This design comes from an exercise in tuning for small area and a short achievable clock period on the open sky130 flow, not from production work.
Function was checked by simulation only, so behaviour that the tests miss may differ from the original.
Not every run is shown, and edits may drop behaviour that the tests do not exercise.

--- run.sh ---
#!/bin/bash
# synth_recipe.tcl (not shown) runs the flow's synth.tcl, then flattens the netlist and writes it again
# the make line also repeats each setting of config.mk as NAME=value (left out here)
make -C /OpenROAD-flow-scripts/flow DESIGN_CONFIG=/design/flow/config.mk WORK_HOME=/design/flow/orfs CLKGATE_MAP_FILE= SYNTH_SCRIPT=/design/flow/synth_recipe.tcl finish
--- design.v ---
module cordic (
  input [15:0] x_real, x_imag,
  input enable,
  output reg [15:0] angle,
  output reg ready
);
  reg [23:0] x_temp, y_temp, x_temp1, adjust_x, adjust_y;
  reg [19:0] angle1;
  reg xr_sign, xi_sign;
  integer i, d;
  function [19:0] look_up;
    input integer k;
    begin
      case (k)
        0: look_up = 20'b00001100100100010000;
        1: look_up = 20'b00000111011010110010;
        2: look_up = 20'b00000011111010110111;
        3: look_up = 20'b00000001111111010110;
        4: look_up = 20'b00000000111111111011;
        5: look_up = 20'b00000000011111111111;
        6: look_up = 20'b00000000010000000000;
        7: look_up = 20'b00000000001000000000;
        8: look_up = 20'b00000000000100000000;
        9: look_up = 20'b00000000000010000000;
        10: look_up = 20'b00000000000001000000;
        11: look_up = 20'b00000000000000100000;
        12: look_up = 20'b00000000000000010000;
        13: look_up = 20'b00000000000000001000;
        14: look_up = 20'b00000000000000000100;
        15: look_up = 20'b00000000000000000010;
        default: look_up = 20'b00000000000000000010;
      endcase
    end
  endfunction
  localparam [19:0] pi = 20'b00110010010000111111;
  always @(*) begin
    begin
      ready = 0;   
      angle = 16'd0;
      xr_sign = x_real[15];
      xi_sign = x_imag[15];
      x_temp = xr_sign ? {-x_real, 8'h00} : {x_real, 8'h00};
      y_temp = {x_imag, 8'h00};
      angle1 = 0;
      for (i = 0; i < 16; i = i + 1) begin
        case ({y_temp[23], x_temp[23]})
          2'b00: begin adjust_x = 0; adjust_y = 0; d = 1; end
          2'b01: begin adjust_x = ~(24'hFFFFFF >> i); adjust_y = 0; d = 1; end
          2'b10: begin adjust_x = 0; adjust_y = ~(24'hFFFFFF >> i); d = -1; end
          2'b11: begin adjust_x = ~(24'hFFFFFF >> i); adjust_y = ~(24'hFFFFFF >> i); d = -1; end
        endcase
        if (d > 0) begin
          x_temp1 = x_temp + ((y_temp >> i) | adjust_y);
          y_temp  = y_temp - ((x_temp >> i) | adjust_x);
          angle1  = angle1 + look_up(i);
        end else begin
          x_temp1 = x_temp - ((y_temp >> i) | adjust_y);
          y_temp  = y_temp + ((x_temp >> i) | adjust_x);
          angle1  = angle1 - look_up(i);
        end
        x_temp  = x_temp1;
      end
      case ({xr_sign, xi_sign})
        2'b00: angle1 = angle1;                   
        2'b01: angle1 = pi + pi + angle1;         
        2'b10,
        2'b11: angle1 = pi - angle1;              
      endcase
      angle1 = angle1 >> 4;                       
      angle = angle1[19:4];                       
      ready = 1;   
    end
  end
endmodule
module psk (
  input [5:0] n_points,
  input [15:0] x_real, x_imag,
  output reg [5:0] index
);
  localparam PI = 16'd804;   
  reg [15:0] reset_angle, dividend;
  wire [15:0] angle;
  wire cor_ready;
  cordic c1 (
    .angle(angle),
    .ready(cor_ready),
    .x_real(x_real),
    .x_imag(x_imag),
    .enable(1'b1)   
  );
  always @(*) begin
    reset_angle = (PI >> 2) - (
      (n_points == 6'd4)  ? 16'd201 :
      (n_points == 6'd8)  ? 16'd100 :
      (n_points == 6'd12) ? 16'd67  :
      (n_points == 6'd16) ? 16'd50  : 16'd0
    );
    begin   
      if (angle < reset_angle)
        dividend = angle - reset_angle + (PI << 1);   
      else
        dividend = angle - reset_angle;
      case (n_points)
        6'd4: begin
          if      (dividend < 16'd402)   index = 6'd0;
          else if (dividend < 16'd804)   index = 6'd1;
          else if (dividend < 16'd1206)  index = 6'd2;
          else                           index = 6'd3;
        end
        6'd8: begin
          if      (dividend < 16'd201)   index = 6'd0;
          else if (dividend < 16'd402)   index = 6'd1;
          else if (dividend < 16'd603)   index = 6'd2;
          else if (dividend < 16'd804)   index = 6'd3;
          else if (dividend < 16'd1005)  index = 6'd4;
          else if (dividend < 16'd1206)  index = 6'd5;
          else if (dividend < 16'd1407)  index = 6'd6;
          else                           index = 6'd7;
        end
        6'd12: begin
          if      (dividend < 16'd134)   index = 6'd0;
          else if (dividend < 16'd268)   index = 6'd1;
          else if (dividend < 16'd402)   index = 6'd2;
          else if (dividend < 16'd536)   index = 6'd3;
          else if (dividend < 16'd670)   index = 6'd4;
          else if (dividend < 16'd804)   index = 6'd5;
          else if (dividend < 16'd938)   index = 6'd6;
          else if (dividend < 16'd1072)  index = 6'd7;
          else if (dividend < 16'd1206)  index = 6'd8;
          else if (dividend < 16'd1340)  index = 6'd9;
          else if (dividend < 16'd1474)  index = 6'd10;
          else                           index = 6'd11;
        end
        6'd16: begin
          if      (dividend < 16'd100)   index = 6'd0;
          else if (dividend < 16'd201)   index = 6'd1;
          else if (dividend < 16'd301)   index = 6'd2;
          else if (dividend < 16'd402)   index = 6'd3;
          else if (dividend < 16'd502)   index = 6'd4;
          else if (dividend < 16'd603)   index = 6'd5;
          else if (dividend < 16'd703)   index = 6'd6;
          else if (dividend < 16'd804)   index = 6'd7;
          else if (dividend < 16'd904)   index = 6'd8;
          else if (dividend < 16'd1005)  index = 6'd9;
          else if (dividend < 16'd1105)  index = 6'd10;
          else if (dividend < 16'd1206)  index = 6'd11;
          else if (dividend < 16'd1306)  index = 6'd12;
          else if (dividend < 16'd1407)  index = 6'd13;
          else if (dividend < 16'd1507)  index = 6'd14;
          else                           index = 6'd15;
        end
        default: index = 6'd0;
      endcase
    end
  end
endmodule
`timescale 1ns / 1ps
module demapper #(
  parameter MAX_BITS = 5  
)(
  input clk,
  input rst,                    
  input enable,                 
  input [15:0] x_real,
  input [15:0] x_imag,
  input [3:0]  coding_rate,   
  output reg [MAX_BITS-1:0] bits,
  output reg valid_out          
);
  reg [15:0] abs_x, abs_y, max, min, magnitude;
  reg [5:0]  points;
  reg [1:0]  region;
  reg [5:0]  i;
  reg [MAX_BITS-1:0] bits_next;
  wire [5:0] psk_index;
  psk psk_inst (
    .n_points(points),
    .x_real(x_real),
    .x_imag(x_imag),
    .index(psk_index)
  );
  always @(*) begin
    abs_x = x_real[15] ? (~x_real + 1) : x_real;
    abs_y = x_imag[15] ? (~x_imag + 1) : x_imag;
    if (abs_x > abs_y) begin
      max = abs_x;
      min = abs_y;
    end else begin
      max = abs_y;
      min = abs_x;
    end
    magnitude = max + (min >> 2) + (min >> 3) + (min >> 4)
                    - (min >> 6) - (min >> 7);
    region = apsk_32_region(magnitude, coding_rate);
    case (MAX_BITS)
      3'd2: points = 6'd4;    
      3'd3: points = 6'd8;    
      3'd4: points = (magnitude < apsk_16_threshold(coding_rate)) ? 6'd4 : 6'd12;
      3'd5: begin             
        case (region)
          2'd0: points = 6'd4;
          2'd1: points = 6'd12;
          2'd2: points = 6'd16;
          default: points = 6'd0;
        endcase
      end
      default: points = 6'd0;
    endcase
  end
  always @(*) begin
    bits_next = 0;
    i = psk_index;
    case (MAX_BITS)
      3'd2: begin  
        if (i >= 4) i = 0;
        bits_next = gray_qpsk(i);
      end
      3'd3: begin  
        if (i >= 8) i = 0;
        bits_next = gray_8psk(i);
      end
      3'd4: begin  
        if (magnitude < apsk_16_threshold(coding_rate)) begin
          if (i >= 4) i = 0;
          bits_next = gray_16apsk(i);
        end else begin
          if (i >= 12) i = 0;
          bits_next = gray_16apsk(i + 4);
        end
      end
      3'd5: begin  
        case (region)
          2'd0: begin if (i >= 4)  i = 0; bits_next = gray_32apsk(i); end
          2'd1: begin if (i >= 12) i = 0; bits_next = gray_32apsk(i + 4); end
          2'd2: begin if (i >= 16) i = 0; bits_next = gray_32apsk(i + 16); end
          default: bits_next = 0;
        endcase
      end
      default: bits_next = 0;
    endcase
  end
  always @(posedge clk) begin
    if (rst)
      valid_out <= 1'b0;
    else
      valid_out <= enable;
    if (enable)
      bits <= bits_next;
  end
  function [15:0] apsk_16_threshold;
    input [3:0] rate;
    begin
      case (rate)
        4'd1: apsk_16_threshold = 16'd169;
        4'd2: apsk_16_threshold = 16'd173;
        4'd3: apsk_16_threshold = 16'd174;
        4'd4: apsk_16_threshold = 16'd175;
        4'd5: apsk_16_threshold = 16'd177;
        4'd6: apsk_16_threshold = 16'd178;
        default: apsk_16_threshold = 16'd173;
      endcase
    end
  endfunction
  function [1:0] apsk_32_region;
    input [15:0] mag;
    input [3:0]  rate;
    reg [15:0] t1, t2;
    begin
      case (rate)
        4'd2: begin t1 = 16'd54; t2 = 16'd173; end
        4'd3: begin t1 = 16'd57; t2 = 16'd175; end
        4'd4: begin t1 = 16'd59; t2 = 16'd176; end
        4'd5: begin t1 = 16'd62; t2 = 16'd178; end
        4'd6: begin t1 = 16'd63; t2 = 16'd179; end
        default: begin t1 = 16'd54; t2 = 16'd173; end
      endcase
      if (mag < t1)
        apsk_32_region = 2'd0;
      else if (mag < t2)
        apsk_32_region = 2'd1;
      else
        apsk_32_region = 2'd2;
    end
  endfunction
  function [1:0] gray_qpsk;
    input [5:0] k;
    begin
      case (k)
        6'd0: gray_qpsk = 2'b00;
        6'd1: gray_qpsk = 2'b01;
        6'd2: gray_qpsk = 2'b11;
        6'd3: gray_qpsk = 2'b10;
        default: gray_qpsk = 2'd0;
      endcase
    end
  endfunction
  function [2:0] gray_8psk;
    input [5:0] k;
    begin
      case (k)
        6'd0: gray_8psk = 3'b000;
        6'd1: gray_8psk = 3'b100;
        6'd2: gray_8psk = 3'b110;
        6'd3: gray_8psk = 3'b010;
        6'd4: gray_8psk = 3'b011;
        6'd5: gray_8psk = 3'b111;
        6'd6: gray_8psk = 3'b101;
        6'd7: gray_8psk = 3'b001;
        default: gray_8psk = 3'd0;
      endcase
    end
  endfunction
  function [3:0] gray_16apsk;
    input [5:0] k;
    begin
      case (k)
        6'd0: gray_16apsk = 4'b1100;
        6'd1: gray_16apsk = 4'b1110;
        6'd2: gray_16apsk = 4'b1111;
        6'd3: gray_16apsk = 4'b1101;
        6'd4: gray_16apsk = 4'b0000;
        6'd5: gray_16apsk = 4'b1000;
        6'd6: gray_16apsk = 4'b1010;
        6'd7: gray_16apsk = 4'b0010;
        6'd8: gray_16apsk = 4'b0110;
        6'd9: gray_16apsk = 4'b0111;
        6'd10: gray_16apsk = 4'b0011;
        6'd11: gray_16apsk = 4'b1011;
        6'd12: gray_16apsk = 4'b1001;
        6'd13: gray_16apsk = 4'b0001;
        6'd14: gray_16apsk = 4'b0101;
        6'd15: gray_16apsk = 4'b0100;
        default: gray_16apsk = 4'd0;
      endcase
    end
  endfunction
  function [4:0] gray_32apsk;
    input [5:0] k;
    begin
      case (k)
        6'd0: gray_32apsk = 5'b10001;
        6'd1: gray_32apsk = 5'b10101;
        6'd2: gray_32apsk = 5'b10111;
        6'd3: gray_32apsk = 5'b10011;
        6'd4: gray_32apsk = 5'b00000;
        6'd5: gray_32apsk = 5'b00001;
        6'd6: gray_32apsk = 5'b00101;
        6'd7: gray_32apsk = 5'b00100;
        6'd8: gray_32apsk = 5'b10100;
        6'd9: gray_32apsk = 5'b10110;
        6'd10: gray_32apsk = 5'b00110;
        6'd11: gray_32apsk = 5'b00111;
        6'd12: gray_32apsk = 5'b00011;
        6'd13: gray_32apsk = 5'b00010;
        6'd14: gray_32apsk = 5'b10010;
        6'd15: gray_32apsk = 5'b10000;
        6'd16: gray_32apsk = 5'b11001;
        6'd17: gray_32apsk = 5'b01001;
        6'd18: gray_32apsk = 5'b01101;
        6'd19: gray_32apsk = 5'b11101;
        6'd20: gray_32apsk = 5'b01100;
        6'd21: gray_32apsk = 5'b11100;
        6'd22: gray_32apsk = 5'b11110;
        6'd23: gray_32apsk = 5'b01110;
        6'd24: gray_32apsk = 5'b11111;
        6'd25: gray_32apsk = 5'b01111;
        6'd26: gray_32apsk = 5'b01011;
        6'd27: gray_32apsk = 5'b11011;
        6'd28: gray_32apsk = 5'b01010;
        6'd29: gray_32apsk = 5'b11010;
        6'd30: gray_32apsk = 5'b11000;
        6'd31: gray_32apsk = 5'b01000;
        default: gray_32apsk = 5'd0;
      endcase
    end
  endfunction
endmodule
--- constraint.sdc ---
create_clock -name core_clock -period 85.0 [get_ports {clk}]
set_input_delay 17.0000 -clock core_clock [delete_from_list [all_inputs] [get_ports {clk}]]
set_output_delay 17.0000 -clock core_clock [all_outputs]
set_load 0.01 [all_outputs]
--- config.mk ---
export PLATFORM = sky130hd
export DESIGN_NAME = demapper
export DESIGN_NICKNAME = demapper
export VERILOG_FILES = /design/flow/design.v
export SDC_FILE = /design/flow/constraint.sdc
export NUM_CORES = 4
export LEC_CHECK = 0
export CAP_MARGIN = 20
export CORE_MARGIN = 2
export CORE_UTILIZATION = 40
export SLEW_MARGIN = 20
### M1 wires, run 1

Supply wires on this layer in gray.
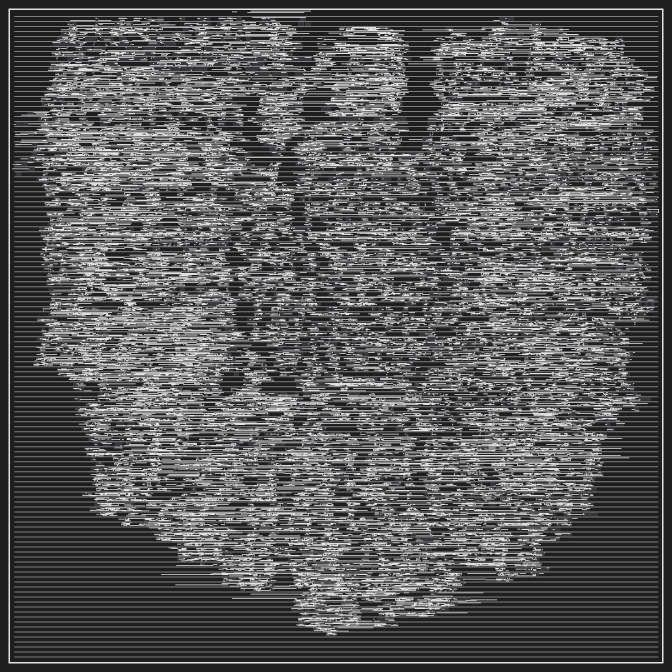
7806 nets have wire on it. The wires run mostly horizontal.
Via Count: 47470
GR Util met1: 0.2902
WL final: 140.9 mm

### Track usage over the die, run 1

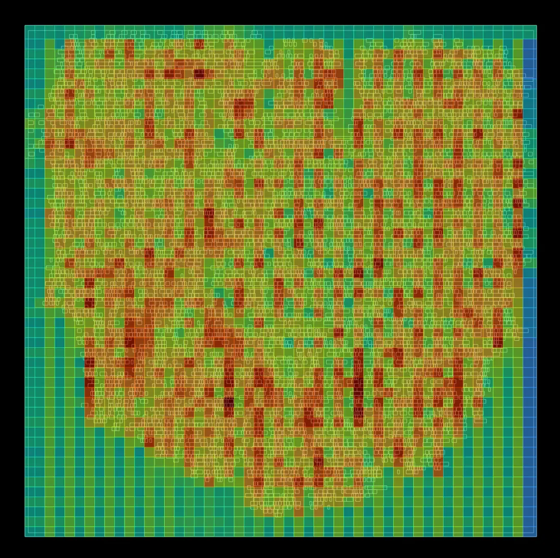
fin util: 0.4493
GRT Max-Usage Layer: met2

### Met4 routing, run 1

Supply wires on this layer in gray.
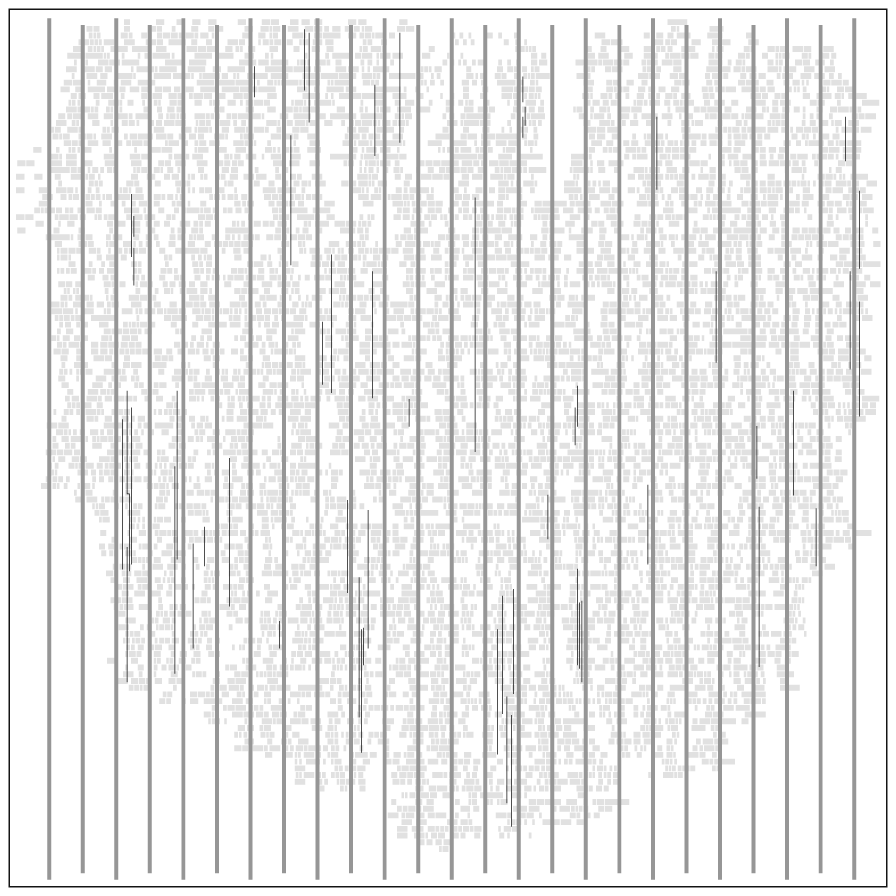
53 nets have wire on it. The wires run mostly vertical. The layer carries 2020 um of wire. The layer holds 1.4% of the routed length.

### Cells colored by class, run 1

The bar under the picture is 100 um long. Fill, decap, tap and diode cells in gray.
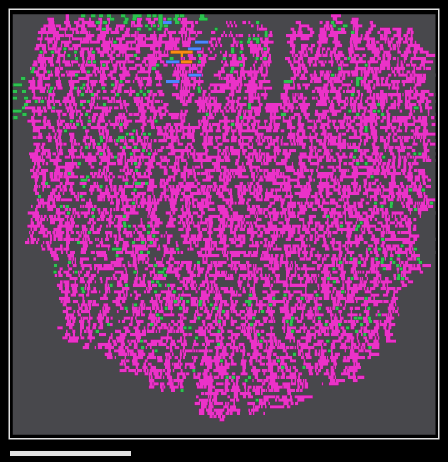
Key: blue = registers [cells 6, share of their area 0.32%]; orange = clock drivers and dummy loads [cells 4, share of their area 0.15%]; green = remaining buffers and delay cells [cells 357, share of their area 5.4%]; magenta = remaining logic cells [cells 6697, share of their area 94%]
sequential share of cell area: 0.003107
core area: 121900 sq um
post-route cell area: 54760 sq um
FP Rows: 128

==> flow_metrics.env, run 1 <==
export IMPL_status="finished clean"
export IMPL_dp_slack_ps=-1659
export IMPL_critPathSlowestCell="or4_1"
export IMPL_htreeDepth=1
export IMPL_yosysMostFrequentCell="ha_1"
export IMPL_synth_xor_area_frac=0.2003
export IMPL_whs_ps=17310
export IMPL_postCtsSetupBuffers=5
export IMPL_syn_to_final_growth_pct=11.49
export IMPL_critPathTopFamily="compound AO/OA/AOI/OAI gates"
export IMPL_synthSimpleGateAreaFrac=0.1836
export IMPL_antenna_found_initial=0
export IMPL_yosysSeqAreaShare=0.003464
export IMPL_drt_initial_drc_count=2433
export IMPL_cp_common_cell="a21o_1"
export IMPL_cp_arrival_ps=80300
export IMPL_startpoint_type="primary input"
export IMPL_routed_wl_met3_mm=3.456
export IMPL_via_per_inst=5.463
export IMPL_hp_start="rst"
export IMPL_maxSlewViolCount=0
export IMPL_hold_depth=2
export IMPL_grt_pass1_wl_mm=231.7
export IMPL_synth_edf_count=5
export IMPL_largest_cell_class="multi-input gates"
export IMPL_cts_sinks=6
export IMPL_maxCapViolations=0
export IMPL_layout_nonclk_buf_frac=0.05159
export IMPL_die_h_um=354.4
export IMPL_multi_input_area_share=0.8652
export IMPL_cts_root_buffer="clkbuf_16"
export IMPL_cts_buffer_depth=2
export IMPL_inv_count=600
export IMPL_highest_layer="met4"
export IMPL_setup_tns_final_ps=0
export IMPL_dr_wl_met2_mm=68.26
export IMPL_worstSetupPathType="primary input to register"
### The metal 2 layer, run 1

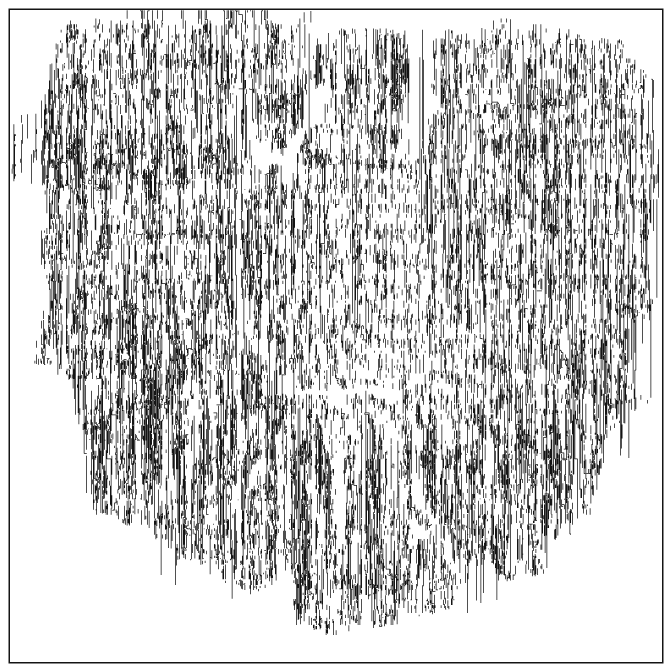

==> run 2: a larger rewrite; changed files in full <==
==> design.v <==
`timescale 1ns / 1ps
module cadd #(parameter W = 24) (
  input [W-1:0] a,
  input [W-1:0] b,
  input m,
  input ci,
  output [W-1:0] s,
  output co
);
  wire [W:0] c;
  wire [W-1:0] bb = b ^ {W{m}};
  assign c[0] = ci;
  genvar k;
  generate for (k = 0; k < W; k = k + 1) begin : g
    assign s[k] = a[k] ^ bb[k] ^ c[k];
    assign c[k+1] = (a[k] & bb[k]) | (c[k] & (a[k] ^ bb[k]));
  end endgenerate
  assign co = c[W];
endmodule
`timescale 1ns / 1ps
module demapper #(
  parameter MAX_BITS = 5
)(
  input clk,
  input rst,                    
  input enable,                 
  input [15:0] x_real,
  input [15:0] x_imag,
  input [3:0]  coding_rate,
  output reg [MAX_BITS-1:0] bits,
  output reg valid_out
);
  reg [15:0] xr_q, xi_q;
  reg [3:0] cr_q;
  always @(posedge clk) begin
    xr_q <= x_real;
    xi_q <= x_imag;
    cr_q <= coding_rate;
  end
  reg [9:0] vp;
  always @(posedge clk) begin
    if (rst) begin
      vp <= 10'd0;
      valid_out <= 1'b0;
    end else begin
      vp <= {vp[8:0], enable};
      valid_out <= vp[9];
    end
  end
  wire [15:0] ax, ay;
  cadd #(.W(16)) u_ax (.a(16'd0), .b(xr_q), .m(xr_q[15]), .ci(xr_q[15]), .s(ax), .co());
  cadd #(.W(16)) u_ay (.a(16'd0), .b(xi_q), .m(xi_q[15]), .ci(xi_q[15]), .s(ay), .co());
  wire big = (|ax[15:8]) | (|ay[15:8]);
  wire xgt = ax[7:0] > ay[7:0];
  wire [7:0] mx = xgt ? ax[7:0] : ay[7:0];
  wire [7:0] mn = xgt ? ay[7:0] : ax[7:0];
  wire [9:0] mag = mx + (mn >> 2) + (mn >> 3) + (mn >> 4) - (mn >> 6) - (mn >> 7);
  reg [9:0] t1, t2;
  always @(*) begin
    case (cr_q)
      4'd3: begin t1 = 10'd57; t2 = 10'd175; end
      4'd4: begin t1 = 10'd59; t2 = 10'd176; end
      4'd5: begin t1 = 10'd62; t2 = 10'd178; end
      4'd6: begin t1 = 10'd63; t2 = 10'd179; end
      default: begin t1 = 10'd54; t2 = 10'd173; end
    endcase
  end
  wire ri_0 = ~big & (mag < t1);           
  wire rm_0 = ~big & ~ri_0 & (mag < t2);   
  wire qx_0 = xr_q[15], qy_0 = xi_q[15];
  wire [23:0] x_0 = {ax, 8'd0};
  wire [23:0] y_0 = {xi_q, 8'd0};
  wire s_0 = y_0[23];
  wire [15:0] y1_0; wire y1_0_co;
  wire m0 = ~(s_0 ^ qx_0);
  cadd #(.W(16)) u_y1_0 (.a(y_0[23:8]), .b(xr_q[15:0]), .m(m0), .ci(m0), .s(y1_0), .co(y1_0_co));
  wire [15:0] x1_0; wire x1_0_co;
  cadd #(.W(16)) u_x1_0 (.a(x_0[23:8]), .b({y_0[23:8]}), .m(s_0), .ci(s_0), .s(x1_0), .co(x1_0_co));
  wire [23:0] y_1 = {y1_0, 8'd0};
  wire [23:0] x_1 = {x1_0, 8'd0};
  wire s_1 = y_1[23];
  wire [16:0] y2_0; wire y2_0_co;
  cadd #(.W(17)) u_y2_0 (.a(y_1[23:7]), .b({x_1[23], x_1[23:8]}), .m(~s_1), .ci(~s_1), .s(y2_0), .co(y2_0_co));
  wire [16:0] x2_0; wire x2_0_co;
  cadd #(.W(17)) u_x2_0 (.a(x_1[23:7]), .b({y_1[23], y_1[23:8]}), .m(s_1), .ci(s_1), .s(x2_0), .co(x2_0_co));
  reg [16:0] yl_c1;
  always @(posedge clk) yl_c1 <= y2_0[16:0];
  reg [16:0] xl_c1;
  always @(posedge clk) xl_c1 <= x2_0[16:0];
  reg [0:0] s_c1;
  always @(posedge clk) s_c1 <= s_1;
  reg qx_c1;
  always @(posedge clk) qx_c1 <= qx_0;
  reg qy_c1;
  always @(posedge clk) qy_c1 <= qy_0;
  reg ri_c1;
  always @(posedge clk) ri_c1 <= ri_0;
  reg rm_c1;
  always @(posedge clk) rm_c1 <= rm_0;
  reg [1:0] d_c1;
  always @(posedge clk) d_c1 <= {~s_1, ~s_0};
  wire [23:0] y_2 = {yl_c1, 7'd0};
  wire [23:0] x_2 = {xl_c1, 7'd0};
  wire s_2 = y_2[23];
  wire [18:0] y3_0; wire y3_0_co;
  cadd #(.W(19)) u_y3_0 (.a(y_2[23:5]), .b({{2{x_2[23]}}, x_2[23:7]}), .m(~s_2), .ci(~s_2), .s(y3_0), .co(y3_0_co));
  wire [18:0] x3_0; wire x3_0_co;
  cadd #(.W(19)) u_x3_0 (.a(x_2[23:5]), .b({{2{y_2[23]}}, y_2[23:7]}), .m(s_2), .ci(s_2), .s(x3_0), .co(x3_0_co));
  wire [23:0] y_3 = {y3_0, 5'd0};
  wire [23:0] x_3 = {x3_0, 5'd0};
  wire s_3 = y_3[23];
  wire [15:0] y4_0; wire y4_0_co;
  cadd #(.W(16)) u_y4_0 (.a(y_3[17:2]), .b({x_3[20:5]}), .m(~s_3), .ci(~s_3), .s(y4_0), .co(y4_0_co));
  wire [15:0] x4_0; wire x4_0_co;
  cadd #(.W(16)) u_x4_0 (.a(x_3[17:2]), .b({y_3[20:5]}), .m(s_3), .ci(s_3), .s(x4_0), .co(x4_0_co));
  reg [15:0] yl_c3;
  always @(posedge clk) yl_c3 <= y4_0[15:0];
  reg [15:0] xl_c3;
  always @(posedge clk) xl_c3 <= x4_0[15:0];
  reg [0:0] cy_c3;
  always @(posedge clk) cy_c3 <= y4_0_co;
  reg [0:0] cx_c3;
  always @(posedge clk) cx_c3 <= x4_0_co;
  reg [5:0] yh_c3;
  always @(posedge clk) yh_c3 <= y_3[23:18];
  reg [5:0] xh_c3;
  always @(posedge clk) xh_c3 <= x_3[23:18];
  wire [23:0] xi_c3 = {xh_c3, 18'd0};
  wire [23:0] yi_c3 = {yh_c3, 18'd0};
  reg [0:0] s_c3;
  always @(posedge clk) s_c3 <= s_3;
  reg qx_c3;
  always @(posedge clk) qx_c3 <= qx_c1;
  reg qy_c3;
  always @(posedge clk) qy_c3 <= qy_c1;
  reg ri_c3;
  always @(posedge clk) ri_c3 <= ri_c1;
  reg rm_c3;
  always @(posedge clk) rm_c3 <= rm_c1;
  reg [3:0] d_c3;
  always @(posedge clk) d_c3 <= {~s_3, ~s_2, ~s_c1[0], d_c1[0]};
  wire [5:0] y4_1; wire y4_1_co;
  cadd #(.W(6)) u_y4_1 (.a(yi_c3[23:18]), .b({{3{xi_c3[23]}}, xi_c3[23:21]}), .m(~s_c3[0]), .ci(cy_c3[0]), .s(y4_1), .co(y4_1_co));
  wire [5:0] x4_1; wire x4_1_co;
  cadd #(.W(6)) u_x4_1 (.a(xi_c3[23:18]), .b({{3{yi_c3[23]}}, yi_c3[23:21]}), .m(s_c3[0]), .ci(cx_c3[0]), .s(x4_1), .co(x4_1_co));
  wire [23:0] y_4 = {y4_1, yl_c3, 2'd0};
  wire [23:0] x_4 = {x4_1, xl_c3, 2'd0};
  wire s_4 = y_4[23];
  wire [23:0] y5_0; wire y5_0_co;
  cadd #(.W(24)) u_y5_0 (.a(y_4[23:0]), .b({{4{x_4[23]}}, x_4[23:4]}), .m(~s_4), .ci(~s_4), .s(y5_0), .co(y5_0_co));
  wire [23:0] x5_0; wire x5_0_co;
  cadd #(.W(24)) u_x5_0 (.a(x_4[23:0]), .b({{4{y_4[23]}}, y_4[23:4]}), .m(s_4), .ci(s_4), .s(x5_0), .co(x5_0_co));
  wire [23:0] y_5 = {y5_0};
  wire [23:0] x_5 = {x5_0};
  wire s_5 = y_5[23];
  wire [3:0] y6_0; wire y6_0_co;
  cadd #(.W(4)) u_y6_0 (.a(y_5[3:0]), .b({x_5[8:5]}), .m(~s_5), .ci(~s_5), .s(y6_0), .co(y6_0_co));
  wire [3:0] x6_0; wire x6_0_co;
  cadd #(.W(4)) u_x6_0 (.a(x_5[3:0]), .b({y_5[8:5]}), .m(s_5), .ci(s_5), .s(x6_0), .co(x6_0_co));
  reg [3:0] yl_c5;
  always @(posedge clk) yl_c5 <= y6_0[3:0];
  reg [3:0] xl_c5;
  always @(posedge clk) xl_c5 <= x6_0[3:0];
  reg [0:0] cy_c5;
  always @(posedge clk) cy_c5 <= y6_0_co;
  reg [0:0] cx_c5;
  always @(posedge clk) cx_c5 <= x6_0_co;
  reg [19:0] yh_c5;
  always @(posedge clk) yh_c5 <= y_5[23:4];
  reg [19:0] xh_c5;
  always @(posedge clk) xh_c5 <= x_5[23:4];
  wire [23:0] xi_c5 = {xh_c5, 4'd0};
  wire [23:0] yi_c5 = {yh_c5, 4'd0};
  reg [0:0] s_c5;
  always @(posedge clk) s_c5 <= s_5;
  reg qx_c5;
  always @(posedge clk) qx_c5 <= qx_c3;
  reg qy_c5;
  always @(posedge clk) qy_c5 <= qy_c3;
  reg ri_c5;
  always @(posedge clk) ri_c5 <= ri_c3;
  reg rm_c5;
  always @(posedge clk) rm_c5 <= rm_c3;
  reg [5:0] d_c5;
  always @(posedge clk) d_c5 <= {~s_5, ~s_4, ~s_c3[0], d_c3[2], d_c3[1], d_c3[0]};
  wire [19:0] y6_1; wire y6_1_co;
  cadd #(.W(20)) u_y6_1 (.a(yi_c5[23:4]), .b({{5{xi_c5[23]}}, xi_c5[23:9]}), .m(~s_c5[0]), .ci(cy_c5[0]), .s(y6_1), .co(y6_1_co));
  wire [19:0] x6_1; wire x6_1_co;
  cadd #(.W(20)) u_x6_1 (.a(xi_c5[23:4]), .b({{5{yi_c5[23]}}, yi_c5[23:9]}), .m(s_c5[0]), .ci(cx_c5[0]), .s(x6_1), .co(x6_1_co));
  wire [23:0] y_6 = {y6_1, yl_c5};
  wire [23:0] x_6 = {x6_1, xl_c5};
  wire s_6 = y_6[23];
  wire [17:0] y7_0; wire y7_0_co;
  cadd #(.W(18)) u_y7_0 (.a(y_6[17:0]), .b({x_6[23:6]}), .m(~s_6), .ci(~s_6), .s(y7_0), .co(y7_0_co));
  wire [17:0] x7_0; wire x7_0_co;
  cadd #(.W(18)) u_x7_0 (.a(x_6[17:0]), .b({y_6[23:6]}), .m(s_6), .ci(s_6), .s(x7_0), .co(x7_0_co));
  reg [17:0] yl_c6;
  always @(posedge clk) yl_c6 <= y7_0[17:0];
  reg [17:0] xl_c6;
  always @(posedge clk) xl_c6 <= x7_0[17:0];
  reg [0:0] cy_c6;
  always @(posedge clk) cy_c6 <= y7_0_co;
  reg [0:0] cx_c6;
  always @(posedge clk) cx_c6 <= x7_0_co;
  reg [5:0] yh_c6;
  always @(posedge clk) yh_c6 <= y_6[23:18];
  reg [5:0] xh_c6;
  always @(posedge clk) xh_c6 <= x_6[23:18];
  wire [23:0] xi_c6 = {xh_c6, 18'd0};
  wire [23:0] yi_c6 = {yh_c6, 18'd0};
  reg [0:0] s_c6;
  always @(posedge clk) s_c6 <= s_6;
  reg qx_c6;
  always @(posedge clk) qx_c6 <= qx_c5;
  reg qy_c6;
  always @(posedge clk) qy_c6 <= qy_c5;
  reg ri_c6;
  always @(posedge clk) ri_c6 <= ri_c5;
  reg rm_c6;
  always @(posedge clk) rm_c6 <= rm_c5;
  reg [6:0] d_c6;
  always @(posedge clk) d_c6 <= {~s_6, ~s_c5[0], d_c5[4], d_c5[3], d_c5[2], d_c5[1], d_c5[0]};
  wire [5:0] y7_1; wire y7_1_co;
  cadd #(.W(6)) u_y7_1 (.a(yi_c6[23:18]), .b({{6{xi_c6[23]}}}), .m(~s_c6[0]), .ci(cy_c6[0]), .s(y7_1), .co(y7_1_co));
  wire [5:0] x7_1; wire x7_1_co;
  cadd #(.W(6)) u_x7_1 (.a(xi_c6[23:18]), .b({{6{yi_c6[23]}}}), .m(s_c6[0]), .ci(cx_c6[0]), .s(x7_1), .co(x7_1_co));
  wire [23:0] y_7 = {y7_1, yl_c6};
  wire [23:0] x_7 = {x7_1, xl_c6};
  wire s_7 = y_7[23];
  wire [23:0] y8_0; wire y8_0_co;
  cadd #(.W(24)) u_y8_0 (.a(y_7[23:0]), .b({{7{x_7[23]}}, x_7[23:7]}), .m(~s_7), .ci(~s_7), .s(y8_0), .co(y8_0_co));
  wire [23:0] x8_0; wire x8_0_co;
  cadd #(.W(24)) u_x8_0 (.a(x_7[23:0]), .b({{7{y_7[23]}}, y_7[23:7]}), .m(s_7), .ci(s_7), .s(x8_0), .co(x8_0_co));
  wire [23:0] y_8 = {y8_0};
  wire [23:0] x_8 = {x8_0};
  wire s_8 = y_8[23];
  wire [3:0] y9_0; wire y9_0_co;
  cadd #(.W(4)) u_y9_0 (.a(y_8[3:0]), .b({x_8[11:8]}), .m(~s_8), .ci(~s_8), .s(y9_0), .co(y9_0_co));
  wire [3:0] x9_0; wire x9_0_co;
  cadd #(.W(4)) u_x9_0 (.a(x_8[3:0]), .b({y_8[11:8]}), .m(s_8), .ci(s_8), .s(x9_0), .co(x9_0_co));
  reg [3:0] yl_c8;
  always @(posedge clk) yl_c8 <= y9_0[3:0];
  reg [3:0] xl_c8;
  always @(posedge clk) xl_c8 <= x9_0[3:0];
  reg [0:0] cy_c8;
  always @(posedge clk) cy_c8 <= y9_0_co;
  reg [0:0] cx_c8;
  always @(posedge clk) cx_c8 <= x9_0_co;
  reg [19:0] yh_c8;
  always @(posedge clk) yh_c8 <= y_8[23:4];
  reg [19:0] xh_c8;
  always @(posedge clk) xh_c8 <= x_8[23:4];
  wire [23:0] xi_c8 = {xh_c8, 4'd0};
  wire [23:0] yi_c8 = {yh_c8, 4'd0};
  reg [0:0] s_c8;
  always @(posedge clk) s_c8 <= s_8;
  reg qx_c8;
  always @(posedge clk) qx_c8 <= qx_c6;
  reg qy_c8;
  always @(posedge clk) qy_c8 <= qy_c6;
  reg ri_c8;
  always @(posedge clk) ri_c8 <= ri_c6;
  reg rm_c8;
  always @(posedge clk) rm_c8 <= rm_c6;
  reg [8:0] d_c8;
  always @(posedge clk) d_c8 <= {~s_8, ~s_7, ~s_c6[0], d_c6[5], d_c6[4], d_c6[3], d_c6[2], d_c6[1], d_c6[0]};
  wire [19:0] y9_1; wire y9_1_co;
  cadd #(.W(20)) u_y9_1 (.a(yi_c8[23:4]), .b({{8{xi_c8[23]}}, xi_c8[23:12]}), .m(~s_c8[0]), .ci(cy_c8[0]), .s(y9_1), .co(y9_1_co));
  wire [19:0] x9_1; wire x9_1_co;
  cadd #(.W(20)) u_x9_1 (.a(xi_c8[23:4]), .b({{8{yi_c8[23]}}, yi_c8[23:12]}), .m(s_c8[0]), .ci(cx_c8[0]), .s(x9_1), .co(x9_1_co));
  wire [23:0] y_9 = {y9_1, yl_c8};
  wire [23:0] x_9 = {x9_1, xl_c8};
  wire s_9 = y_9[23];
  wire [17:0] y10_0; wire y10_0_co;
  cadd #(.W(18)) u_y10_0 (.a(y_9[17:0]), .b({{3{x_9[23]}}, x_9[23:9]}), .m(~s_9), .ci(~s_9), .s(y10_0), .co(y10_0_co));
  wire [17:0] x10_0; wire x10_0_co;
  cadd #(.W(18)) u_x10_0 (.a(x_9[17:0]), .b({{3{y_9[23]}}, y_9[23:9]}), .m(s_9), .ci(s_9), .s(x10_0), .co(x10_0_co));
  reg [17:0] yl_c9;
  always @(posedge clk) yl_c9 <= y10_0[17:0];
  reg [17:0] xl_c9;
  always @(posedge clk) xl_c9 <= x10_0[17:0];
  reg [0:0] cy_c9;
  always @(posedge clk) cy_c9 <= y10_0_co;
  reg [0:0] cx_c9;
  always @(posedge clk) cx_c9 <= x10_0_co;
  reg [5:0] yh_c9;
  always @(posedge clk) yh_c9 <= y_9[23:18];
  reg [5:0] xh_c9;
  always @(posedge clk) xh_c9 <= x_9[23:18];
  wire [23:0] xi_c9 = {xh_c9, 18'd0};
  wire [23:0] yi_c9 = {yh_c9, 18'd0};
  reg [0:0] s_c9;
  always @(posedge clk) s_c9 <= s_9;
  reg qx_c9;
  always @(posedge clk) qx_c9 <= qx_c8;
  reg qy_c9;
  always @(posedge clk) qy_c9 <= qy_c8;
  reg ri_c9;
  always @(posedge clk) ri_c9 <= ri_c8;
  reg rm_c9;
  always @(posedge clk) rm_c9 <= rm_c8;
  reg [9:0] d_c9;
  always @(posedge clk) d_c9 <= {~s_9, ~s_c8[0], d_c8[7], d_c8[6], d_c8[5], d_c8[4], d_c8[3], d_c8[2], d_c8[1], d_c8[0]};
  wire [5:0] y10_1; wire y10_1_co;
  cadd #(.W(6)) u_y10_1 (.a(yi_c9[23:18]), .b({{6{xi_c9[23]}}}), .m(~s_c9[0]), .ci(cy_c9[0]), .s(y10_1), .co(y10_1_co));
  wire [5:0] x10_1; wire x10_1_co;
  cadd #(.W(6)) u_x10_1 (.a(xi_c9[23:18]), .b({{6{yi_c9[23]}}}), .m(s_c9[0]), .ci(cx_c9[0]), .s(x10_1), .co(x10_1_co));
  wire [23:0] y_10 = {y10_1, yl_c9};
  wire [23:0] x_10 = {x10_1, xl_c9};
  wire s_10 = y_10[23];
  wire [23:0] y11_0; wire y11_0_co;
  cadd #(.W(24)) u_y11_0 (.a(y_10[23:0]), .b({{10{x_10[23]}}, x_10[23:10]}), .m(~s_10), .ci(~s_10), .s(y11_0), .co(y11_0_co));
  wire [23:0] x11_0; wire x11_0_co;
  cadd #(.W(24)) u_x11_0 (.a(x_10[23:0]), .b({{10{y_10[23]}}, y_10[23:10]}), .m(s_10), .ci(s_10), .s(x11_0), .co(x11_0_co));
  wire [23:0] y_11 = {y11_0};
  wire [23:0] x_11 = {x11_0};
  wire s_11 = y_11[23];
  wire [3:0] y12_0; wire y12_0_co;
  cadd #(.W(4)) u_y12_0 (.a(y_11[3:0]), .b({x_11[14:11]}), .m(~s_11), .ci(~s_11), .s(y12_0), .co(y12_0_co));
  wire [3:0] x12_0; wire x12_0_co;
  cadd #(.W(4)) u_x12_0 (.a(x_11[3:0]), .b({y_11[14:11]}), .m(s_11), .ci(s_11), .s(x12_0), .co(x12_0_co));
  reg [3:0] yl_c11;
  always @(posedge clk) yl_c11 <= y12_0[3:0];
  reg [3:0] xl_c11;
  always @(posedge clk) xl_c11 <= x12_0[3:0];
  reg [0:0] cy_c11;
  always @(posedge clk) cy_c11 <= y12_0_co;
  reg [0:0] cx_c11;
  always @(posedge clk) cx_c11 <= x12_0_co;
  reg [19:0] yh_c11;
  always @(posedge clk) yh_c11 <= y_11[23:4];
  reg [19:0] xh_c11;
  always @(posedge clk) xh_c11 <= x_11[23:4];
  wire [23:0] xi_c11 = {xh_c11, 4'd0};
  wire [23:0] yi_c11 = {yh_c11, 4'd0};
  reg [0:0] s_c11;
  always @(posedge clk) s_c11 <= s_11;
  reg qx_c11;
  always @(posedge clk) qx_c11 <= qx_c9;
  reg qy_c11;
  always @(posedge clk) qy_c11 <= qy_c9;
  reg ri_c11;
  always @(posedge clk) ri_c11 <= ri_c9;
  reg rm_c11;
  always @(posedge clk) rm_c11 <= rm_c9;
  reg [11:0] d_c11;
  always @(posedge clk) d_c11 <= {~s_11, ~s_10, ~s_c9[0], d_c9[8], d_c9[7], d_c9[6], d_c9[5], d_c9[4], d_c9[3], d_c9[2], d_c9[1], d_c9[0]};
  wire [19:0] y12_1; wire y12_1_co;
  cadd #(.W(20)) u_y12_1 (.a(yi_c11[23:4]), .b({{11{xi_c11[23]}}, xi_c11[23:15]}), .m(~s_c11[0]), .ci(cy_c11[0]), .s(y12_1), .co(y12_1_co));
  wire [19:0] x12_1; wire x12_1_co;
  cadd #(.W(20)) u_x12_1 (.a(xi_c11[23:4]), .b({{11{yi_c11[23]}}, yi_c11[23:15]}), .m(s_c11[0]), .ci(cx_c11[0]), .s(x12_1), .co(x12_1_co));
  wire [23:0] y_12 = {y12_1, yl_c11};
  wire [23:0] x_12 = {x12_1, xl_c11};
  wire s_12 = y_12[23];
  wire [17:0] y13_0; wire y13_0_co;
  cadd #(.W(18)) u_y13_0 (.a(y_12[17:0]), .b({{6{x_12[23]}}, x_12[23:12]}), .m(~s_12), .ci(~s_12), .s(y13_0), .co(y13_0_co));
  wire [17:0] x13_0; wire x13_0_co;
  cadd #(.W(18)) u_x13_0 (.a(x_12[17:0]), .b({{6{y_12[23]}}, y_12[23:12]}), .m(s_12), .ci(s_12), .s(x13_0), .co(x13_0_co));
  reg [17:0] yl_c12;
  always @(posedge clk) yl_c12 <= y13_0[17:0];
  reg [17:0] xl_c12;
  always @(posedge clk) xl_c12 <= x13_0[17:0];
  reg [0:0] cy_c12;
  always @(posedge clk) cy_c12 <= y13_0_co;
  reg [0:0] cx_c12;
  always @(posedge clk) cx_c12 <= x13_0_co;
  reg [5:0] yh_c12;
  always @(posedge clk) yh_c12 <= y_12[23:18];
  reg [5:0] xh_c12;
  always @(posedge clk) xh_c12 <= x_12[23:18];
  wire [23:0] xi_c12 = {xh_c12, 18'd0};
  wire [23:0] yi_c12 = {yh_c12, 18'd0};
  reg [0:0] s_c12;
  always @(posedge clk) s_c12 <= s_12;
  reg qx_c12;
  always @(posedge clk) qx_c12 <= qx_c11;
  reg qy_c12;
  always @(posedge clk) qy_c12 <= qy_c11;
  reg ri_c12;
  always @(posedge clk) ri_c12 <= ri_c11;
  reg rm_c12;
  always @(posedge clk) rm_c12 <= rm_c11;
  reg [12:0] d_c12;
  always @(posedge clk) d_c12 <= {~s_12, ~s_c11[0], d_c11[10], d_c11[9], d_c11[8], d_c11[7], d_c11[6], d_c11[5], d_c11[4], d_c11[3], d_c11[2], d_c11[1], d_c11[0]};
  wire [5:0] y13_1; wire y13_1_co;
  cadd #(.W(6)) u_y13_1 (.a(yi_c12[23:18]), .b({{6{xi_c12[23]}}}), .m(~s_c12[0]), .ci(cy_c12[0]), .s(y13_1), .co(y13_1_co));
  wire [5:0] x13_1; wire x13_1_co;
  cadd #(.W(6)) u_x13_1 (.a(xi_c12[23:18]), .b({{6{yi_c12[23]}}}), .m(s_c12[0]), .ci(cx_c12[0]), .s(x13_1), .co(x13_1_co));
  wire [23:0] y_13 = {y13_1, yl_c12};
  wire [23:0] x_13 = {x13_1, xl_c12};
  wire s_13 = y_13[23];
  wire [23:0] y14_0; wire y14_0_co;
  cadd #(.W(24)) u_y14_0 (.a(y_13[23:0]), .b({{13{x_13[23]}}, x_13[23:13]}), .m(~s_13), .ci(~s_13), .s(y14_0), .co(y14_0_co));
  wire [23:0] x14_0; wire x14_0_co;
  cadd #(.W(24)) u_x14_0 (.a(x_13[23:0]), .b({{13{y_13[23]}}, y_13[23:13]}), .m(s_13), .ci(s_13), .s(x14_0), .co(x14_0_co));
  wire [23:0] y_14 = {y14_0};
  wire [23:0] x_14 = {x14_0};
  wire s_14 = y_14[23];
  wire [3:0] y15_0; wire y15_0_co;
  cadd #(.W(4)) u_y15_0 (.a(y_14[3:0]), .b({x_14[17:14]}), .m(~s_14), .ci(~s_14), .s(y15_0), .co(y15_0_co));
  reg [0:0] cy_c14;
  always @(posedge clk) cy_c14 <= y15_0_co;
  reg [19:0] yh_c14;
  always @(posedge clk) yh_c14 <= y_14[23:4];
  reg [5:0] xh_c14;
  always @(posedge clk) xh_c14 <= x_14[23:18];
  wire [23:0] xi_c14 = {xh_c14, 18'd0};
  wire [23:0] yi_c14 = {yh_c14, 4'd0};
  reg [0:0] s_c14;
  always @(posedge clk) s_c14 <= s_14;
  reg qx_c14;
  always @(posedge clk) qx_c14 <= qx_c12;
  reg qy_c14;
  always @(posedge clk) qy_c14 <= qy_c12;
  reg ri_c14;
  always @(posedge clk) ri_c14 <= ri_c12;
  reg rm_c14;
  always @(posedge clk) rm_c14 <= rm_c12;
  reg [14:0] d_c14;
  always @(posedge clk) d_c14 <= {~s_14, ~s_13, ~s_c12[0], d_c12[11], d_c12[10], d_c12[9], d_c12[8], d_c12[7], d_c12[6], d_c12[5], d_c12[4], d_c12[3], d_c12[2], d_c12[1], d_c12[0]};
  wire [19:0] y15_1; wire y15_1_co;
  cadd #(.W(20)) u_y15_1 (.a(yi_c14[23:4]), .b({{14{xi_c14[23]}}, xi_c14[23:18]}), .m(~s_c14[0]), .ci(cy_c14[0]), .s(y15_1), .co(y15_1_co));
  wire [23:0] y_15 = {y15_1, 4'd0};
  wire s_15 = y_15[23];
  wire [15:0] dv = {~s_15, ~s_c14[0], d_c14[13], d_c14[12], d_c14[11], d_c14[10], d_c14[9], d_c14[8], d_c14[7], d_c14[6], d_c14[5], d_c14[4], d_c14[3], d_c14[2], d_c14[1], d_c14[0]};
  reg [19:0] rom;
  always @(*) begin
    case (dv[5:0])
      6'd0: rom = 20'hE41B9;
      6'd1: rom = 20'hFD3D9;
      6'd2: rom = 20'hF2F1D;
      6'd3: rom = 20'h0C13D;
      6'd4: rom = 20'hEBF27;
      6'd5: rom = 20'h05147;
      6'd6: rom = 20'hFAC8B;
      6'd7: rom = 20'h13EAB;
      6'd8: rom = 20'hE8165;
      6'd9: rom = 20'h01385;
      6'd10: rom = 20'hF6EC9;
      6'd11: rom = 20'h100E9;
      6'd12: rom = 20'hEFED3;
      6'd13: rom = 20'h090F3;
      6'd14: rom = 20'hFEC37;
      6'd15: rom = 20'h17E57;
      6'd16: rom = 20'hE61AF;
      6'd17: rom = 20'hFF3CF;
      6'd18: rom = 20'hF4F13;
      6'd19: rom = 20'h0E133;
      6'd20: rom = 20'hEDF1D;
      6'd21: rom = 20'h0713D;
      6'd22: rom = 20'hFCC81;
      6'd23: rom = 20'h15EA1;
      6'd24: rom = 20'hEA15B;
      6'd25: rom = 20'h0337B;
      6'd26: rom = 20'hF8EBF;
      6'd27: rom = 20'h120DF;
      6'd28: rom = 20'hF1EC9;
      6'd29: rom = 20'h0B0E9;
      6'd30: rom = 20'h00C2D;
      6'd31: rom = 20'h19E4D;
      6'd32: rom = 20'hE51B7;
      6'd33: rom = 20'hFE3D7;
      6'd34: rom = 20'hF3F1B;
      6'd35: rom = 20'h0D13B;
      6'd36: rom = 20'hECF25;
      6'd37: rom = 20'h06145;
      6'd38: rom = 20'hFBC89;
      6'd39: rom = 20'h14EA9;
      6'd40: rom = 20'hE9163;
      6'd41: rom = 20'h02383;
      6'd42: rom = 20'hF7EC7;
      6'd43: rom = 20'h110E7;
      6'd44: rom = 20'hF0ED1;
      6'd45: rom = 20'h0A0F1;
      6'd46: rom = 20'hFFC35;
      6'd47: rom = 20'h18E55;
      6'd48: rom = 20'hE71AD;
      6'd49: rom = 20'h003CD;
      6'd50: rom = 20'hF5F11;
      6'd51: rom = 20'h0F131;
      6'd52: rom = 20'hEEF1B;
      6'd53: rom = 20'h0813B;
      6'd54: rom = 20'hFDC7F;
      6'd55: rom = 20'h16E9F;
      6'd56: rom = 20'hEB159;
      6'd57: rom = 20'h04379;
      6'd58: rom = 20'hF9EBD;
      6'd59: rom = 20'h130DD;
      6'd60: rom = 20'hF2EC7;
      6'd61: rom = 20'h0C0E7;
      6'd62: rom = 20'h01C2B;
      6'd63: rom = 20'h1AE4B;
    endcase
  end
  wire [19:0] ang = rom + {8'd0, dv[6], dv[7], dv[8], dv[9], dv[10], dv[11], dv[12], dv[13], dv[14], dv[15], 2'b00};
  localparam [19:0] PI = 20'h3243F;
  reg [19:0] angq;
  always @(*) begin
    case ({qx_c14, qy_c14})
      2'b00: angq = ang;
      2'b01: angq = PI + PI + ang;
      default: angq = PI - ang;
    endcase
  end
  wire [11:0] a12 = angq[19:8];
  reg [4:0] lab;
  reg [11:0] dv2;
  always @(*) begin
    if (ri_c14) begin
      if      (a12 < 12'd402)  lab = 5'b10001;
      else if (a12 < 12'd804)  lab = 5'b10101;
      else if (a12 < 12'd1206) lab = 5'b10111;
      else                     lab = 5'b10011;
      dv2 = 12'd0;
    end else if (rm_c14) begin
      dv2 = (a12 < 12'd134) ? a12 + 12'd1474 : a12 - 12'd134;
      if      (dv2 < 12'd134)  lab = 5'b00000;
      else if (dv2 < 12'd268)  lab = 5'b00001;
      else if (dv2 < 12'd402)  lab = 5'b00101;
      else if (dv2 < 12'd536)  lab = 5'b00100;
      else if (dv2 < 12'd670)  lab = 5'b10100;
      else if (dv2 < 12'd804)  lab = 5'b10110;
      else if (dv2 < 12'd938)  lab = 5'b00110;
      else if (dv2 < 12'd1072) lab = 5'b00111;
      else if (dv2 < 12'd1206) lab = 5'b00011;
      else if (dv2 < 12'd1340) lab = 5'b00010;
      else if (dv2 < 12'd1474) lab = 5'b10010;
      else                     lab = 5'b10000;
    end else begin
      dv2 = (a12 < 12'd151) ? a12 + 12'd1457 : a12 - 12'd151;
      if      (dv2 < 12'd100)  lab = 5'b11001;
      else if (dv2 < 12'd201)  lab = 5'b01001;
      else if (dv2 < 12'd301)  lab = 5'b01101;
      else if (dv2 < 12'd402)  lab = 5'b11101;
      else if (dv2 < 12'd502)  lab = 5'b01100;
      else if (dv2 < 12'd603)  lab = 5'b11100;
      else if (dv2 < 12'd703)  lab = 5'b11110;
      else if (dv2 < 12'd804)  lab = 5'b01110;
      else if (dv2 < 12'd904)  lab = 5'b11111;
      else if (dv2 < 12'd1005) lab = 5'b01111;
      else if (dv2 < 12'd1105) lab = 5'b01011;
      else if (dv2 < 12'd1206) lab = 5'b11011;
      else if (dv2 < 12'd1306) lab = 5'b01010;
      else if (dv2 < 12'd1407) lab = 5'b11010;
      else if (dv2 < 12'd1507) lab = 5'b11000;
      else                     lab = 5'b01000;
    end
  end
  always @(posedge clk) bits <= lab;
endmodule
### The metal 2 layer, run 2

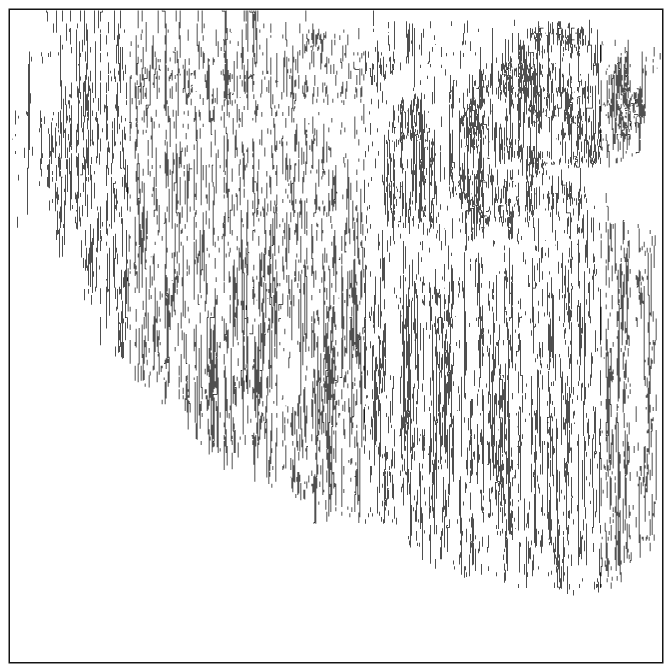
The layer carries 30.4 mm of wire. 3164 nets have wire on it. The layer holds 50% of the routed length. The longest straight run is 87.9 um. The wires run mostly vertical.

### Met4 routing, run 2

Supply wires on this layer in gray.
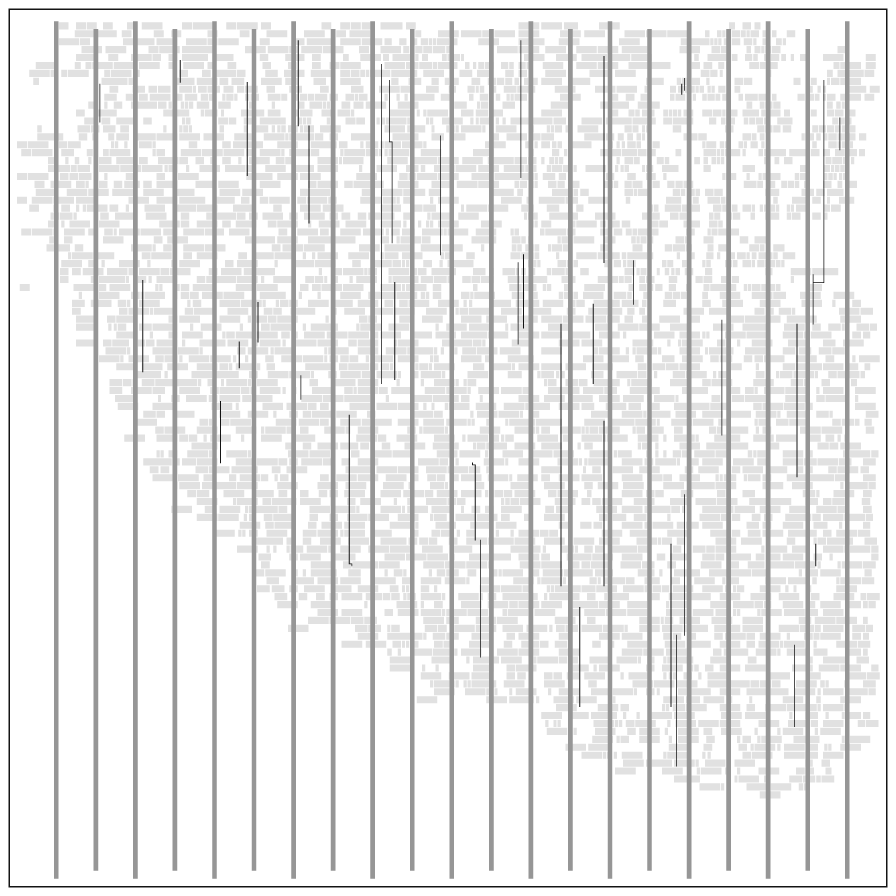
The wires run mostly vertical. The layer carries 1340 um of wire.

==> run 2 against run 1 <==
Effect of this change:
- final area is 28% lower
- sequential cell count is 569 higher
- critical path depth is 369 lower
- global-route usage is 7.3 points lower
- critical endpoint is now bits[0]
==> flow_metrics.env, run 2 <==
export IMPL_synthSimpleGateAreaFrac=0.04471
export IMPL_inv_count=521
export IMPL_via_per_inst=4.522
export IMPL_hold_depth=0
export IMPL_startpoint_type="register"
export IMPL_cp_arrival_ps=1430
export IMPL_antenna_found_initial=1
export IMPL_synth_edf_count=0
export IMPL_yosysMostFrequentCell="dfxtp_1"
export IMPL_core_area_sq_um=87020
export IMPL_postCtsSetupBuffers=0
export IMPL_final_area_sq_um=39290
export IMPL_drt_initial_drc_count=830
export IMPL_sh_seq_area=0.2931
export IMPL_synth_xor_area_frac=0.1369
export IMPL_critPathTopFamily="buffers and inverters"
export IMPL_setup_tns_final_ps=0
export IMPL_multi_input_area_share=0.5462
export IMPL_vias=19580
export IMPL_highest_layer="met4"
export IMPL_maxSlewViolCount=0
export IMPL_yosysSeqAreaShare=0.3272
export IMPL_worstSetupPathType="register to primary output"
export IMPL_whs_ps=316.2
export IMPL_die_h_um=300.6
export IMPL_largest_cell_class="multi-input gates"
export IMPL_hp_start="d_c8[2]"
export IMPL_rows=108
export IMPL_cts_root_buffer="clkbuf_16"
export IMPL_syn_to_final_growth_pct=11.68
export IMPL_htreeDepth=3
export IMPL_maxCapViolations=0
export IMPL_status="finished clean"
export IMPL_layout_nonclk_buf_frac=0.01599
export IMPL_cts_sinks=575
export IMPL_dr_wl_met2_mm=30.36
export IMPL_cts_buffer_depth=3
export IMPL_routed_wl_mm=61.09
### Track usage over the die, run 2

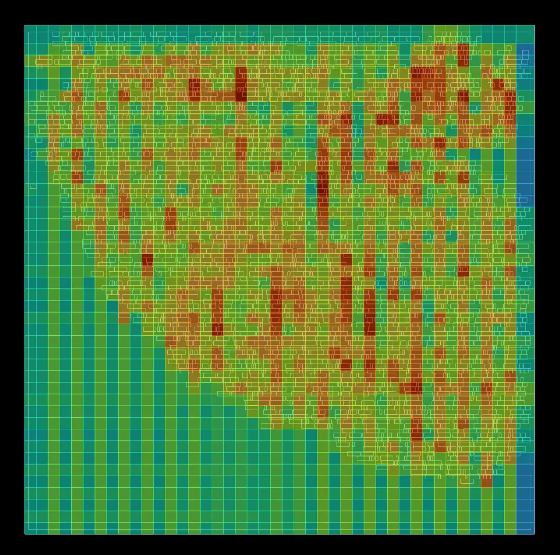
GR Util met1: 0.1845
met2 GRT Util: 0.2482
fin util: 0.4514

### Cells colored by class, run 2

The bar under the picture is 100 um long. Fill, decap, tap and diode cells in gray.
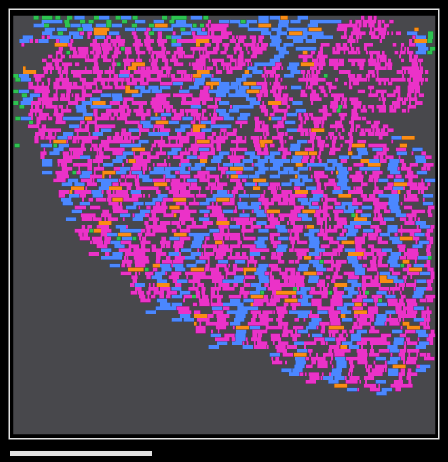

==> run 3: a larger rewrite; changed files in full <==
==> design.v <==
`timescale 1ns / 1ps
module cadd #(parameter W = 24) (
  input [W-1:0] a,
  input [W-1:0] b,
  input m,
  input ci,
  output [W-1:0] s,
  output co
);
  wire [W:0] c;
  wire [W-1:0] bb = b ^ {W{m}};
  assign c[0] = ci;
  genvar k;
  generate for (k = 0; k < W; k = k + 1) begin : g
    assign s[k] = a[k] ^ bb[k] ^ c[k];
    assign c[k+1] = (a[k] & bb[k]) | (c[k] & (a[k] ^ bb[k]));
  end endgenerate
  assign co = c[W];
endmodule
`timescale 1ns / 1ps
module demapper #(
  parameter MAX_BITS = 5
)(
  input clk,
  input rst,                    
  input enable,                 
  input [15:0] x_real,
  input [15:0] x_imag,
  input [3:0]  coding_rate,
  output reg [MAX_BITS-1:0] bits,
  output reg valid_out
);
  reg [15:0] xr_q, xi_q;
  reg [3:0] cr_q;
  always @(posedge clk) begin
    xr_q <= x_real;
    xi_q <= x_imag;
    cr_q <= coding_rate;
  end
  reg [8:0] vp;
  always @(posedge clk) begin
    if (rst) begin
      vp <= 9'd0;
      valid_out <= 1'b0;
    end else begin
      vp <= {vp[7:0], enable};
      valid_out <= vp[8];
    end
  end
  wire [15:0] ax, ay;
  cadd #(.W(16)) u_ax (.a(16'd0), .b(xr_q), .m(xr_q[15]), .ci(xr_q[15]), .s(ax), .co());
  cadd #(.W(16)) u_ay (.a(16'd0), .b(xi_q), .m(xi_q[15]), .ci(xi_q[15]), .s(ay), .co());
  wire big = (|ax[15:8]) | (|ay[15:8]);
  wire xgt = ax[7:0] > ay[7:0];
  wire [7:0] mx = xgt ? ax[7:0] : ay[7:0];
  wire [7:0] mn = xgt ? ay[7:0] : ax[7:0];
  wire [9:0] mag = mx + (mn >> 2) + (mn >> 3) + (mn >> 4) - (mn >> 6) - (mn >> 7);
  reg [9:0] t1, t2;
  always @(*) begin
    case (cr_q)
      4'd3: begin t1 = 10'd57; t2 = 10'd175; end
      4'd4: begin t1 = 10'd59; t2 = 10'd176; end
      4'd5: begin t1 = 10'd62; t2 = 10'd178; end
      4'd6: begin t1 = 10'd63; t2 = 10'd179; end
      default: begin t1 = 10'd54; t2 = 10'd173; end
    endcase
  end
  wire ri_0 = ~big & (mag < t1);           
  wire rm_0 = ~big & ~ri_0 & (mag < t2);   
  wire qx_0 = xr_q[15];
  wire [23:0] x_0 = {ax, 8'd0};
  wire [23:0] y_0 = {xi_q, 8'd0};
  wire s_0 = y_0[23];
  wire [15:0] y1_0; wire y1_0_co;
  wire m0 = ~(s_0 ^ qx_0);
  cadd #(.W(16)) u_y1_0 (.a(y_0[23:8]), .b(xr_q[15:0]), .m(m0), .ci(m0), .s(y1_0), .co(y1_0_co));
  wire [15:0] x1_0; wire x1_0_co;
  cadd #(.W(16)) u_x1_0 (.a(x_0[23:8]), .b({y_0[23:8]}), .m(s_0), .ci(s_0), .s(x1_0), .co(x1_0_co));
  wire [23:0] y_1 = {y1_0, 8'd0};
  wire [23:0] x_1 = {x1_0, 8'd0};
  wire s_1 = y_1[23];
  wire [16:0] y2_0; wire y2_0_co;
  cadd #(.W(17)) u_y2_0 (.a(y_1[23:7]), .b({x_1[23], x_1[23:8]}), .m(~s_1), .ci(~s_1), .s(y2_0), .co(y2_0_co));
  wire [16:0] x2_0; wire x2_0_co;
  cadd #(.W(17)) u_x2_0 (.a(x_1[23:7]), .b({y_1[23], y_1[23:8]}), .m(s_1), .ci(s_1), .s(x2_0), .co(x2_0_co));
  reg [16:0] yl_c1;
  always @(posedge clk) yl_c1 <= y2_0[16:0];
  reg [16:0] xl_c1;
  always @(posedge clk) xl_c1 <= x2_0[16:0];
  reg [0:0] s_c1;
  always @(posedge clk) s_c1 <= s_1;
  reg qx_c1;
  always @(posedge clk) qx_c1 <= qx_0;
  reg ri_c1;
  always @(posedge clk) ri_c1 <= ri_0;
  reg rm_c1;
  always @(posedge clk) rm_c1 <= rm_0;
  reg [1:0] d_c1;
  always @(posedge clk) d_c1 <= {~s_1, ~s_0};
  wire [23:0] y_2 = {yl_c1, 7'd0};
  wire [23:0] x_2 = {xl_c1, 7'd0};
  wire s_2 = y_2[23];
  wire [18:0] y3_0; wire y3_0_co;
  cadd #(.W(19)) u_y3_0 (.a(y_2[23:5]), .b({{2{x_2[23]}}, x_2[23:7]}), .m(~s_2), .ci(~s_2), .s(y3_0), .co(y3_0_co));
  wire [18:0] x3_0; wire x3_0_co;
  cadd #(.W(19)) u_x3_0 (.a(x_2[23:5]), .b({{2{y_2[23]}}, y_2[23:7]}), .m(s_2), .ci(s_2), .s(x3_0), .co(x3_0_co));
  wire [23:0] y_3 = {y3_0, 5'd0};
  wire [23:0] x_3 = {x3_0, 5'd0};
  wire s_3 = y_3[23];
  wire [21:0] y4_0; wire y4_0_co;
  cadd #(.W(22)) u_y4_0 (.a(y_3[23:2]), .b({{3{x_3[23]}}, x_3[23:5]}), .m(~s_3), .ci(~s_3), .s(y4_0), .co(y4_0_co));
  wire [21:0] x4_0; wire x4_0_co;
  cadd #(.W(22)) u_x4_0 (.a(x_3[23:2]), .b({{3{y_3[23]}}, y_3[23:5]}), .m(s_3), .ci(s_3), .s(x4_0), .co(x4_0_co));
  reg [21:0] yl_c3;
  always @(posedge clk) yl_c3 <= y4_0[21:0];
  reg [21:0] xl_c3;
  always @(posedge clk) xl_c3 <= x4_0[21:0];
  reg [0:0] s_c3;
  always @(posedge clk) s_c3 <= s_3;
  reg qx_c3;
  always @(posedge clk) qx_c3 <= qx_c1;
  reg ri_c3;
  always @(posedge clk) ri_c3 <= ri_c1;
  reg rm_c3;
  always @(posedge clk) rm_c3 <= rm_c1;
  reg [3:0] d_c3;
  always @(posedge clk) d_c3 <= {~s_3, ~s_2, ~s_c1[0], d_c1[0]};
  wire [23:0] y_4 = {yl_c3, 2'd0};
  wire [23:0] x_4 = {xl_c3, 2'd0};
  wire s_4 = y_4[23];
  wire [23:0] y5_0; wire y5_0_co;
  cadd #(.W(24)) u_y5_0 (.a(y_4[23:0]), .b({{4{x_4[23]}}, x_4[23:4]}), .m(~s_4), .ci(~s_4), .s(y5_0), .co(y5_0_co));
  wire [23:0] x5_0; wire x5_0_co;
  cadd #(.W(24)) u_x5_0 (.a(x_4[23:0]), .b({{4{y_4[23]}}, y_4[23:4]}), .m(s_4), .ci(s_4), .s(x5_0), .co(x5_0_co));
  wire [23:0] y_5 = {y5_0};
  wire [23:0] x_5 = {x5_0};
  wire s_5 = y_5[23];
  wire [15:0] y6_0; wire y6_0_co;
  cadd #(.W(16)) u_y6_0 (.a(y_5[15:0]), .b({x_5[20:5]}), .m(~s_5), .ci(~s_5), .s(y6_0), .co(y6_0_co));
  wire [15:0] x6_0; wire x6_0_co;
  cadd #(.W(16)) u_x6_0 (.a(x_5[15:0]), .b({y_5[20:5]}), .m(s_5), .ci(s_5), .s(x6_0), .co(x6_0_co));
  reg [15:0] yl_c5;
  always @(posedge clk) yl_c5 <= y6_0[15:0];
  reg [15:0] xl_c5;
  always @(posedge clk) xl_c5 <= x6_0[15:0];
  reg [0:0] cy_c5;
  always @(posedge clk) cy_c5 <= y6_0_co;
  reg [0:0] cx_c5;
  always @(posedge clk) cx_c5 <= x6_0_co;
  reg [7:0] yh_c5;
  always @(posedge clk) yh_c5 <= y_5[23:16];
  reg [7:0] xh_c5;
  always @(posedge clk) xh_c5 <= x_5[23:16];
  wire [23:0] xi_c5 = {xh_c5, 16'd0};
  wire [23:0] yi_c5 = {yh_c5, 16'd0};
  reg [0:0] s_c5;
  always @(posedge clk) s_c5 <= s_5;
  reg qx_c5;
  always @(posedge clk) qx_c5 <= qx_c3;
  reg ri_c5;
  always @(posedge clk) ri_c5 <= ri_c3;
  reg rm_c5;
  always @(posedge clk) rm_c5 <= rm_c3;
  reg [5:0] d_c5;
  always @(posedge clk) d_c5 <= {~s_5, ~s_4, ~s_c3[0], d_c3[2], d_c3[1], d_c3[0]};
  wire [7:0] y6_1; wire y6_1_co;
  cadd #(.W(8)) u_y6_1 (.a(yi_c5[23:16]), .b({{5{xi_c5[23]}}, xi_c5[23:21]}), .m(~s_c5[0]), .ci(cy_c5[0]), .s(y6_1), .co(y6_1_co));
  wire [7:0] x6_1; wire x6_1_co;
  cadd #(.W(8)) u_x6_1 (.a(xi_c5[23:16]), .b({{5{yi_c5[23]}}, yi_c5[23:21]}), .m(s_c5[0]), .ci(cx_c5[0]), .s(x6_1), .co(x6_1_co));
  wire [23:0] y_6 = {y6_1, yl_c5};
  wire [23:0] x_6 = {x6_1, xl_c5};
  wire s_6 = y_6[23];
  wire [23:0] y7_0; wire y7_0_co;
  cadd #(.W(24)) u_y7_0 (.a(y_6[23:0]), .b({{6{x_6[23]}}, x_6[23:6]}), .m(~s_6), .ci(~s_6), .s(y7_0), .co(y7_0_co));
  wire [23:0] x7_0; wire x7_0_co;
  cadd #(.W(24)) u_x7_0 (.a(x_6[23:0]), .b({{6{y_6[23]}}, y_6[23:6]}), .m(s_6), .ci(s_6), .s(x7_0), .co(x7_0_co));
  wire [23:0] y_7 = {y7_0};
  wire [23:0] x_7 = {x7_0};
  wire s_7 = y_7[23];
  wire [5:0] y8_0; wire y8_0_co;
  cadd #(.W(6)) u_y8_0 (.a(y_7[5:0]), .b({x_7[12:7]}), .m(~s_7), .ci(~s_7), .s(y8_0), .co(y8_0_co));
  wire [5:0] x8_0; wire x8_0_co;
  cadd #(.W(6)) u_x8_0 (.a(x_7[5:0]), .b({y_7[12:7]}), .m(s_7), .ci(s_7), .s(x8_0), .co(x8_0_co));
  reg [5:0] yl_c7;
  always @(posedge clk) yl_c7 <= y8_0[5:0];
  reg [5:0] xl_c7;
  always @(posedge clk) xl_c7 <= x8_0[5:0];
  reg [0:0] cy_c7;
  always @(posedge clk) cy_c7 <= y8_0_co;
  reg [0:0] cx_c7;
  always @(posedge clk) cx_c7 <= x8_0_co;
  reg [17:0] yh_c7;
  always @(posedge clk) yh_c7 <= y_7[23:6];
  reg [17:0] xh_c7;
  always @(posedge clk) xh_c7 <= x_7[23:6];
  wire [23:0] xi_c7 = {xh_c7, 6'd0};
  wire [23:0] yi_c7 = {yh_c7, 6'd0};
  reg [0:0] s_c7;
  always @(posedge clk) s_c7 <= s_7;
  reg qx_c7;
  always @(posedge clk) qx_c7 <= qx_c5;
  reg ri_c7;
  always @(posedge clk) ri_c7 <= ri_c5;
  reg rm_c7;
  always @(posedge clk) rm_c7 <= rm_c5;
  reg [7:0] d_c7;
  always @(posedge clk) d_c7 <= {~s_7, ~s_6, ~s_c5[0], d_c5[4], d_c5[3], d_c5[2], d_c5[1], d_c5[0]};
  wire [17:0] y8_1; wire y8_1_co;
  cadd #(.W(18)) u_y8_1 (.a(yi_c7[23:6]), .b({{7{xi_c7[23]}}, xi_c7[23:13]}), .m(~s_c7[0]), .ci(cy_c7[0]), .s(y8_1), .co(y8_1_co));
  wire [17:0] x8_1; wire x8_1_co;
  cadd #(.W(18)) u_x8_1 (.a(xi_c7[23:6]), .b({{7{yi_c7[23]}}, yi_c7[23:13]}), .m(s_c7[0]), .ci(cx_c7[0]), .s(x8_1), .co(x8_1_co));
  wire [23:0] y_8 = {y8_1, yl_c7};
  wire [23:0] x_8 = {x8_1, xl_c7};
  wire s_8 = y_8[23];
  wire [23:0] y9_0; wire y9_0_co;
  cadd #(.W(24)) u_y9_0 (.a(y_8[23:0]), .b({{8{x_8[23]}}, x_8[23:8]}), .m(~s_8), .ci(~s_8), .s(y9_0), .co(y9_0_co));
  wire [23:0] x9_0; wire x9_0_co;
  cadd #(.W(24)) u_x9_0 (.a(x_8[23:0]), .b({{8{y_8[23]}}, y_8[23:8]}), .m(s_8), .ci(s_8), .s(x9_0), .co(x9_0_co));
  reg [23:0] yl_c8;
  always @(posedge clk) yl_c8 <= y9_0[23:0];
  reg [23:0] xl_c8;
  always @(posedge clk) xl_c8 <= x9_0[23:0];
  reg [0:0] s_c8;
  always @(posedge clk) s_c8 <= s_8;
  reg qx_c8;
  always @(posedge clk) qx_c8 <= qx_c7;
  reg ri_c8;
  always @(posedge clk) ri_c8 <= ri_c7;
  reg rm_c8;
  always @(posedge clk) rm_c8 <= rm_c7;
  reg [8:0] d_c8;
  always @(posedge clk) d_c8 <= {~s_8, ~s_c7[0], d_c7[6], d_c7[5], d_c7[4], d_c7[3], d_c7[2], d_c7[1], d_c7[0]};
  wire [23:0] y_9 = {yl_c8};
  wire [23:0] x_9 = {xl_c8};
  wire s_9 = y_9[23];
  wire [23:0] y10_0; wire y10_0_co;
  cadd #(.W(24)) u_y10_0 (.a(y_9[23:0]), .b({{9{x_9[23]}}, x_9[23:9]}), .m(~s_9), .ci(~s_9), .s(y10_0), .co(y10_0_co));
  wire [23:0] x10_0; wire x10_0_co;
  cadd #(.W(24)) u_x10_0 (.a(x_9[23:0]), .b({{9{y_9[23]}}, y_9[23:9]}), .m(s_9), .ci(s_9), .s(x10_0), .co(x10_0_co));
  wire [23:0] y_10 = {y10_0};
  wire [23:0] x_10 = {x10_0};
  wire s_10 = y_10[23];
  wire [15:0] y11_0; wire y11_0_co;
  cadd #(.W(16)) u_y11_0 (.a(y_10[15:0]), .b({{2{x_10[23]}}, x_10[23:10]}), .m(~s_10), .ci(~s_10), .s(y11_0), .co(y11_0_co));
  wire [15:0] x11_0; wire x11_0_co;
  cadd #(.W(16)) u_x11_0 (.a(x_10[15:0]), .b({{2{y_10[23]}}, y_10[23:10]}), .m(s_10), .ci(s_10), .s(x11_0), .co(x11_0_co));
  reg [15:0] yl_c10;
  always @(posedge clk) yl_c10 <= y11_0[15:0];
  reg [15:0] xl_c10;
  always @(posedge clk) xl_c10 <= x11_0[15:0];
  reg [0:0] cy_c10;
  always @(posedge clk) cy_c10 <= y11_0_co;
  reg [0:0] cx_c10;
  always @(posedge clk) cx_c10 <= x11_0_co;
  reg [7:0] yh_c10;
  always @(posedge clk) yh_c10 <= y_10[23:16];
  reg [7:0] xh_c10;
  always @(posedge clk) xh_c10 <= x_10[23:16];
  wire [23:0] xi_c10 = {xh_c10, 16'd0};
  wire [23:0] yi_c10 = {yh_c10, 16'd0};
  reg [0:0] s_c10;
  always @(posedge clk) s_c10 <= s_10;
  reg qx_c10;
  always @(posedge clk) qx_c10 <= qx_c8;
  reg ri_c10;
  always @(posedge clk) ri_c10 <= ri_c8;
  reg rm_c10;
  always @(posedge clk) rm_c10 <= rm_c8;
  reg [10:0] d_c10;
  always @(posedge clk) d_c10 <= {~s_10, ~s_9, ~s_c8[0], d_c8[7], d_c8[6], d_c8[5], d_c8[4], d_c8[3], d_c8[2], d_c8[1], d_c8[0]};
  wire [7:0] y11_1; wire y11_1_co;
  cadd #(.W(8)) u_y11_1 (.a(yi_c10[23:16]), .b({{8{xi_c10[23]}}}), .m(~s_c10[0]), .ci(cy_c10[0]), .s(y11_1), .co(y11_1_co));
  wire [7:0] x11_1; wire x11_1_co;
  cadd #(.W(8)) u_x11_1 (.a(xi_c10[23:16]), .b({{8{yi_c10[23]}}}), .m(s_c10[0]), .ci(cx_c10[0]), .s(x11_1), .co(x11_1_co));
  wire [23:0] y_11 = {y11_1, yl_c10};
  wire [23:0] x_11 = {x11_1, xl_c10};
  wire s_11 = y_11[23];
  wire [23:0] y12_0; wire y12_0_co;
  cadd #(.W(24)) u_y12_0 (.a(y_11[23:0]), .b({{11{x_11[23]}}, x_11[23:11]}), .m(~s_11), .ci(~s_11), .s(y12_0), .co(y12_0_co));
  wire [23:0] x12_0; wire x12_0_co;
  cadd #(.W(24)) u_x12_0 (.a(x_11[23:0]), .b({{11{y_11[23]}}, y_11[23:11]}), .m(s_11), .ci(s_11), .s(x12_0), .co(x12_0_co));
  wire [23:0] y_12 = {y12_0};
  wire [23:0] x_12 = {x12_0};
  wire s_12 = y_12[23];
  wire [5:0] y13_0; wire y13_0_co;
  cadd #(.W(6)) u_y13_0 (.a(y_12[5:0]), .b({x_12[17:12]}), .m(~s_12), .ci(~s_12), .s(y13_0), .co(y13_0_co));
  wire [5:0] x13_0; wire x13_0_co;
  cadd #(.W(6)) u_x13_0 (.a(x_12[5:0]), .b({y_12[17:12]}), .m(s_12), .ci(s_12), .s(x13_0), .co(x13_0_co));
  reg [5:0] yl_c12;
  always @(posedge clk) yl_c12 <= y13_0[5:0];
  reg [5:0] xl_c12;
  always @(posedge clk) xl_c12 <= x13_0[5:0];
  reg [0:0] cy_c12;
  always @(posedge clk) cy_c12 <= y13_0_co;
  reg [0:0] cx_c12;
  always @(posedge clk) cx_c12 <= x13_0_co;
  reg [17:0] yh_c12;
  always @(posedge clk) yh_c12 <= y_12[23:6];
  reg [17:0] xh_c12;
  always @(posedge clk) xh_c12 <= x_12[23:6];
  wire [23:0] xi_c12 = {xh_c12, 6'd0};
  wire [23:0] yi_c12 = {yh_c12, 6'd0};
  reg [0:0] s_c12;
  always @(posedge clk) s_c12 <= s_12;
  reg qx_c12;
  always @(posedge clk) qx_c12 <= qx_c10;
  reg ri_c12;
  always @(posedge clk) ri_c12 <= ri_c10;
  reg rm_c12;
  always @(posedge clk) rm_c12 <= rm_c10;
  reg [12:0] d_c12;
  always @(posedge clk) d_c12 <= {~s_12, ~s_11, ~s_c10[0], d_c10[9], d_c10[8], d_c10[7], d_c10[6], d_c10[5], d_c10[4], d_c10[3], d_c10[2], d_c10[1], d_c10[0]};
  wire [17:0] y13_1; wire y13_1_co;
  cadd #(.W(18)) u_y13_1 (.a(yi_c12[23:6]), .b({{12{xi_c12[23]}}, xi_c12[23:18]}), .m(~s_c12[0]), .ci(cy_c12[0]), .s(y13_1), .co(y13_1_co));
  wire [17:0] x13_1; wire x13_1_co;
  cadd #(.W(18)) u_x13_1 (.a(xi_c12[23:6]), .b({{12{yi_c12[23]}}, yi_c12[23:18]}), .m(s_c12[0]), .ci(cx_c12[0]), .s(x13_1), .co(x13_1_co));
  wire [23:0] y_13 = {y13_1, yl_c12};
  wire [23:0] x_13 = {x13_1, xl_c12};
  wire s_13 = y_13[23];
  wire [23:0] y14_0; wire y14_0_co;
  cadd #(.W(24)) u_y14_0 (.a(y_13[23:0]), .b({{13{x_13[23]}}, x_13[23:13]}), .m(~s_13), .ci(~s_13), .s(y14_0), .co(y14_0_co));
  wire [23:0] x14_0; wire x14_0_co;
  cadd #(.W(24)) u_x14_0 (.a(x_13[23:0]), .b({{13{y_13[23]}}, y_13[23:13]}), .m(s_13), .ci(s_13), .s(x14_0), .co(x14_0_co));
  reg [23:0] yl_c13;
  always @(posedge clk) yl_c13 <= y14_0[23:0];
  reg [9:0] xl_c13;
  always @(posedge clk) xl_c13 <= x14_0[23:14];
  reg [0:0] s_c13;
  always @(posedge clk) s_c13 <= s_13;
  reg qx_c13;
  always @(posedge clk) qx_c13 <= qx_c12;
  reg ri_c13;
  always @(posedge clk) ri_c13 <= ri_c12;
  reg rm_c13;
  always @(posedge clk) rm_c13 <= rm_c12;
  reg [13:0] d_c13;
  always @(posedge clk) d_c13 <= {~s_13, ~s_c12[0], d_c12[11], d_c12[10], d_c12[9], d_c12[8], d_c12[7], d_c12[6], d_c12[5], d_c12[4], d_c12[3], d_c12[2], d_c12[1], d_c12[0]};
  wire [23:0] y_14 = {yl_c13};
  wire [23:0] x_14 = {xl_c13, 14'd0};
  wire s_14 = y_14[23];
  wire [23:0] y15_0; wire y15_0_co;
  cadd #(.W(24)) u_y15_0 (.a(y_14[23:0]), .b({{14{x_14[23]}}, x_14[23:14]}), .m(~s_14), .ci(~s_14), .s(y15_0), .co(y15_0_co));
  wire [23:0] y_15 = {y15_0};
  wire s_15 = y_15[23];
  wire [15:0] dv = {~s_15, ~s_14, ~s_c13[0], d_c13[12], d_c13[11], d_c13[10], d_c13[9], d_c13[8], d_c13[7], d_c13[6], d_c13[5], d_c13[4], d_c13[3], d_c13[2], d_c13[1], d_c13[0]};
  reg [19:0] rom;
  always @(*) begin
    case (dv[5:0])
      6'd0: rom = 20'hE41B9;
      6'd1: rom = 20'hFD3D9;
      6'd2: rom = 20'hF2F1D;
      6'd3: rom = 20'h0C13D;
      6'd4: rom = 20'hEBF27;
      6'd5: rom = 20'h05147;
      6'd6: rom = 20'hFAC8B;
      6'd7: rom = 20'h13EAB;
      6'd8: rom = 20'hE8165;
      6'd9: rom = 20'h01385;
      6'd10: rom = 20'hF6EC9;
      6'd11: rom = 20'h100E9;
      6'd12: rom = 20'hEFED3;
      6'd13: rom = 20'h090F3;
      6'd14: rom = 20'hFEC37;
      6'd15: rom = 20'h17E57;
      6'd16: rom = 20'hE61AF;
      6'd17: rom = 20'hFF3CF;
      6'd18: rom = 20'hF4F13;
      6'd19: rom = 20'h0E133;
      6'd20: rom = 20'hEDF1D;
      6'd21: rom = 20'h0713D;
      6'd22: rom = 20'hFCC81;
      6'd23: rom = 20'h15EA1;
      6'd24: rom = 20'hEA15B;
      6'd25: rom = 20'h0337B;
      6'd26: rom = 20'hF8EBF;
      6'd27: rom = 20'h120DF;
      6'd28: rom = 20'hF1EC9;
      6'd29: rom = 20'h0B0E9;
      6'd30: rom = 20'h00C2D;
      6'd31: rom = 20'h19E4D;
      6'd32: rom = 20'hE51B7;
      6'd33: rom = 20'hFE3D7;
      6'd34: rom = 20'hF3F1B;
      6'd35: rom = 20'h0D13B;
      6'd36: rom = 20'hECF25;
      6'd37: rom = 20'h06145;
      6'd38: rom = 20'hFBC89;
      6'd39: rom = 20'h14EA9;
      6'd40: rom = 20'hE9163;
      6'd41: rom = 20'h02383;
      6'd42: rom = 20'hF7EC7;
      6'd43: rom = 20'h110E7;
      6'd44: rom = 20'hF0ED1;
      6'd45: rom = 20'h0A0F1;
      6'd46: rom = 20'hFFC35;
      6'd47: rom = 20'h18E55;
      6'd48: rom = 20'hE71AD;
      6'd49: rom = 20'h003CD;
      6'd50: rom = 20'hF5F11;
      6'd51: rom = 20'h0F131;
      6'd52: rom = 20'hEEF1B;
      6'd53: rom = 20'h0813B;
      6'd54: rom = 20'hFDC7F;
      6'd55: rom = 20'h16E9F;
      6'd56: rom = 20'hEB159;
      6'd57: rom = 20'h04379;
      6'd58: rom = 20'hF9EBD;
      6'd59: rom = 20'h130DD;
      6'd60: rom = 20'hF2EC7;
      6'd61: rom = 20'h0C0E7;
      6'd62: rom = 20'h01C2B;
      6'd63: rom = 20'h1AE4B;
    endcase
  end
  wire [19:0] ang = rom + {8'd0, dv[6], dv[7], dv[8], dv[9], dv[10], dv[11], dv[12], dv[13], dv[14], dv[15], 2'b00};
  localparam [19:0] PI = 20'h3243F;
  reg [19:0] angq;
  always @(*) begin
    case ({qx_c13, ~dv[0]})    
      2'b00: angq = ang;
      2'b01: angq = PI + PI + ang;
      default: angq = PI - ang;
    endcase
  end
  wire [11:0] a12 = angq[19:8];
  reg [4:0] lab;
  reg [11:0] dv2;
  always @(*) begin
    if (ri_c13) begin
      if      (a12 < 12'd402)  lab = 5'b10001;
      else if (a12 < 12'd804)  lab = 5'b10101;
      else if (a12 < 12'd1206) lab = 5'b10111;
      else                     lab = 5'b10011;
      dv2 = 12'd0;
    end else if (rm_c13) begin
      dv2 = (a12 < 12'd134) ? a12 + 12'd1474 : a12 - 12'd134;
      if      (dv2 < 12'd134)  lab = 5'b00000;
      else if (dv2 < 12'd268)  lab = 5'b00001;
      else if (dv2 < 12'd402)  lab = 5'b00101;
      else if (dv2 < 12'd536)  lab = 5'b00100;
      else if (dv2 < 12'd670)  lab = 5'b10100;
      else if (dv2 < 12'd804)  lab = 5'b10110;
      else if (dv2 < 12'd938)  lab = 5'b00110;
      else if (dv2 < 12'd1072) lab = 5'b00111;
      else if (dv2 < 12'd1206) lab = 5'b00011;
      else if (dv2 < 12'd1340) lab = 5'b00010;
      else if (dv2 < 12'd1474) lab = 5'b10010;
      else                     lab = 5'b10000;
    end else begin
      dv2 = (a12 < 12'd151) ? a12 + 12'd1457 : a12 - 12'd151;
      if      (dv2 < 12'd100)  lab = 5'b11001;
      else if (dv2 < 12'd201)  lab = 5'b01001;
      else if (dv2 < 12'd301)  lab = 5'b01101;
      else if (dv2 < 12'd402)  lab = 5'b11101;
      else if (dv2 < 12'd502)  lab = 5'b01100;
      else if (dv2 < 12'd603)  lab = 5'b11100;
      else if (dv2 < 12'd703)  lab = 5'b11110;
      else if (dv2 < 12'd804)  lab = 5'b01110;
      else if (dv2 < 12'd904)  lab = 5'b11111;
      else if (dv2 < 12'd1005) lab = 5'b01111;
      else if (dv2 < 12'd1105) lab = 5'b01011;
      else if (dv2 < 12'd1206) lab = 5'b11011;
      else if (dv2 < 12'd1306) lab = 5'b01010;
      else if (dv2 < 12'd1407) lab = 5'b11010;
      else if (dv2 < 12'd1507) lab = 5'b11000;
      else                     lab = 5'b01000;
    end
  end
  always @(posedge clk) bits <= lab;
endmodule
### Cells colored by class, run 3

The bar under the picture is 100 um long. Fill, decap, tap and diode cells in gray.
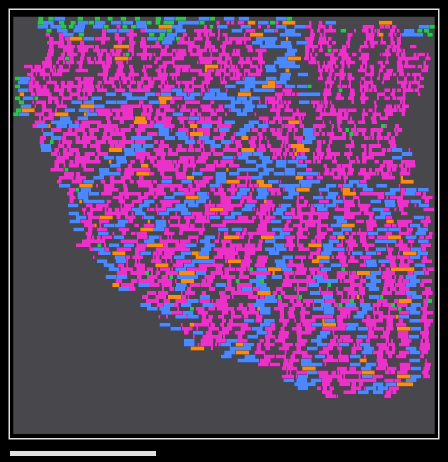
Key: green = remaining buffers and delay cells [cells 75, share of their area 1.9%]; magenta = remaining logic cells [cells 2291, share of their area 64%]; orange = clock drivers and dummy loads [cells 101, share of their area 5.4%]; blue = registers [cells 509, share of their area 28%]
core area: 82370 sq um
post-route cell area: 37140 sq um
sequential share of cell area: 0.2744

### The metal 2 layer, run 3

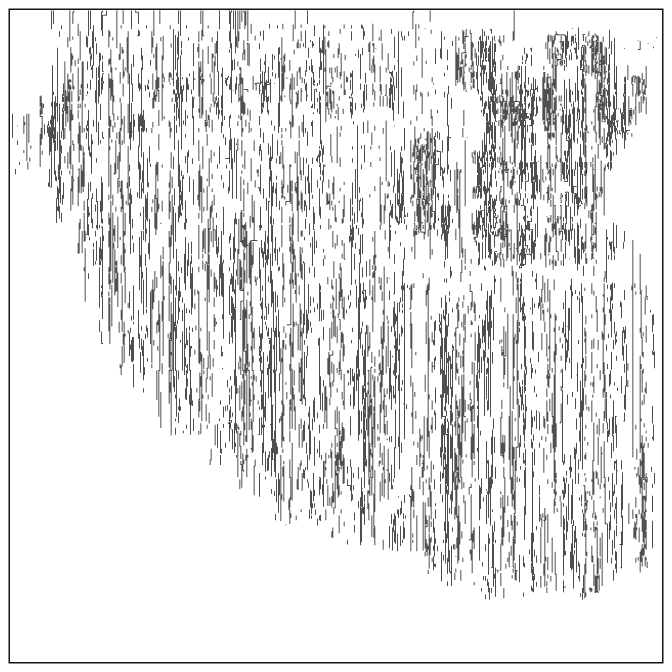
The wires run mostly vertical. The longest straight run is 97.6 um. 3010 nets have wire on it. The layer holds 48% of the routed length. The layer carries 28.9 mm of wire.

==> run 3 against run 2 <==
Effect of this change:
- utilization decreased by 0.052 points
- largest cell class unchanged
- synthesized cell count decreased by 6.1%
- sequential share of layout area decreased by 1.9 points
- still clean on timing, DRC and antenna
- highest routed layer unchanged
- critical path depth unchanged
==> flow_metrics.env, run 3 <==
export IMPL_use_met2=0.2418
export IMPL_whs_ps=321.1
export IMPL_drt_initial_drc_count=828
export IMPL_synth_area_mux_share=0.007041
export IMPL_synth_edf_count=0
export IMPL_layout_nonclk_buf_frac=0.01812
export IMPL_cts_sinks=509
export IMPL_setup_tns_final_ps=0
export IMPL_antenna_found_initial=1
export IMPL_status="finished clean"
export IMPL_maxCapViolations=0
export IMPL_cp_arrival_ps=1470
export IMPL_yosysSeqAreaShare=0.3050
export IMPL_multi_input_area_share=0.5846
export IMPL_largest_cell_class="multi-input gates"
export IMPL_postCtsSetupBuffers=0
export IMPL_startpoint_type="register"
export IMPL_cts_buffer_depth=3
export IMPL_hp_start="ri_c5"
export IMPL_synth_async_reset_ratio=0
export IMPL_hold_depth=0
export IMPL_inv_count=345
export IMPL_htreeDepth=2
export IMPL_worstSetupPathType="register to primary output"
export IMPL_critPathTopFamily="buffers and inverters"
export IMPL_synth_xor_area_frac=0.1393
export IMPL_syn_to_final_growth_pct=11.19
### M1 wires, run 3

Supply wires on this layer in gray.
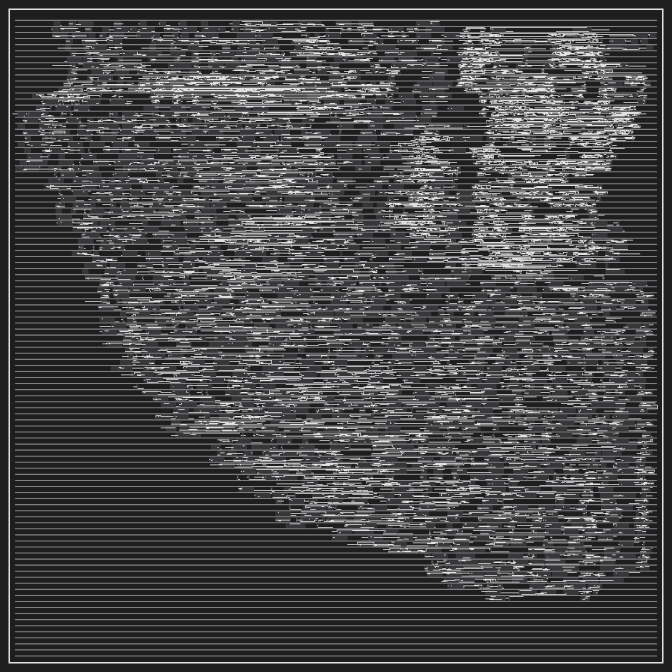
The wires run mostly horizontal. 3427 nets have wire on it. The longest straight run is 80.0 um. The layer carries 27.3 mm of wire. The layer holds 46% of the routed length.
Via Count: 18970
WL final: 59.67 mm
GR Util met1: 0.1968

### Met4 routing, run 3

Supply wires on this layer in gray.
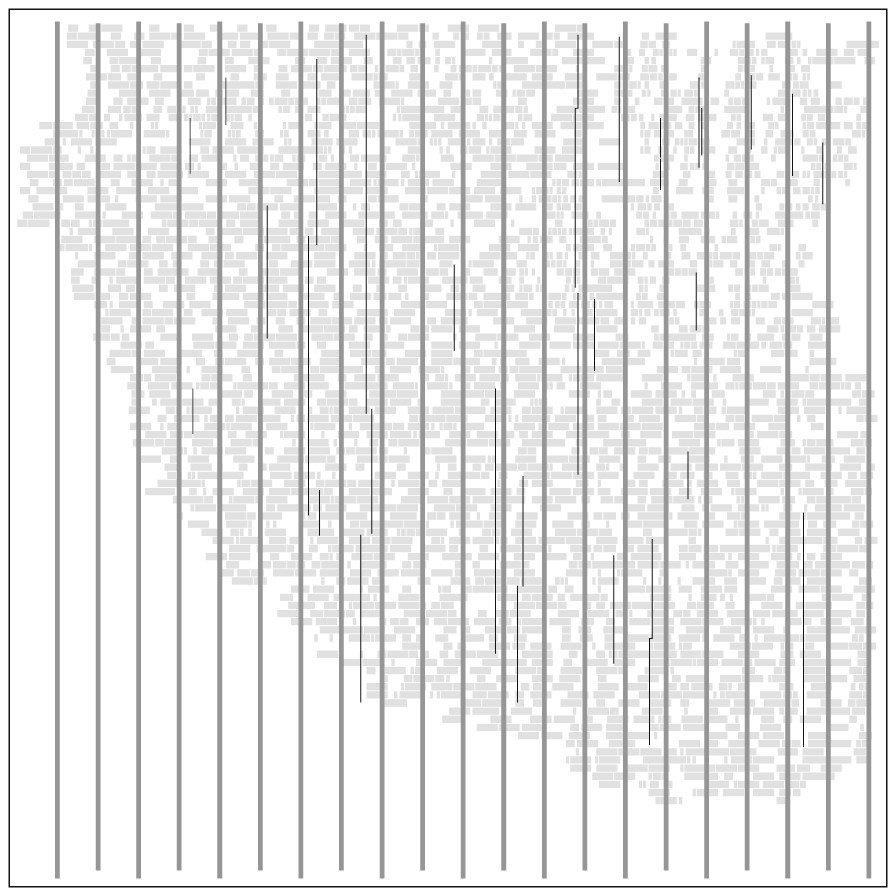

==> run 4: changes to the inputs <==
==> flow/run.sh (new file) <==
#!/bin/bash
# The standard layout, with plain buffers (buf_2) on the ports instead of the
# delay buffers buffer_ports picks by default. Everything else is the standard flow's own flow.
set -euo pipefail
bash standard.sh "BUFFER_PORTS_ARGS=-buffer_cell sky130_fd_sc_hd__buf_2" finish > standard_flow.log 2>&1
==> standard.sh (new file) <==
#!/bin/bash
# synth_recipe.tcl (not shown) runs the flow's synth.tcl, then flattens the netlist and writes it again
# the make line also repeats each setting of config.mk as NAME=value (left out here)
make -C /OpenROAD-flow-scripts/flow DESIGN_CONFIG=/design/flow/config.mk WORK_HOME=/design/flow/orfs CLKGATE_MAP_FILE= SYNTH_SCRIPT=/design/flow/synth_recipe.tcl "${@:-finish}"
removed: run.sh
### Met4 routing, run 4

Supply wires on this layer in gray.
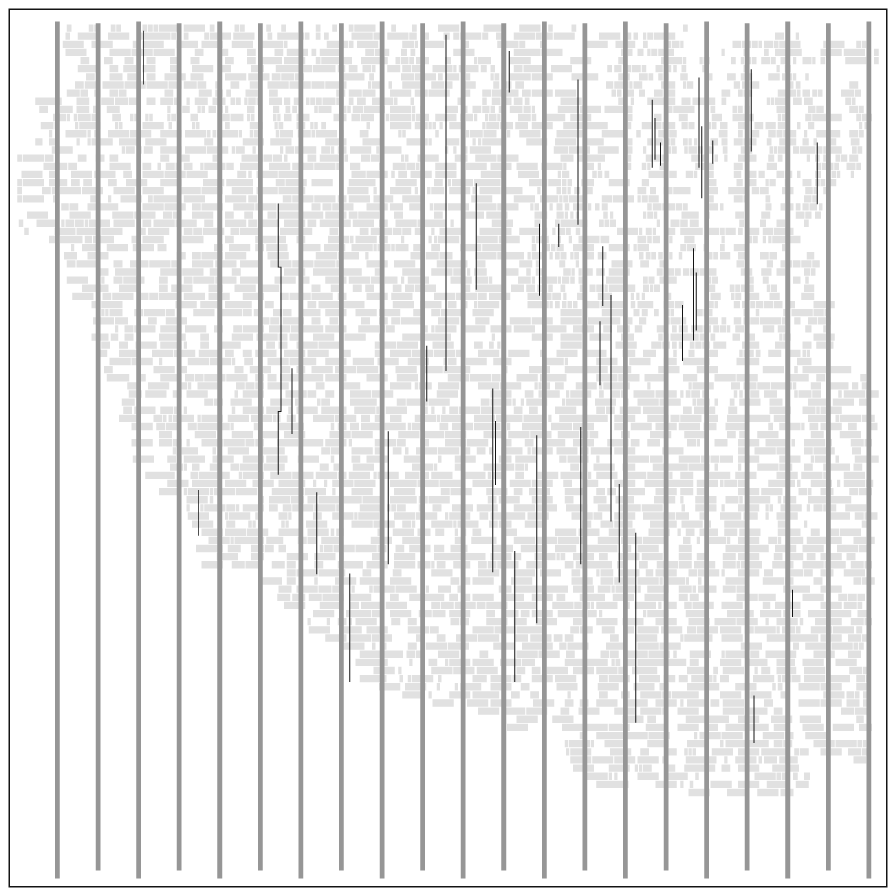
The wires run mostly vertical. The layer holds 2.0% of the routed length.
WL final: 59.64 mm
Via Count: 18920

### Track usage over the die, run 4

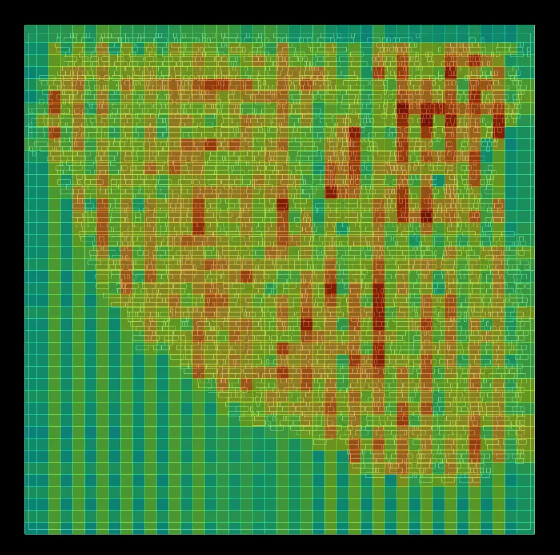
met3 Usage GRT: 0.02806
GR Util met1: 0.1945
fin util: 0.4495
met2 GRT Util: 0.2427

==> run 4 against run 3 <==
Effect of this change:
- still clean on timing, DRC and antenna
- final cell count unchanged
- worst hold slack got worse by 2.0 ps
- sequential share of layout area increased by 0.088 points
- critical endpoint unchanged
==> flow_metrics.env, run 4 <==
export IMPL_yosys_most_used_dff="dfxtp_1"
export IMPL_layout_nonclk_buf_frac=0.01196
export IMPL_cp_arrival_ps=1050
export IMPL_dpl_cell_area_sq_um=34970
export IMPL_synth_edf_count=0
export IMPL_status="finished clean"
export IMPL_drt_initial_drc_count=805
export IMPL_antenna_found_initial=0
export IMPL_maxCapViolations=0
export IMPL_highest_layer="met4"
export IMPL_synth_xor_area_frac=0.1393
export IMPL_multi_input_area_share=0.5868
export IMPL_routed_wl_met3_mm=2.685
export IMPL_final_common_cell="dfxtp_1"
export IMPL_reg_top3="xl_c8: 24 flops, yl_c13: 24 flops, yl_c8: 24 flops"
export IMPL_ant_nets=0
export IMPL_hp_start="d_c10[2]"
export IMPL_synthSimpleGateAreaFrac=0.05124
export IMPL_inv_count=345
export IMPL_clk_pin_slew_worst_paths_ps=60
export IMPL_final_area_sq_um=37030
export IMPL_setup_violations=0
export IMPL_yosysWarningCount=1
export IMPL_syn_to_final_growth_pct=10.83
export IMPL_largest_cell_class="multi-input gates"
export IMPL_dp_cells=3944
export IMPL_min_period_ps=18050
export IMPL_routedWlPerCell_um=14.74
export IMPL_hold_depth=0
export IMPL_synth_area_mux_share=0.007041
export IMPL_core_area_sq_um=82370
export IMPL_postCtsSetupBuffers=0
export IMPL_yosysSeqAreaShare=0.3050
export IMPL_htreeDepth=2
export IMPL_critPathTopFamily="flip-flops"
export IMPL_synth_async_reset_ratio=0
export IMPL_synth_area_top_cells="dfxtp_1, fa_1, ha_1"
export IMPL_cts_buffer_depth=3
export IMPL_synthesis_area_sq_um=33410
export IMPL_setup_tns_final_ps=0
export IMPL_worstSetupPathType="register to primary output"
export IMPL_startpoint_type="register"
export IMPL_fin_ws_ps=66950
export IMPL_multi_input_area_sq_um=21730
export IMPL_cp_cell_sequence="buf_2"
export IMPL_whs_ps=319.1
export IMPL_grt_pass1_wl_mm=102.5
export IMPL_sh_seq_area=0.2753
export IMPL_cts_sinks=509
### Cells colored by class, run 4

The bar under the picture is 100 um long. Fill, decap, tap and diode cells in gray.
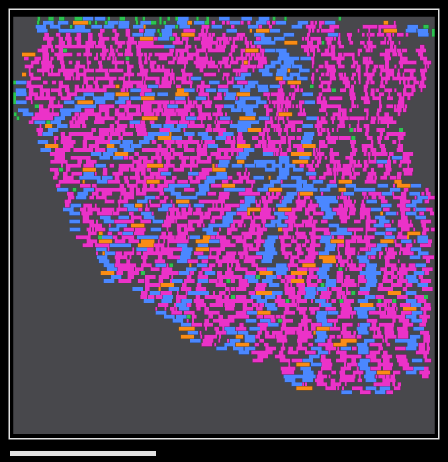
Key: green = remaining buffers and delay cells [cells 74, share of their area 1.2%]; orange = clock drivers and dummy loads [cells 102, share of their area 5.7%]; magenta = remaining logic cells [cells 2291, share of their area 65%]; blue = registers [cells 509, share of their area 29%]

### The metal 2 layer, run 4

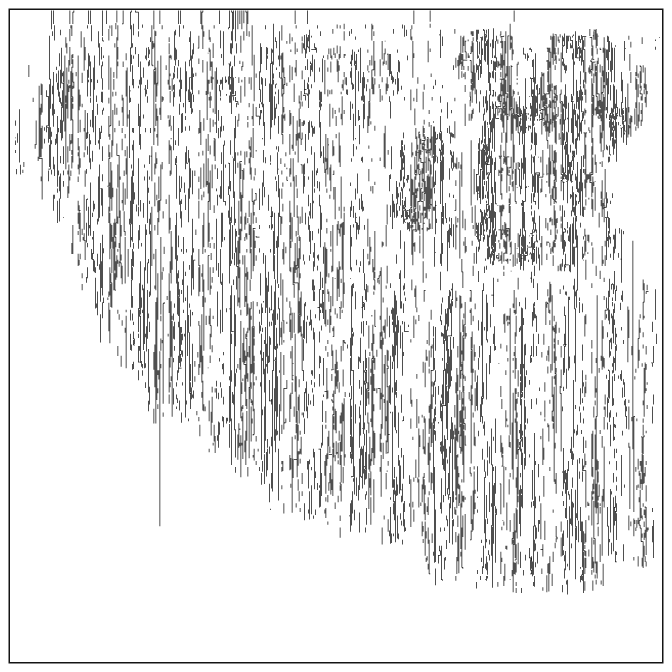

==> run 5: changes to the inputs <==
--- a/config.mk
+++ b/config.mk
@@ -8,4 +8,7 @@
 export CAP_MARGIN = 20
 export CORE_MARGIN = 2
 export CORE_UTILIZATION = 40
+export CTS_BUF_LIST = sky130_fd_sc_hd__clkbuf_16
+export CTS_CLUSTER_DIAMETER = 50
+export CTS_CLUSTER_SIZE = 22
 export SLEW_MARGIN = 20
### The metal 2 layer, run 5

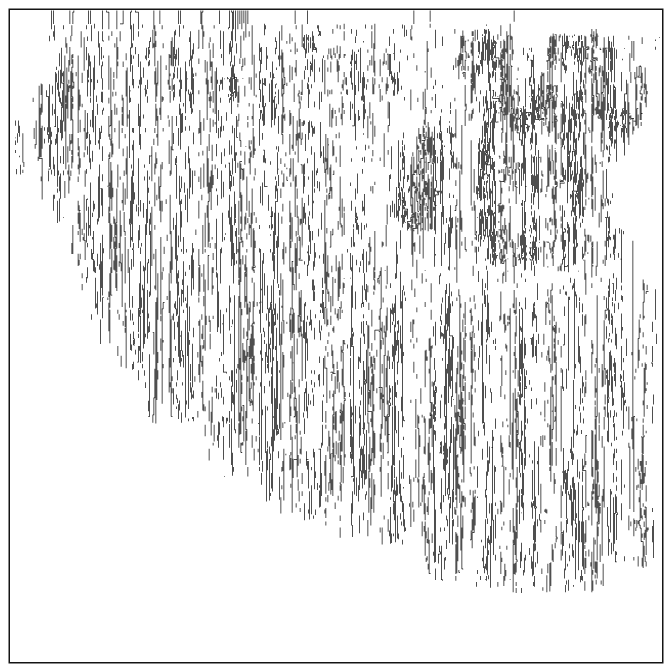
The wires run mostly vertical. The layer holds 48% of the routed length. The longest straight run is 93.5 um. 2995 nets have wire on it. The layer carries 28.2 mm of wire.

### Track usage over the die, run 5

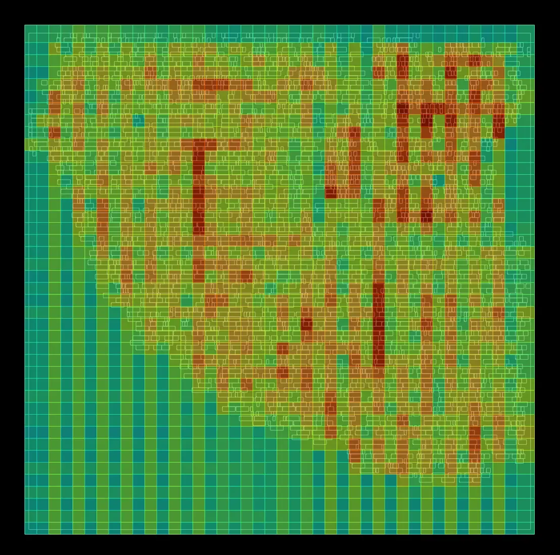
met2 GRT Util: 0.2406
fin util: 0.4535

==> run 5 against run 4 <==
Effect of this change:
- critical endpoint is now valid_out
- sequential cell count unchanged
- synthesized cell count unchanged
- synthesized area unchanged
- wire length down 0.70%
- largest cell class unchanged
- non-clock buffer count unchanged
==> flow_metrics.env, run 5 <==
export IMPL_antenna_found_initial=0
export IMPL_htreeDepth=2
export IMPL_multi_input_area_share=0.5817
export IMPL_clk_pin_slew_worst_paths_ps=70
export IMPL_fin_ws_ps=66950
export IMPL_dp_cells=3944
export IMPL_synth_area_mux_share=0.007041
export IMPL_maxCapViolations=0
export IMPL_worstSetupPathType="register to primary output"
export IMPL_cp_arrival_ps=1050
export IMPL_multi_input_area_sq_um=21730
export IMPL_yosysWarningCount=1
export IMPL_largest_cell_class="multi-input gates"
export IMPL_synth_area_top_cells="dfxtp_1, fa_1, ha_1"
export IMPL_whs_ps=291.3
export IMPL_yosysSeqAreaShare=0.3050
export IMPL_startpoint_type="register"
export IMPL_setup_violations=0
export IMPL_status="finished clean"
export IMPL_ant_nets=0
export IMPL_syn_to_final_growth_pct=11.81
export IMPL_synth_xor_area_frac=0.1393
export IMPL_vias=19020
### Cells colored by class, run 5

The bar under the picture is 100 um long. Fill, decap, tap and diode cells in gray.
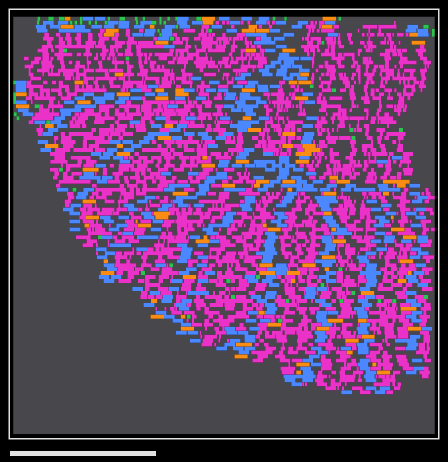
Key: orange = clock drivers and dummy loads [cells 115, share of their area 6.5%]; green = remaining buffers and delay cells [cells 74, share of their area 1.2%]; blue = registers [cells 509, share of their area 28%]; magenta = remaining logic cells [cells 2291, share of their area 64%]
sequential share of cell area: 0.2729
FP Rows: 105

### Met4 routing, run 5

Supply wires on this layer in gray.
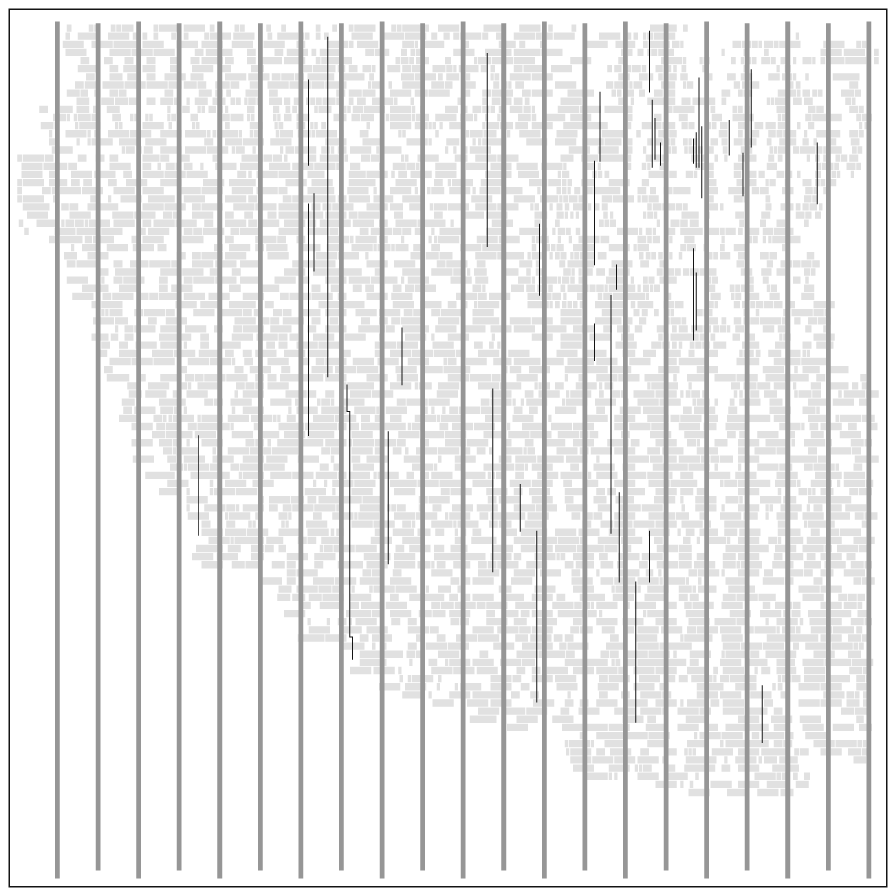

==> run 6: changes to the inputs <==
--- a/config.mk
+++ b/config.mk
@@ -7,8 +7,7 @@
 export LEC_CHECK = 0
 export CAP_MARGIN = 20
 export CORE_MARGIN = 2
-export CORE_UTILIZATION = 40
-export CTS_BUF_LIST = sky130_fd_sc_hd__clkbuf_16
-export CTS_CLUSTER_DIAMETER = 50
-export CTS_CLUSTER_SIZE = 22
+export CORE_UTILIZATION = 60
+export CTS_BUF_LIST = sky130_fd_sc_hd__clkbuf_4 sky130_fd_sc_hd__clkbuf_8
+export CTS_CLUSTER_SIZE = 20
 export SLEW_MARGIN = 20
### Met4 routing, run 6

Supply wires on this layer in gray.
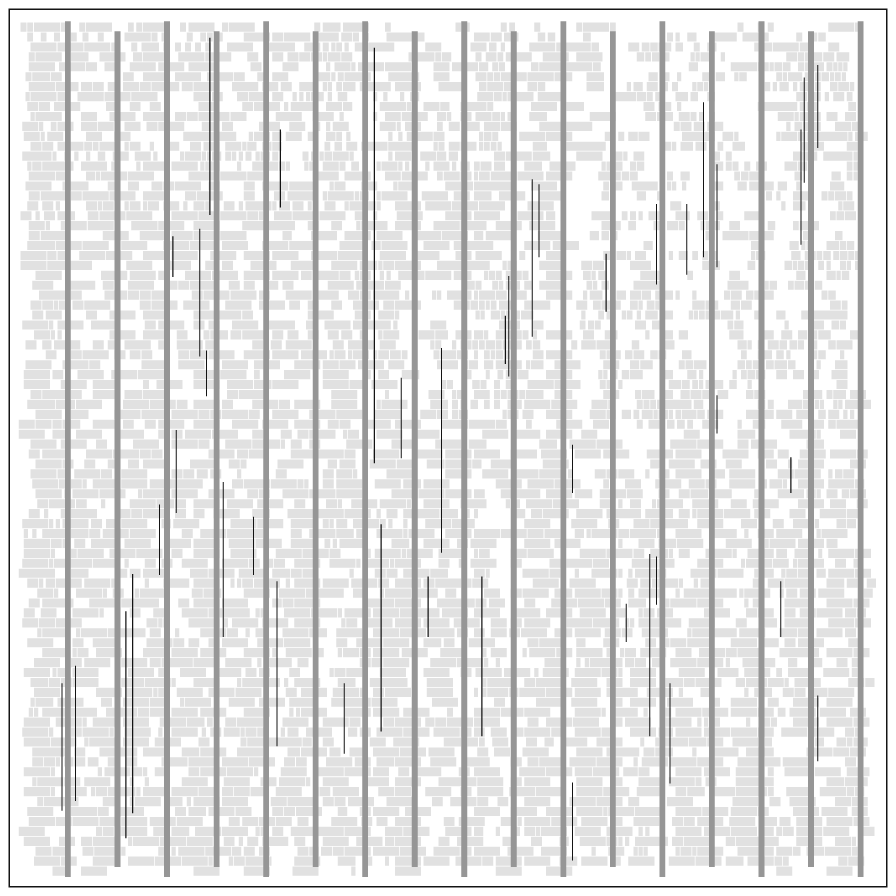
The wires run mostly vertical. The layer holds 2.1% of the routed length. 27 nets have wire on it. The layer carries 1290 um of wire. The longest straight run is 114 um.

### M1 wires, run 6

Supply wires on this layer in gray.
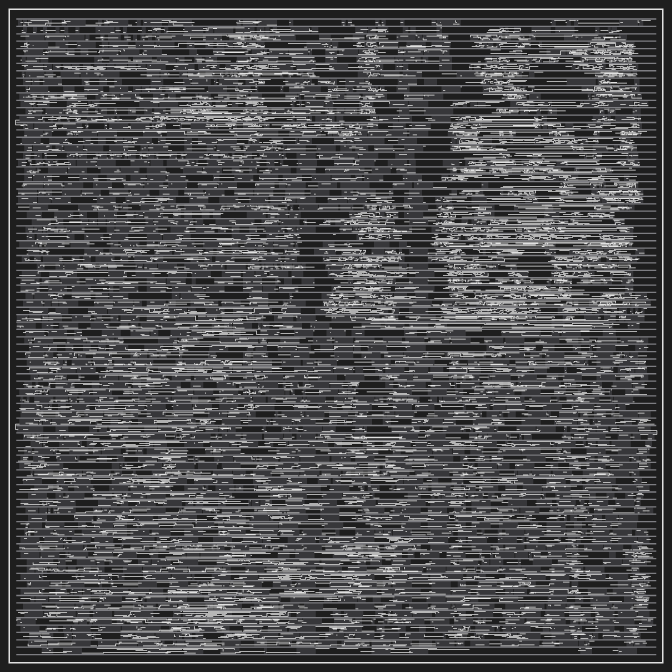
3477 nets have wire on it. The longest straight run is 46.0 um. The wires run mostly horizontal. The layer holds 44% of the routed length.
Via Count: 19490
GR Util met1: 0.3069
WL final: 62.45 mm

### The metal 2 layer, run 6

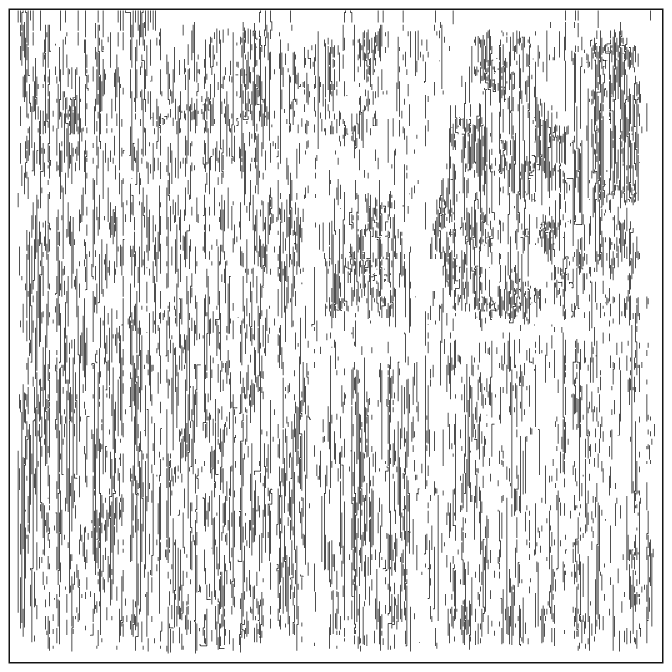
The layer carries 31.0 mm of wire. 3153 nets have wire on it. The longest straight run is 77.5 um. The layer holds 50% of the routed length. The wires run mostly vertical.
met2 GRT Util: 0.3923

==> run 6 against run 5 <==
Effect of this change:
- register-to-register slack gained 110 ps
- synthesized cell count unchanged
- clock skew increased by 9.4 ps
- critical path type unchanged
- highest routed layer unchanged
- still clean
- first-iteration DRC count is 27% higher
- die area fell by 33%
- critical path depth did not move
==> flow_metrics.env, run 6 <==
export IMPL_dp_cells=3619
export IMPL_numCtsBuffers=82
export IMPL_rows=86
export IMPL_ant_nets=0
export IMPL_synth_area_mux_share=0.007041
export IMPL_synth_area_top_cells="dfxtp_1, fa_1, ha_1"
export IMPL_cp_arrival_ps=1080
export IMPL_status="finished clean"
export IMPL_largest_cell_class="multi-input gates"
export IMPL_grt_busiest_layer="met2"
export IMPL_yosysWarningCount=1
export IMPL_fin_ws_ps=66920
export IMPL_whs_ps=291.1
export IMPL_yosysSeqAreaShare=0.3050
export IMPL_setup_violations=0
export IMPL_startpoint_type="register"
export IMPL_sh_seq_area=0.2800
export IMPL_maxCapViolations=0
export IMPL_seqCellArea_sq_um=10190
export IMPL_nClkBuffers=117
export IMPL_maxSlewViolCount=0
export IMPL_antenna_found_initial=1
export IMPL_synth_xor_area_frac=0.1393
export IMPL_worst_pin_slew_ps=973.3
export IMPL_gp_congestion=0.8821
export IMPL_multi_input_area_share=0.5957
export IMPL_core_area_sq_um=55090
export IMPL_post_route_util=0.6609
export IMPL_nFillCells=4337
export IMPL_worstSetupPathType="register to primary output"
export IMPL_syn_to_final_growth_pct=8.985
export IMPL_routed_wl_met3_mm=2.542
export IMPL_clk_pin_slew_worst_paths_ps=60
export IMPL_htreeDepth=3
### Track usage over the die, run 6

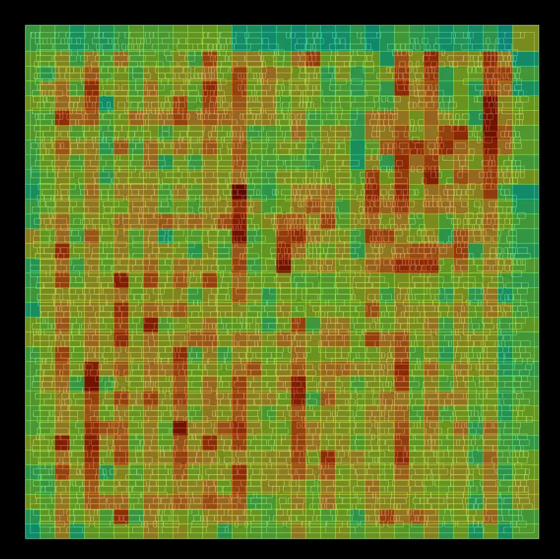

==> run 7: changes to the inputs <==
--- a/config.mk
+++ b/config.mk
@@ -7,7 +7,8 @@
 export LEC_CHECK = 0
 export CAP_MARGIN = 20
 export CORE_MARGIN = 2
-export CORE_UTILIZATION = 60
-export CTS_BUF_LIST = sky130_fd_sc_hd__clkbuf_4 sky130_fd_sc_hd__clkbuf_8
-export CTS_CLUSTER_SIZE = 20
+export CORE_UTILIZATION = 40
+export CTS_BUF_LIST = sky130_fd_sc_hd__clkbuf_8
+export CTS_CLUSTER_DIAMETER = 60
+export CTS_CLUSTER_SIZE = 18
 export SLEW_MARGIN = 20
### Track usage over the die, run 7

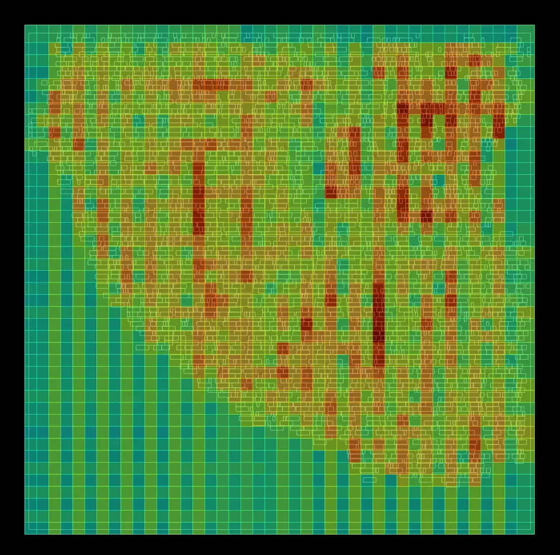
met2 GRT Util: 0.2384
DR WL/cell: 14.61 um
GR Util met1: 0.1940
met3 Usage GRT: 0.02496
gr usage total: 0.1434

### Met4 routing, run 7

Supply wires on this layer in gray.
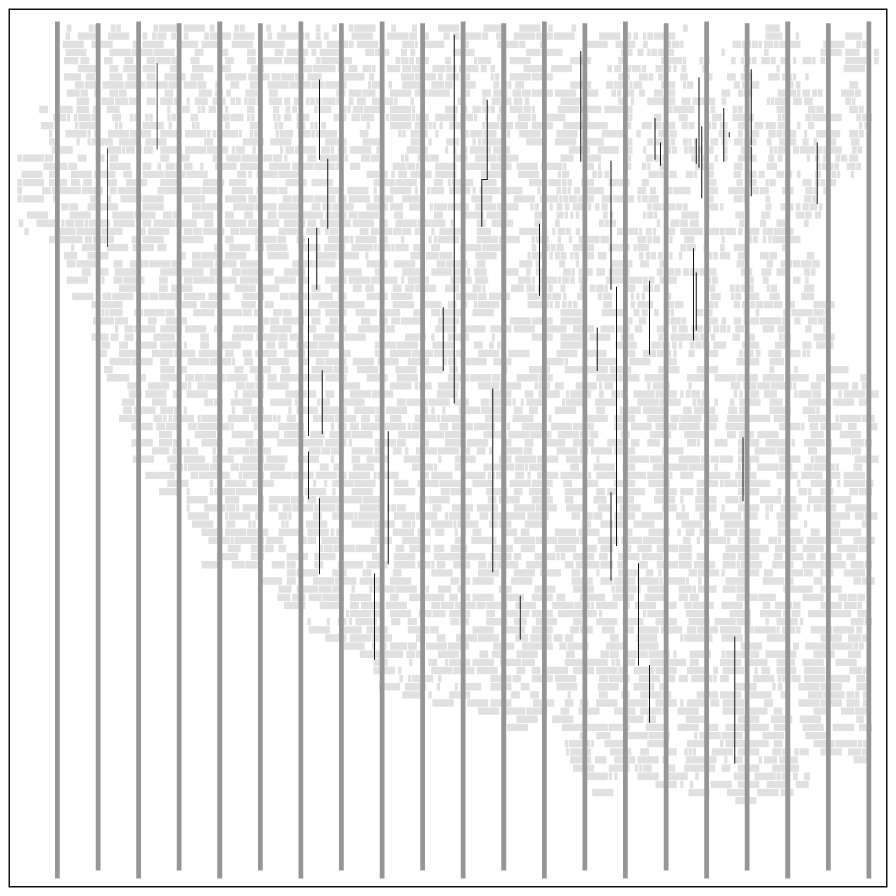
The layer holds 2.0% of the routed length. 21 nets have wire on it. The longest straight run is 123 um. The layer carries 1180 um of wire.
Via Count: 18880
WL final: 58.73 mm

==> run 7 against run 6 <==
Effect of this change:
- count of clock-buffer cells in the layout decreased by 68
- register-to-register slack worse by 50 ps
- critical path type unchanged
- non-clock buffer count rose by 3
- critical endpoint is now bits[0]
- utilization fell by 22 points
- final cell count is 6.7% higher
- critical path depth unchanged
- highest routed layer unchanged
- synthesized area stayed put
- final area decreased by 1.1%
==> flow_metrics.env, run 7 <==
export IMPL_synth_area_top_cells="dfxtp_1, fa_1, ha_1"
export IMPL_dpl_cell_area_sq_um=34970
export IMPL_gp_congestion=0.8650
export IMPL_whs_ps=312.8
export IMPL_synthAdderAreaFrac=0.3697
export IMPL_worstSetupPathType="register to primary output"
export IMPL_io_buffers=44
export IMPL_yosysWarningCount=1
export IMPL_status="finished clean"
export IMPL_setup_violations=0
export IMPL_dieArea_sq_um=85850
export IMPL_fin_ws_ps=66900
export IMPL_multi_input_gates=1946
export IMPL_core_area_sq_um=82370
export IMPL_multi_input_area_share=0.6035
export IMPL_routed_wl_met3_mm=2.385
export IMPL_path_max_fanout=1
export IMPL_worst_pin_slew_ps=1043
export IMPL_critPathBufInv=1
export IMPL_post_route_util=0.4370
export IMPL_yosysSeqAreaShare=0.3050
export IMPL_clk_pin_slew_worst_paths_ps=100
export IMPL_nClkBuffers=49
export IMPL_numCtsBuffers=46
export IMPL_nWellTaps=1070
export IMPL_ant_nets=0
export IMPL_final_area_sq_um=36000
export IMPL_period_share=0.2129
export IMPL_synth_area_mux_share=0.007041
export IMPL_sh_seq_area=0.2831
export IMPL_stdcell_count=4021
export IMPL_maxCapViolations=0
export IMPL_antenna_found_initial=1
export IMPL_htreeDepth=2
export IMPL_rows=105
export IMPL_grt_busiest_layer="met2"
export IMPL_seqCellArea_sq_um=10190
export IMPL_nFillCells=7814
export IMPL_maxSlewViolCount=0
export IMPL_startpoint_type="register"
export IMPL_tritoncts="yes"
export IMPL_hpwl_mm=48.81
export IMPL_cp_arrival_ps=1100
export IMPL_syn_to_final_growth_pct=7.764
export IMPL_dp_cells=3944
export IMPL_grt_pass1_vias=19970
export IMPL_largest_cell_class="multi-input gates"
export IMPL_synth_xor_area_frac=0.1393
export IMPL_synth_common_cells="dfxtp_1, fa_1, inv_1, xnor2_1, xor2_1"
### M1 wires, run 7

Supply wires on this layer in gray.
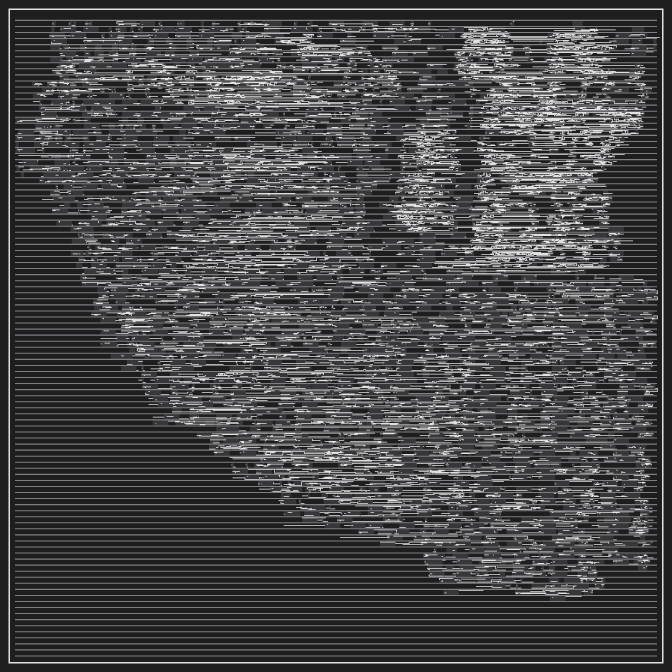
The longest straight run is 51.5 um. 3403 nets have wire on it. The wires run mostly horizontal. The layer carries 27.3 mm of wire.

==> static timing again, ports no longer ideal <==
The flow's constraints put no driver on any port. The routed layouts listed below were extracted and timed again, unchanged, in two steps. Step 1: set_driving_cell puts a clkbuf_16 on clk and a buf_2 on each other input, an assumption about the parent block. Step 2, shift: input delay + t, output delay - t, t = (earliest + latest rising clock arrival at the registers) / 2. This alone moves slack from input paths to output paths. Slacks: ideal ports / drivers / drivers and shift; pairs: ideal ports / drivers.
| run | t, ns | slack for setup (ns) | hold slack, ns | worst setup path at the end | worst register clock-pin slew, ns |
|---|---|---|---|---|---|
| run 1 | 0.258 | 4.790 / 4.795 / 4.537 | 17.306 / 17.299 / 17.557 | input to register | 0.04 / 0.04 |
| run 2 | 0.676 | 66.567 / 66.502 / 66.930 | 0.316 / 0.316 / 0.316 | input to register | 0.06 / 0.06 |
| run 3 | 0.665 | 66.526 / 66.463 / 67.128 | 0.321 / 0.321 / 0.321 | register to output | 0.07 / 0.07 |
| run 4 | 0.679 | 66.952 / 66.891 / 67.571 | 0.319 / 0.319 / 0.319 | register to output | 0.07 / 0.07 |
| run 5 | 0.678 | 66.946 / 66.885 / 67.564 | 0.291 / 0.291 / 0.291 | register to output | 0.08 / 0.08 |
| run 6 | 0.718 | 66.920 / 66.861 / 67.579 | 0.291 / 0.291 / 0.291 | register to output | 0.07 / 0.07 |
| run 7 | 0.696 | 66.903 / 66.844 / 67.540 | 0.313 / 0.313 / 0.313 | register to output | 0.11 / 0.11 |
After both steps setup and hold are still met in every run listed. The setup slack of run 1, which loses most, moves by +0.005 ns with the drivers and by -0.253 ns with both steps.
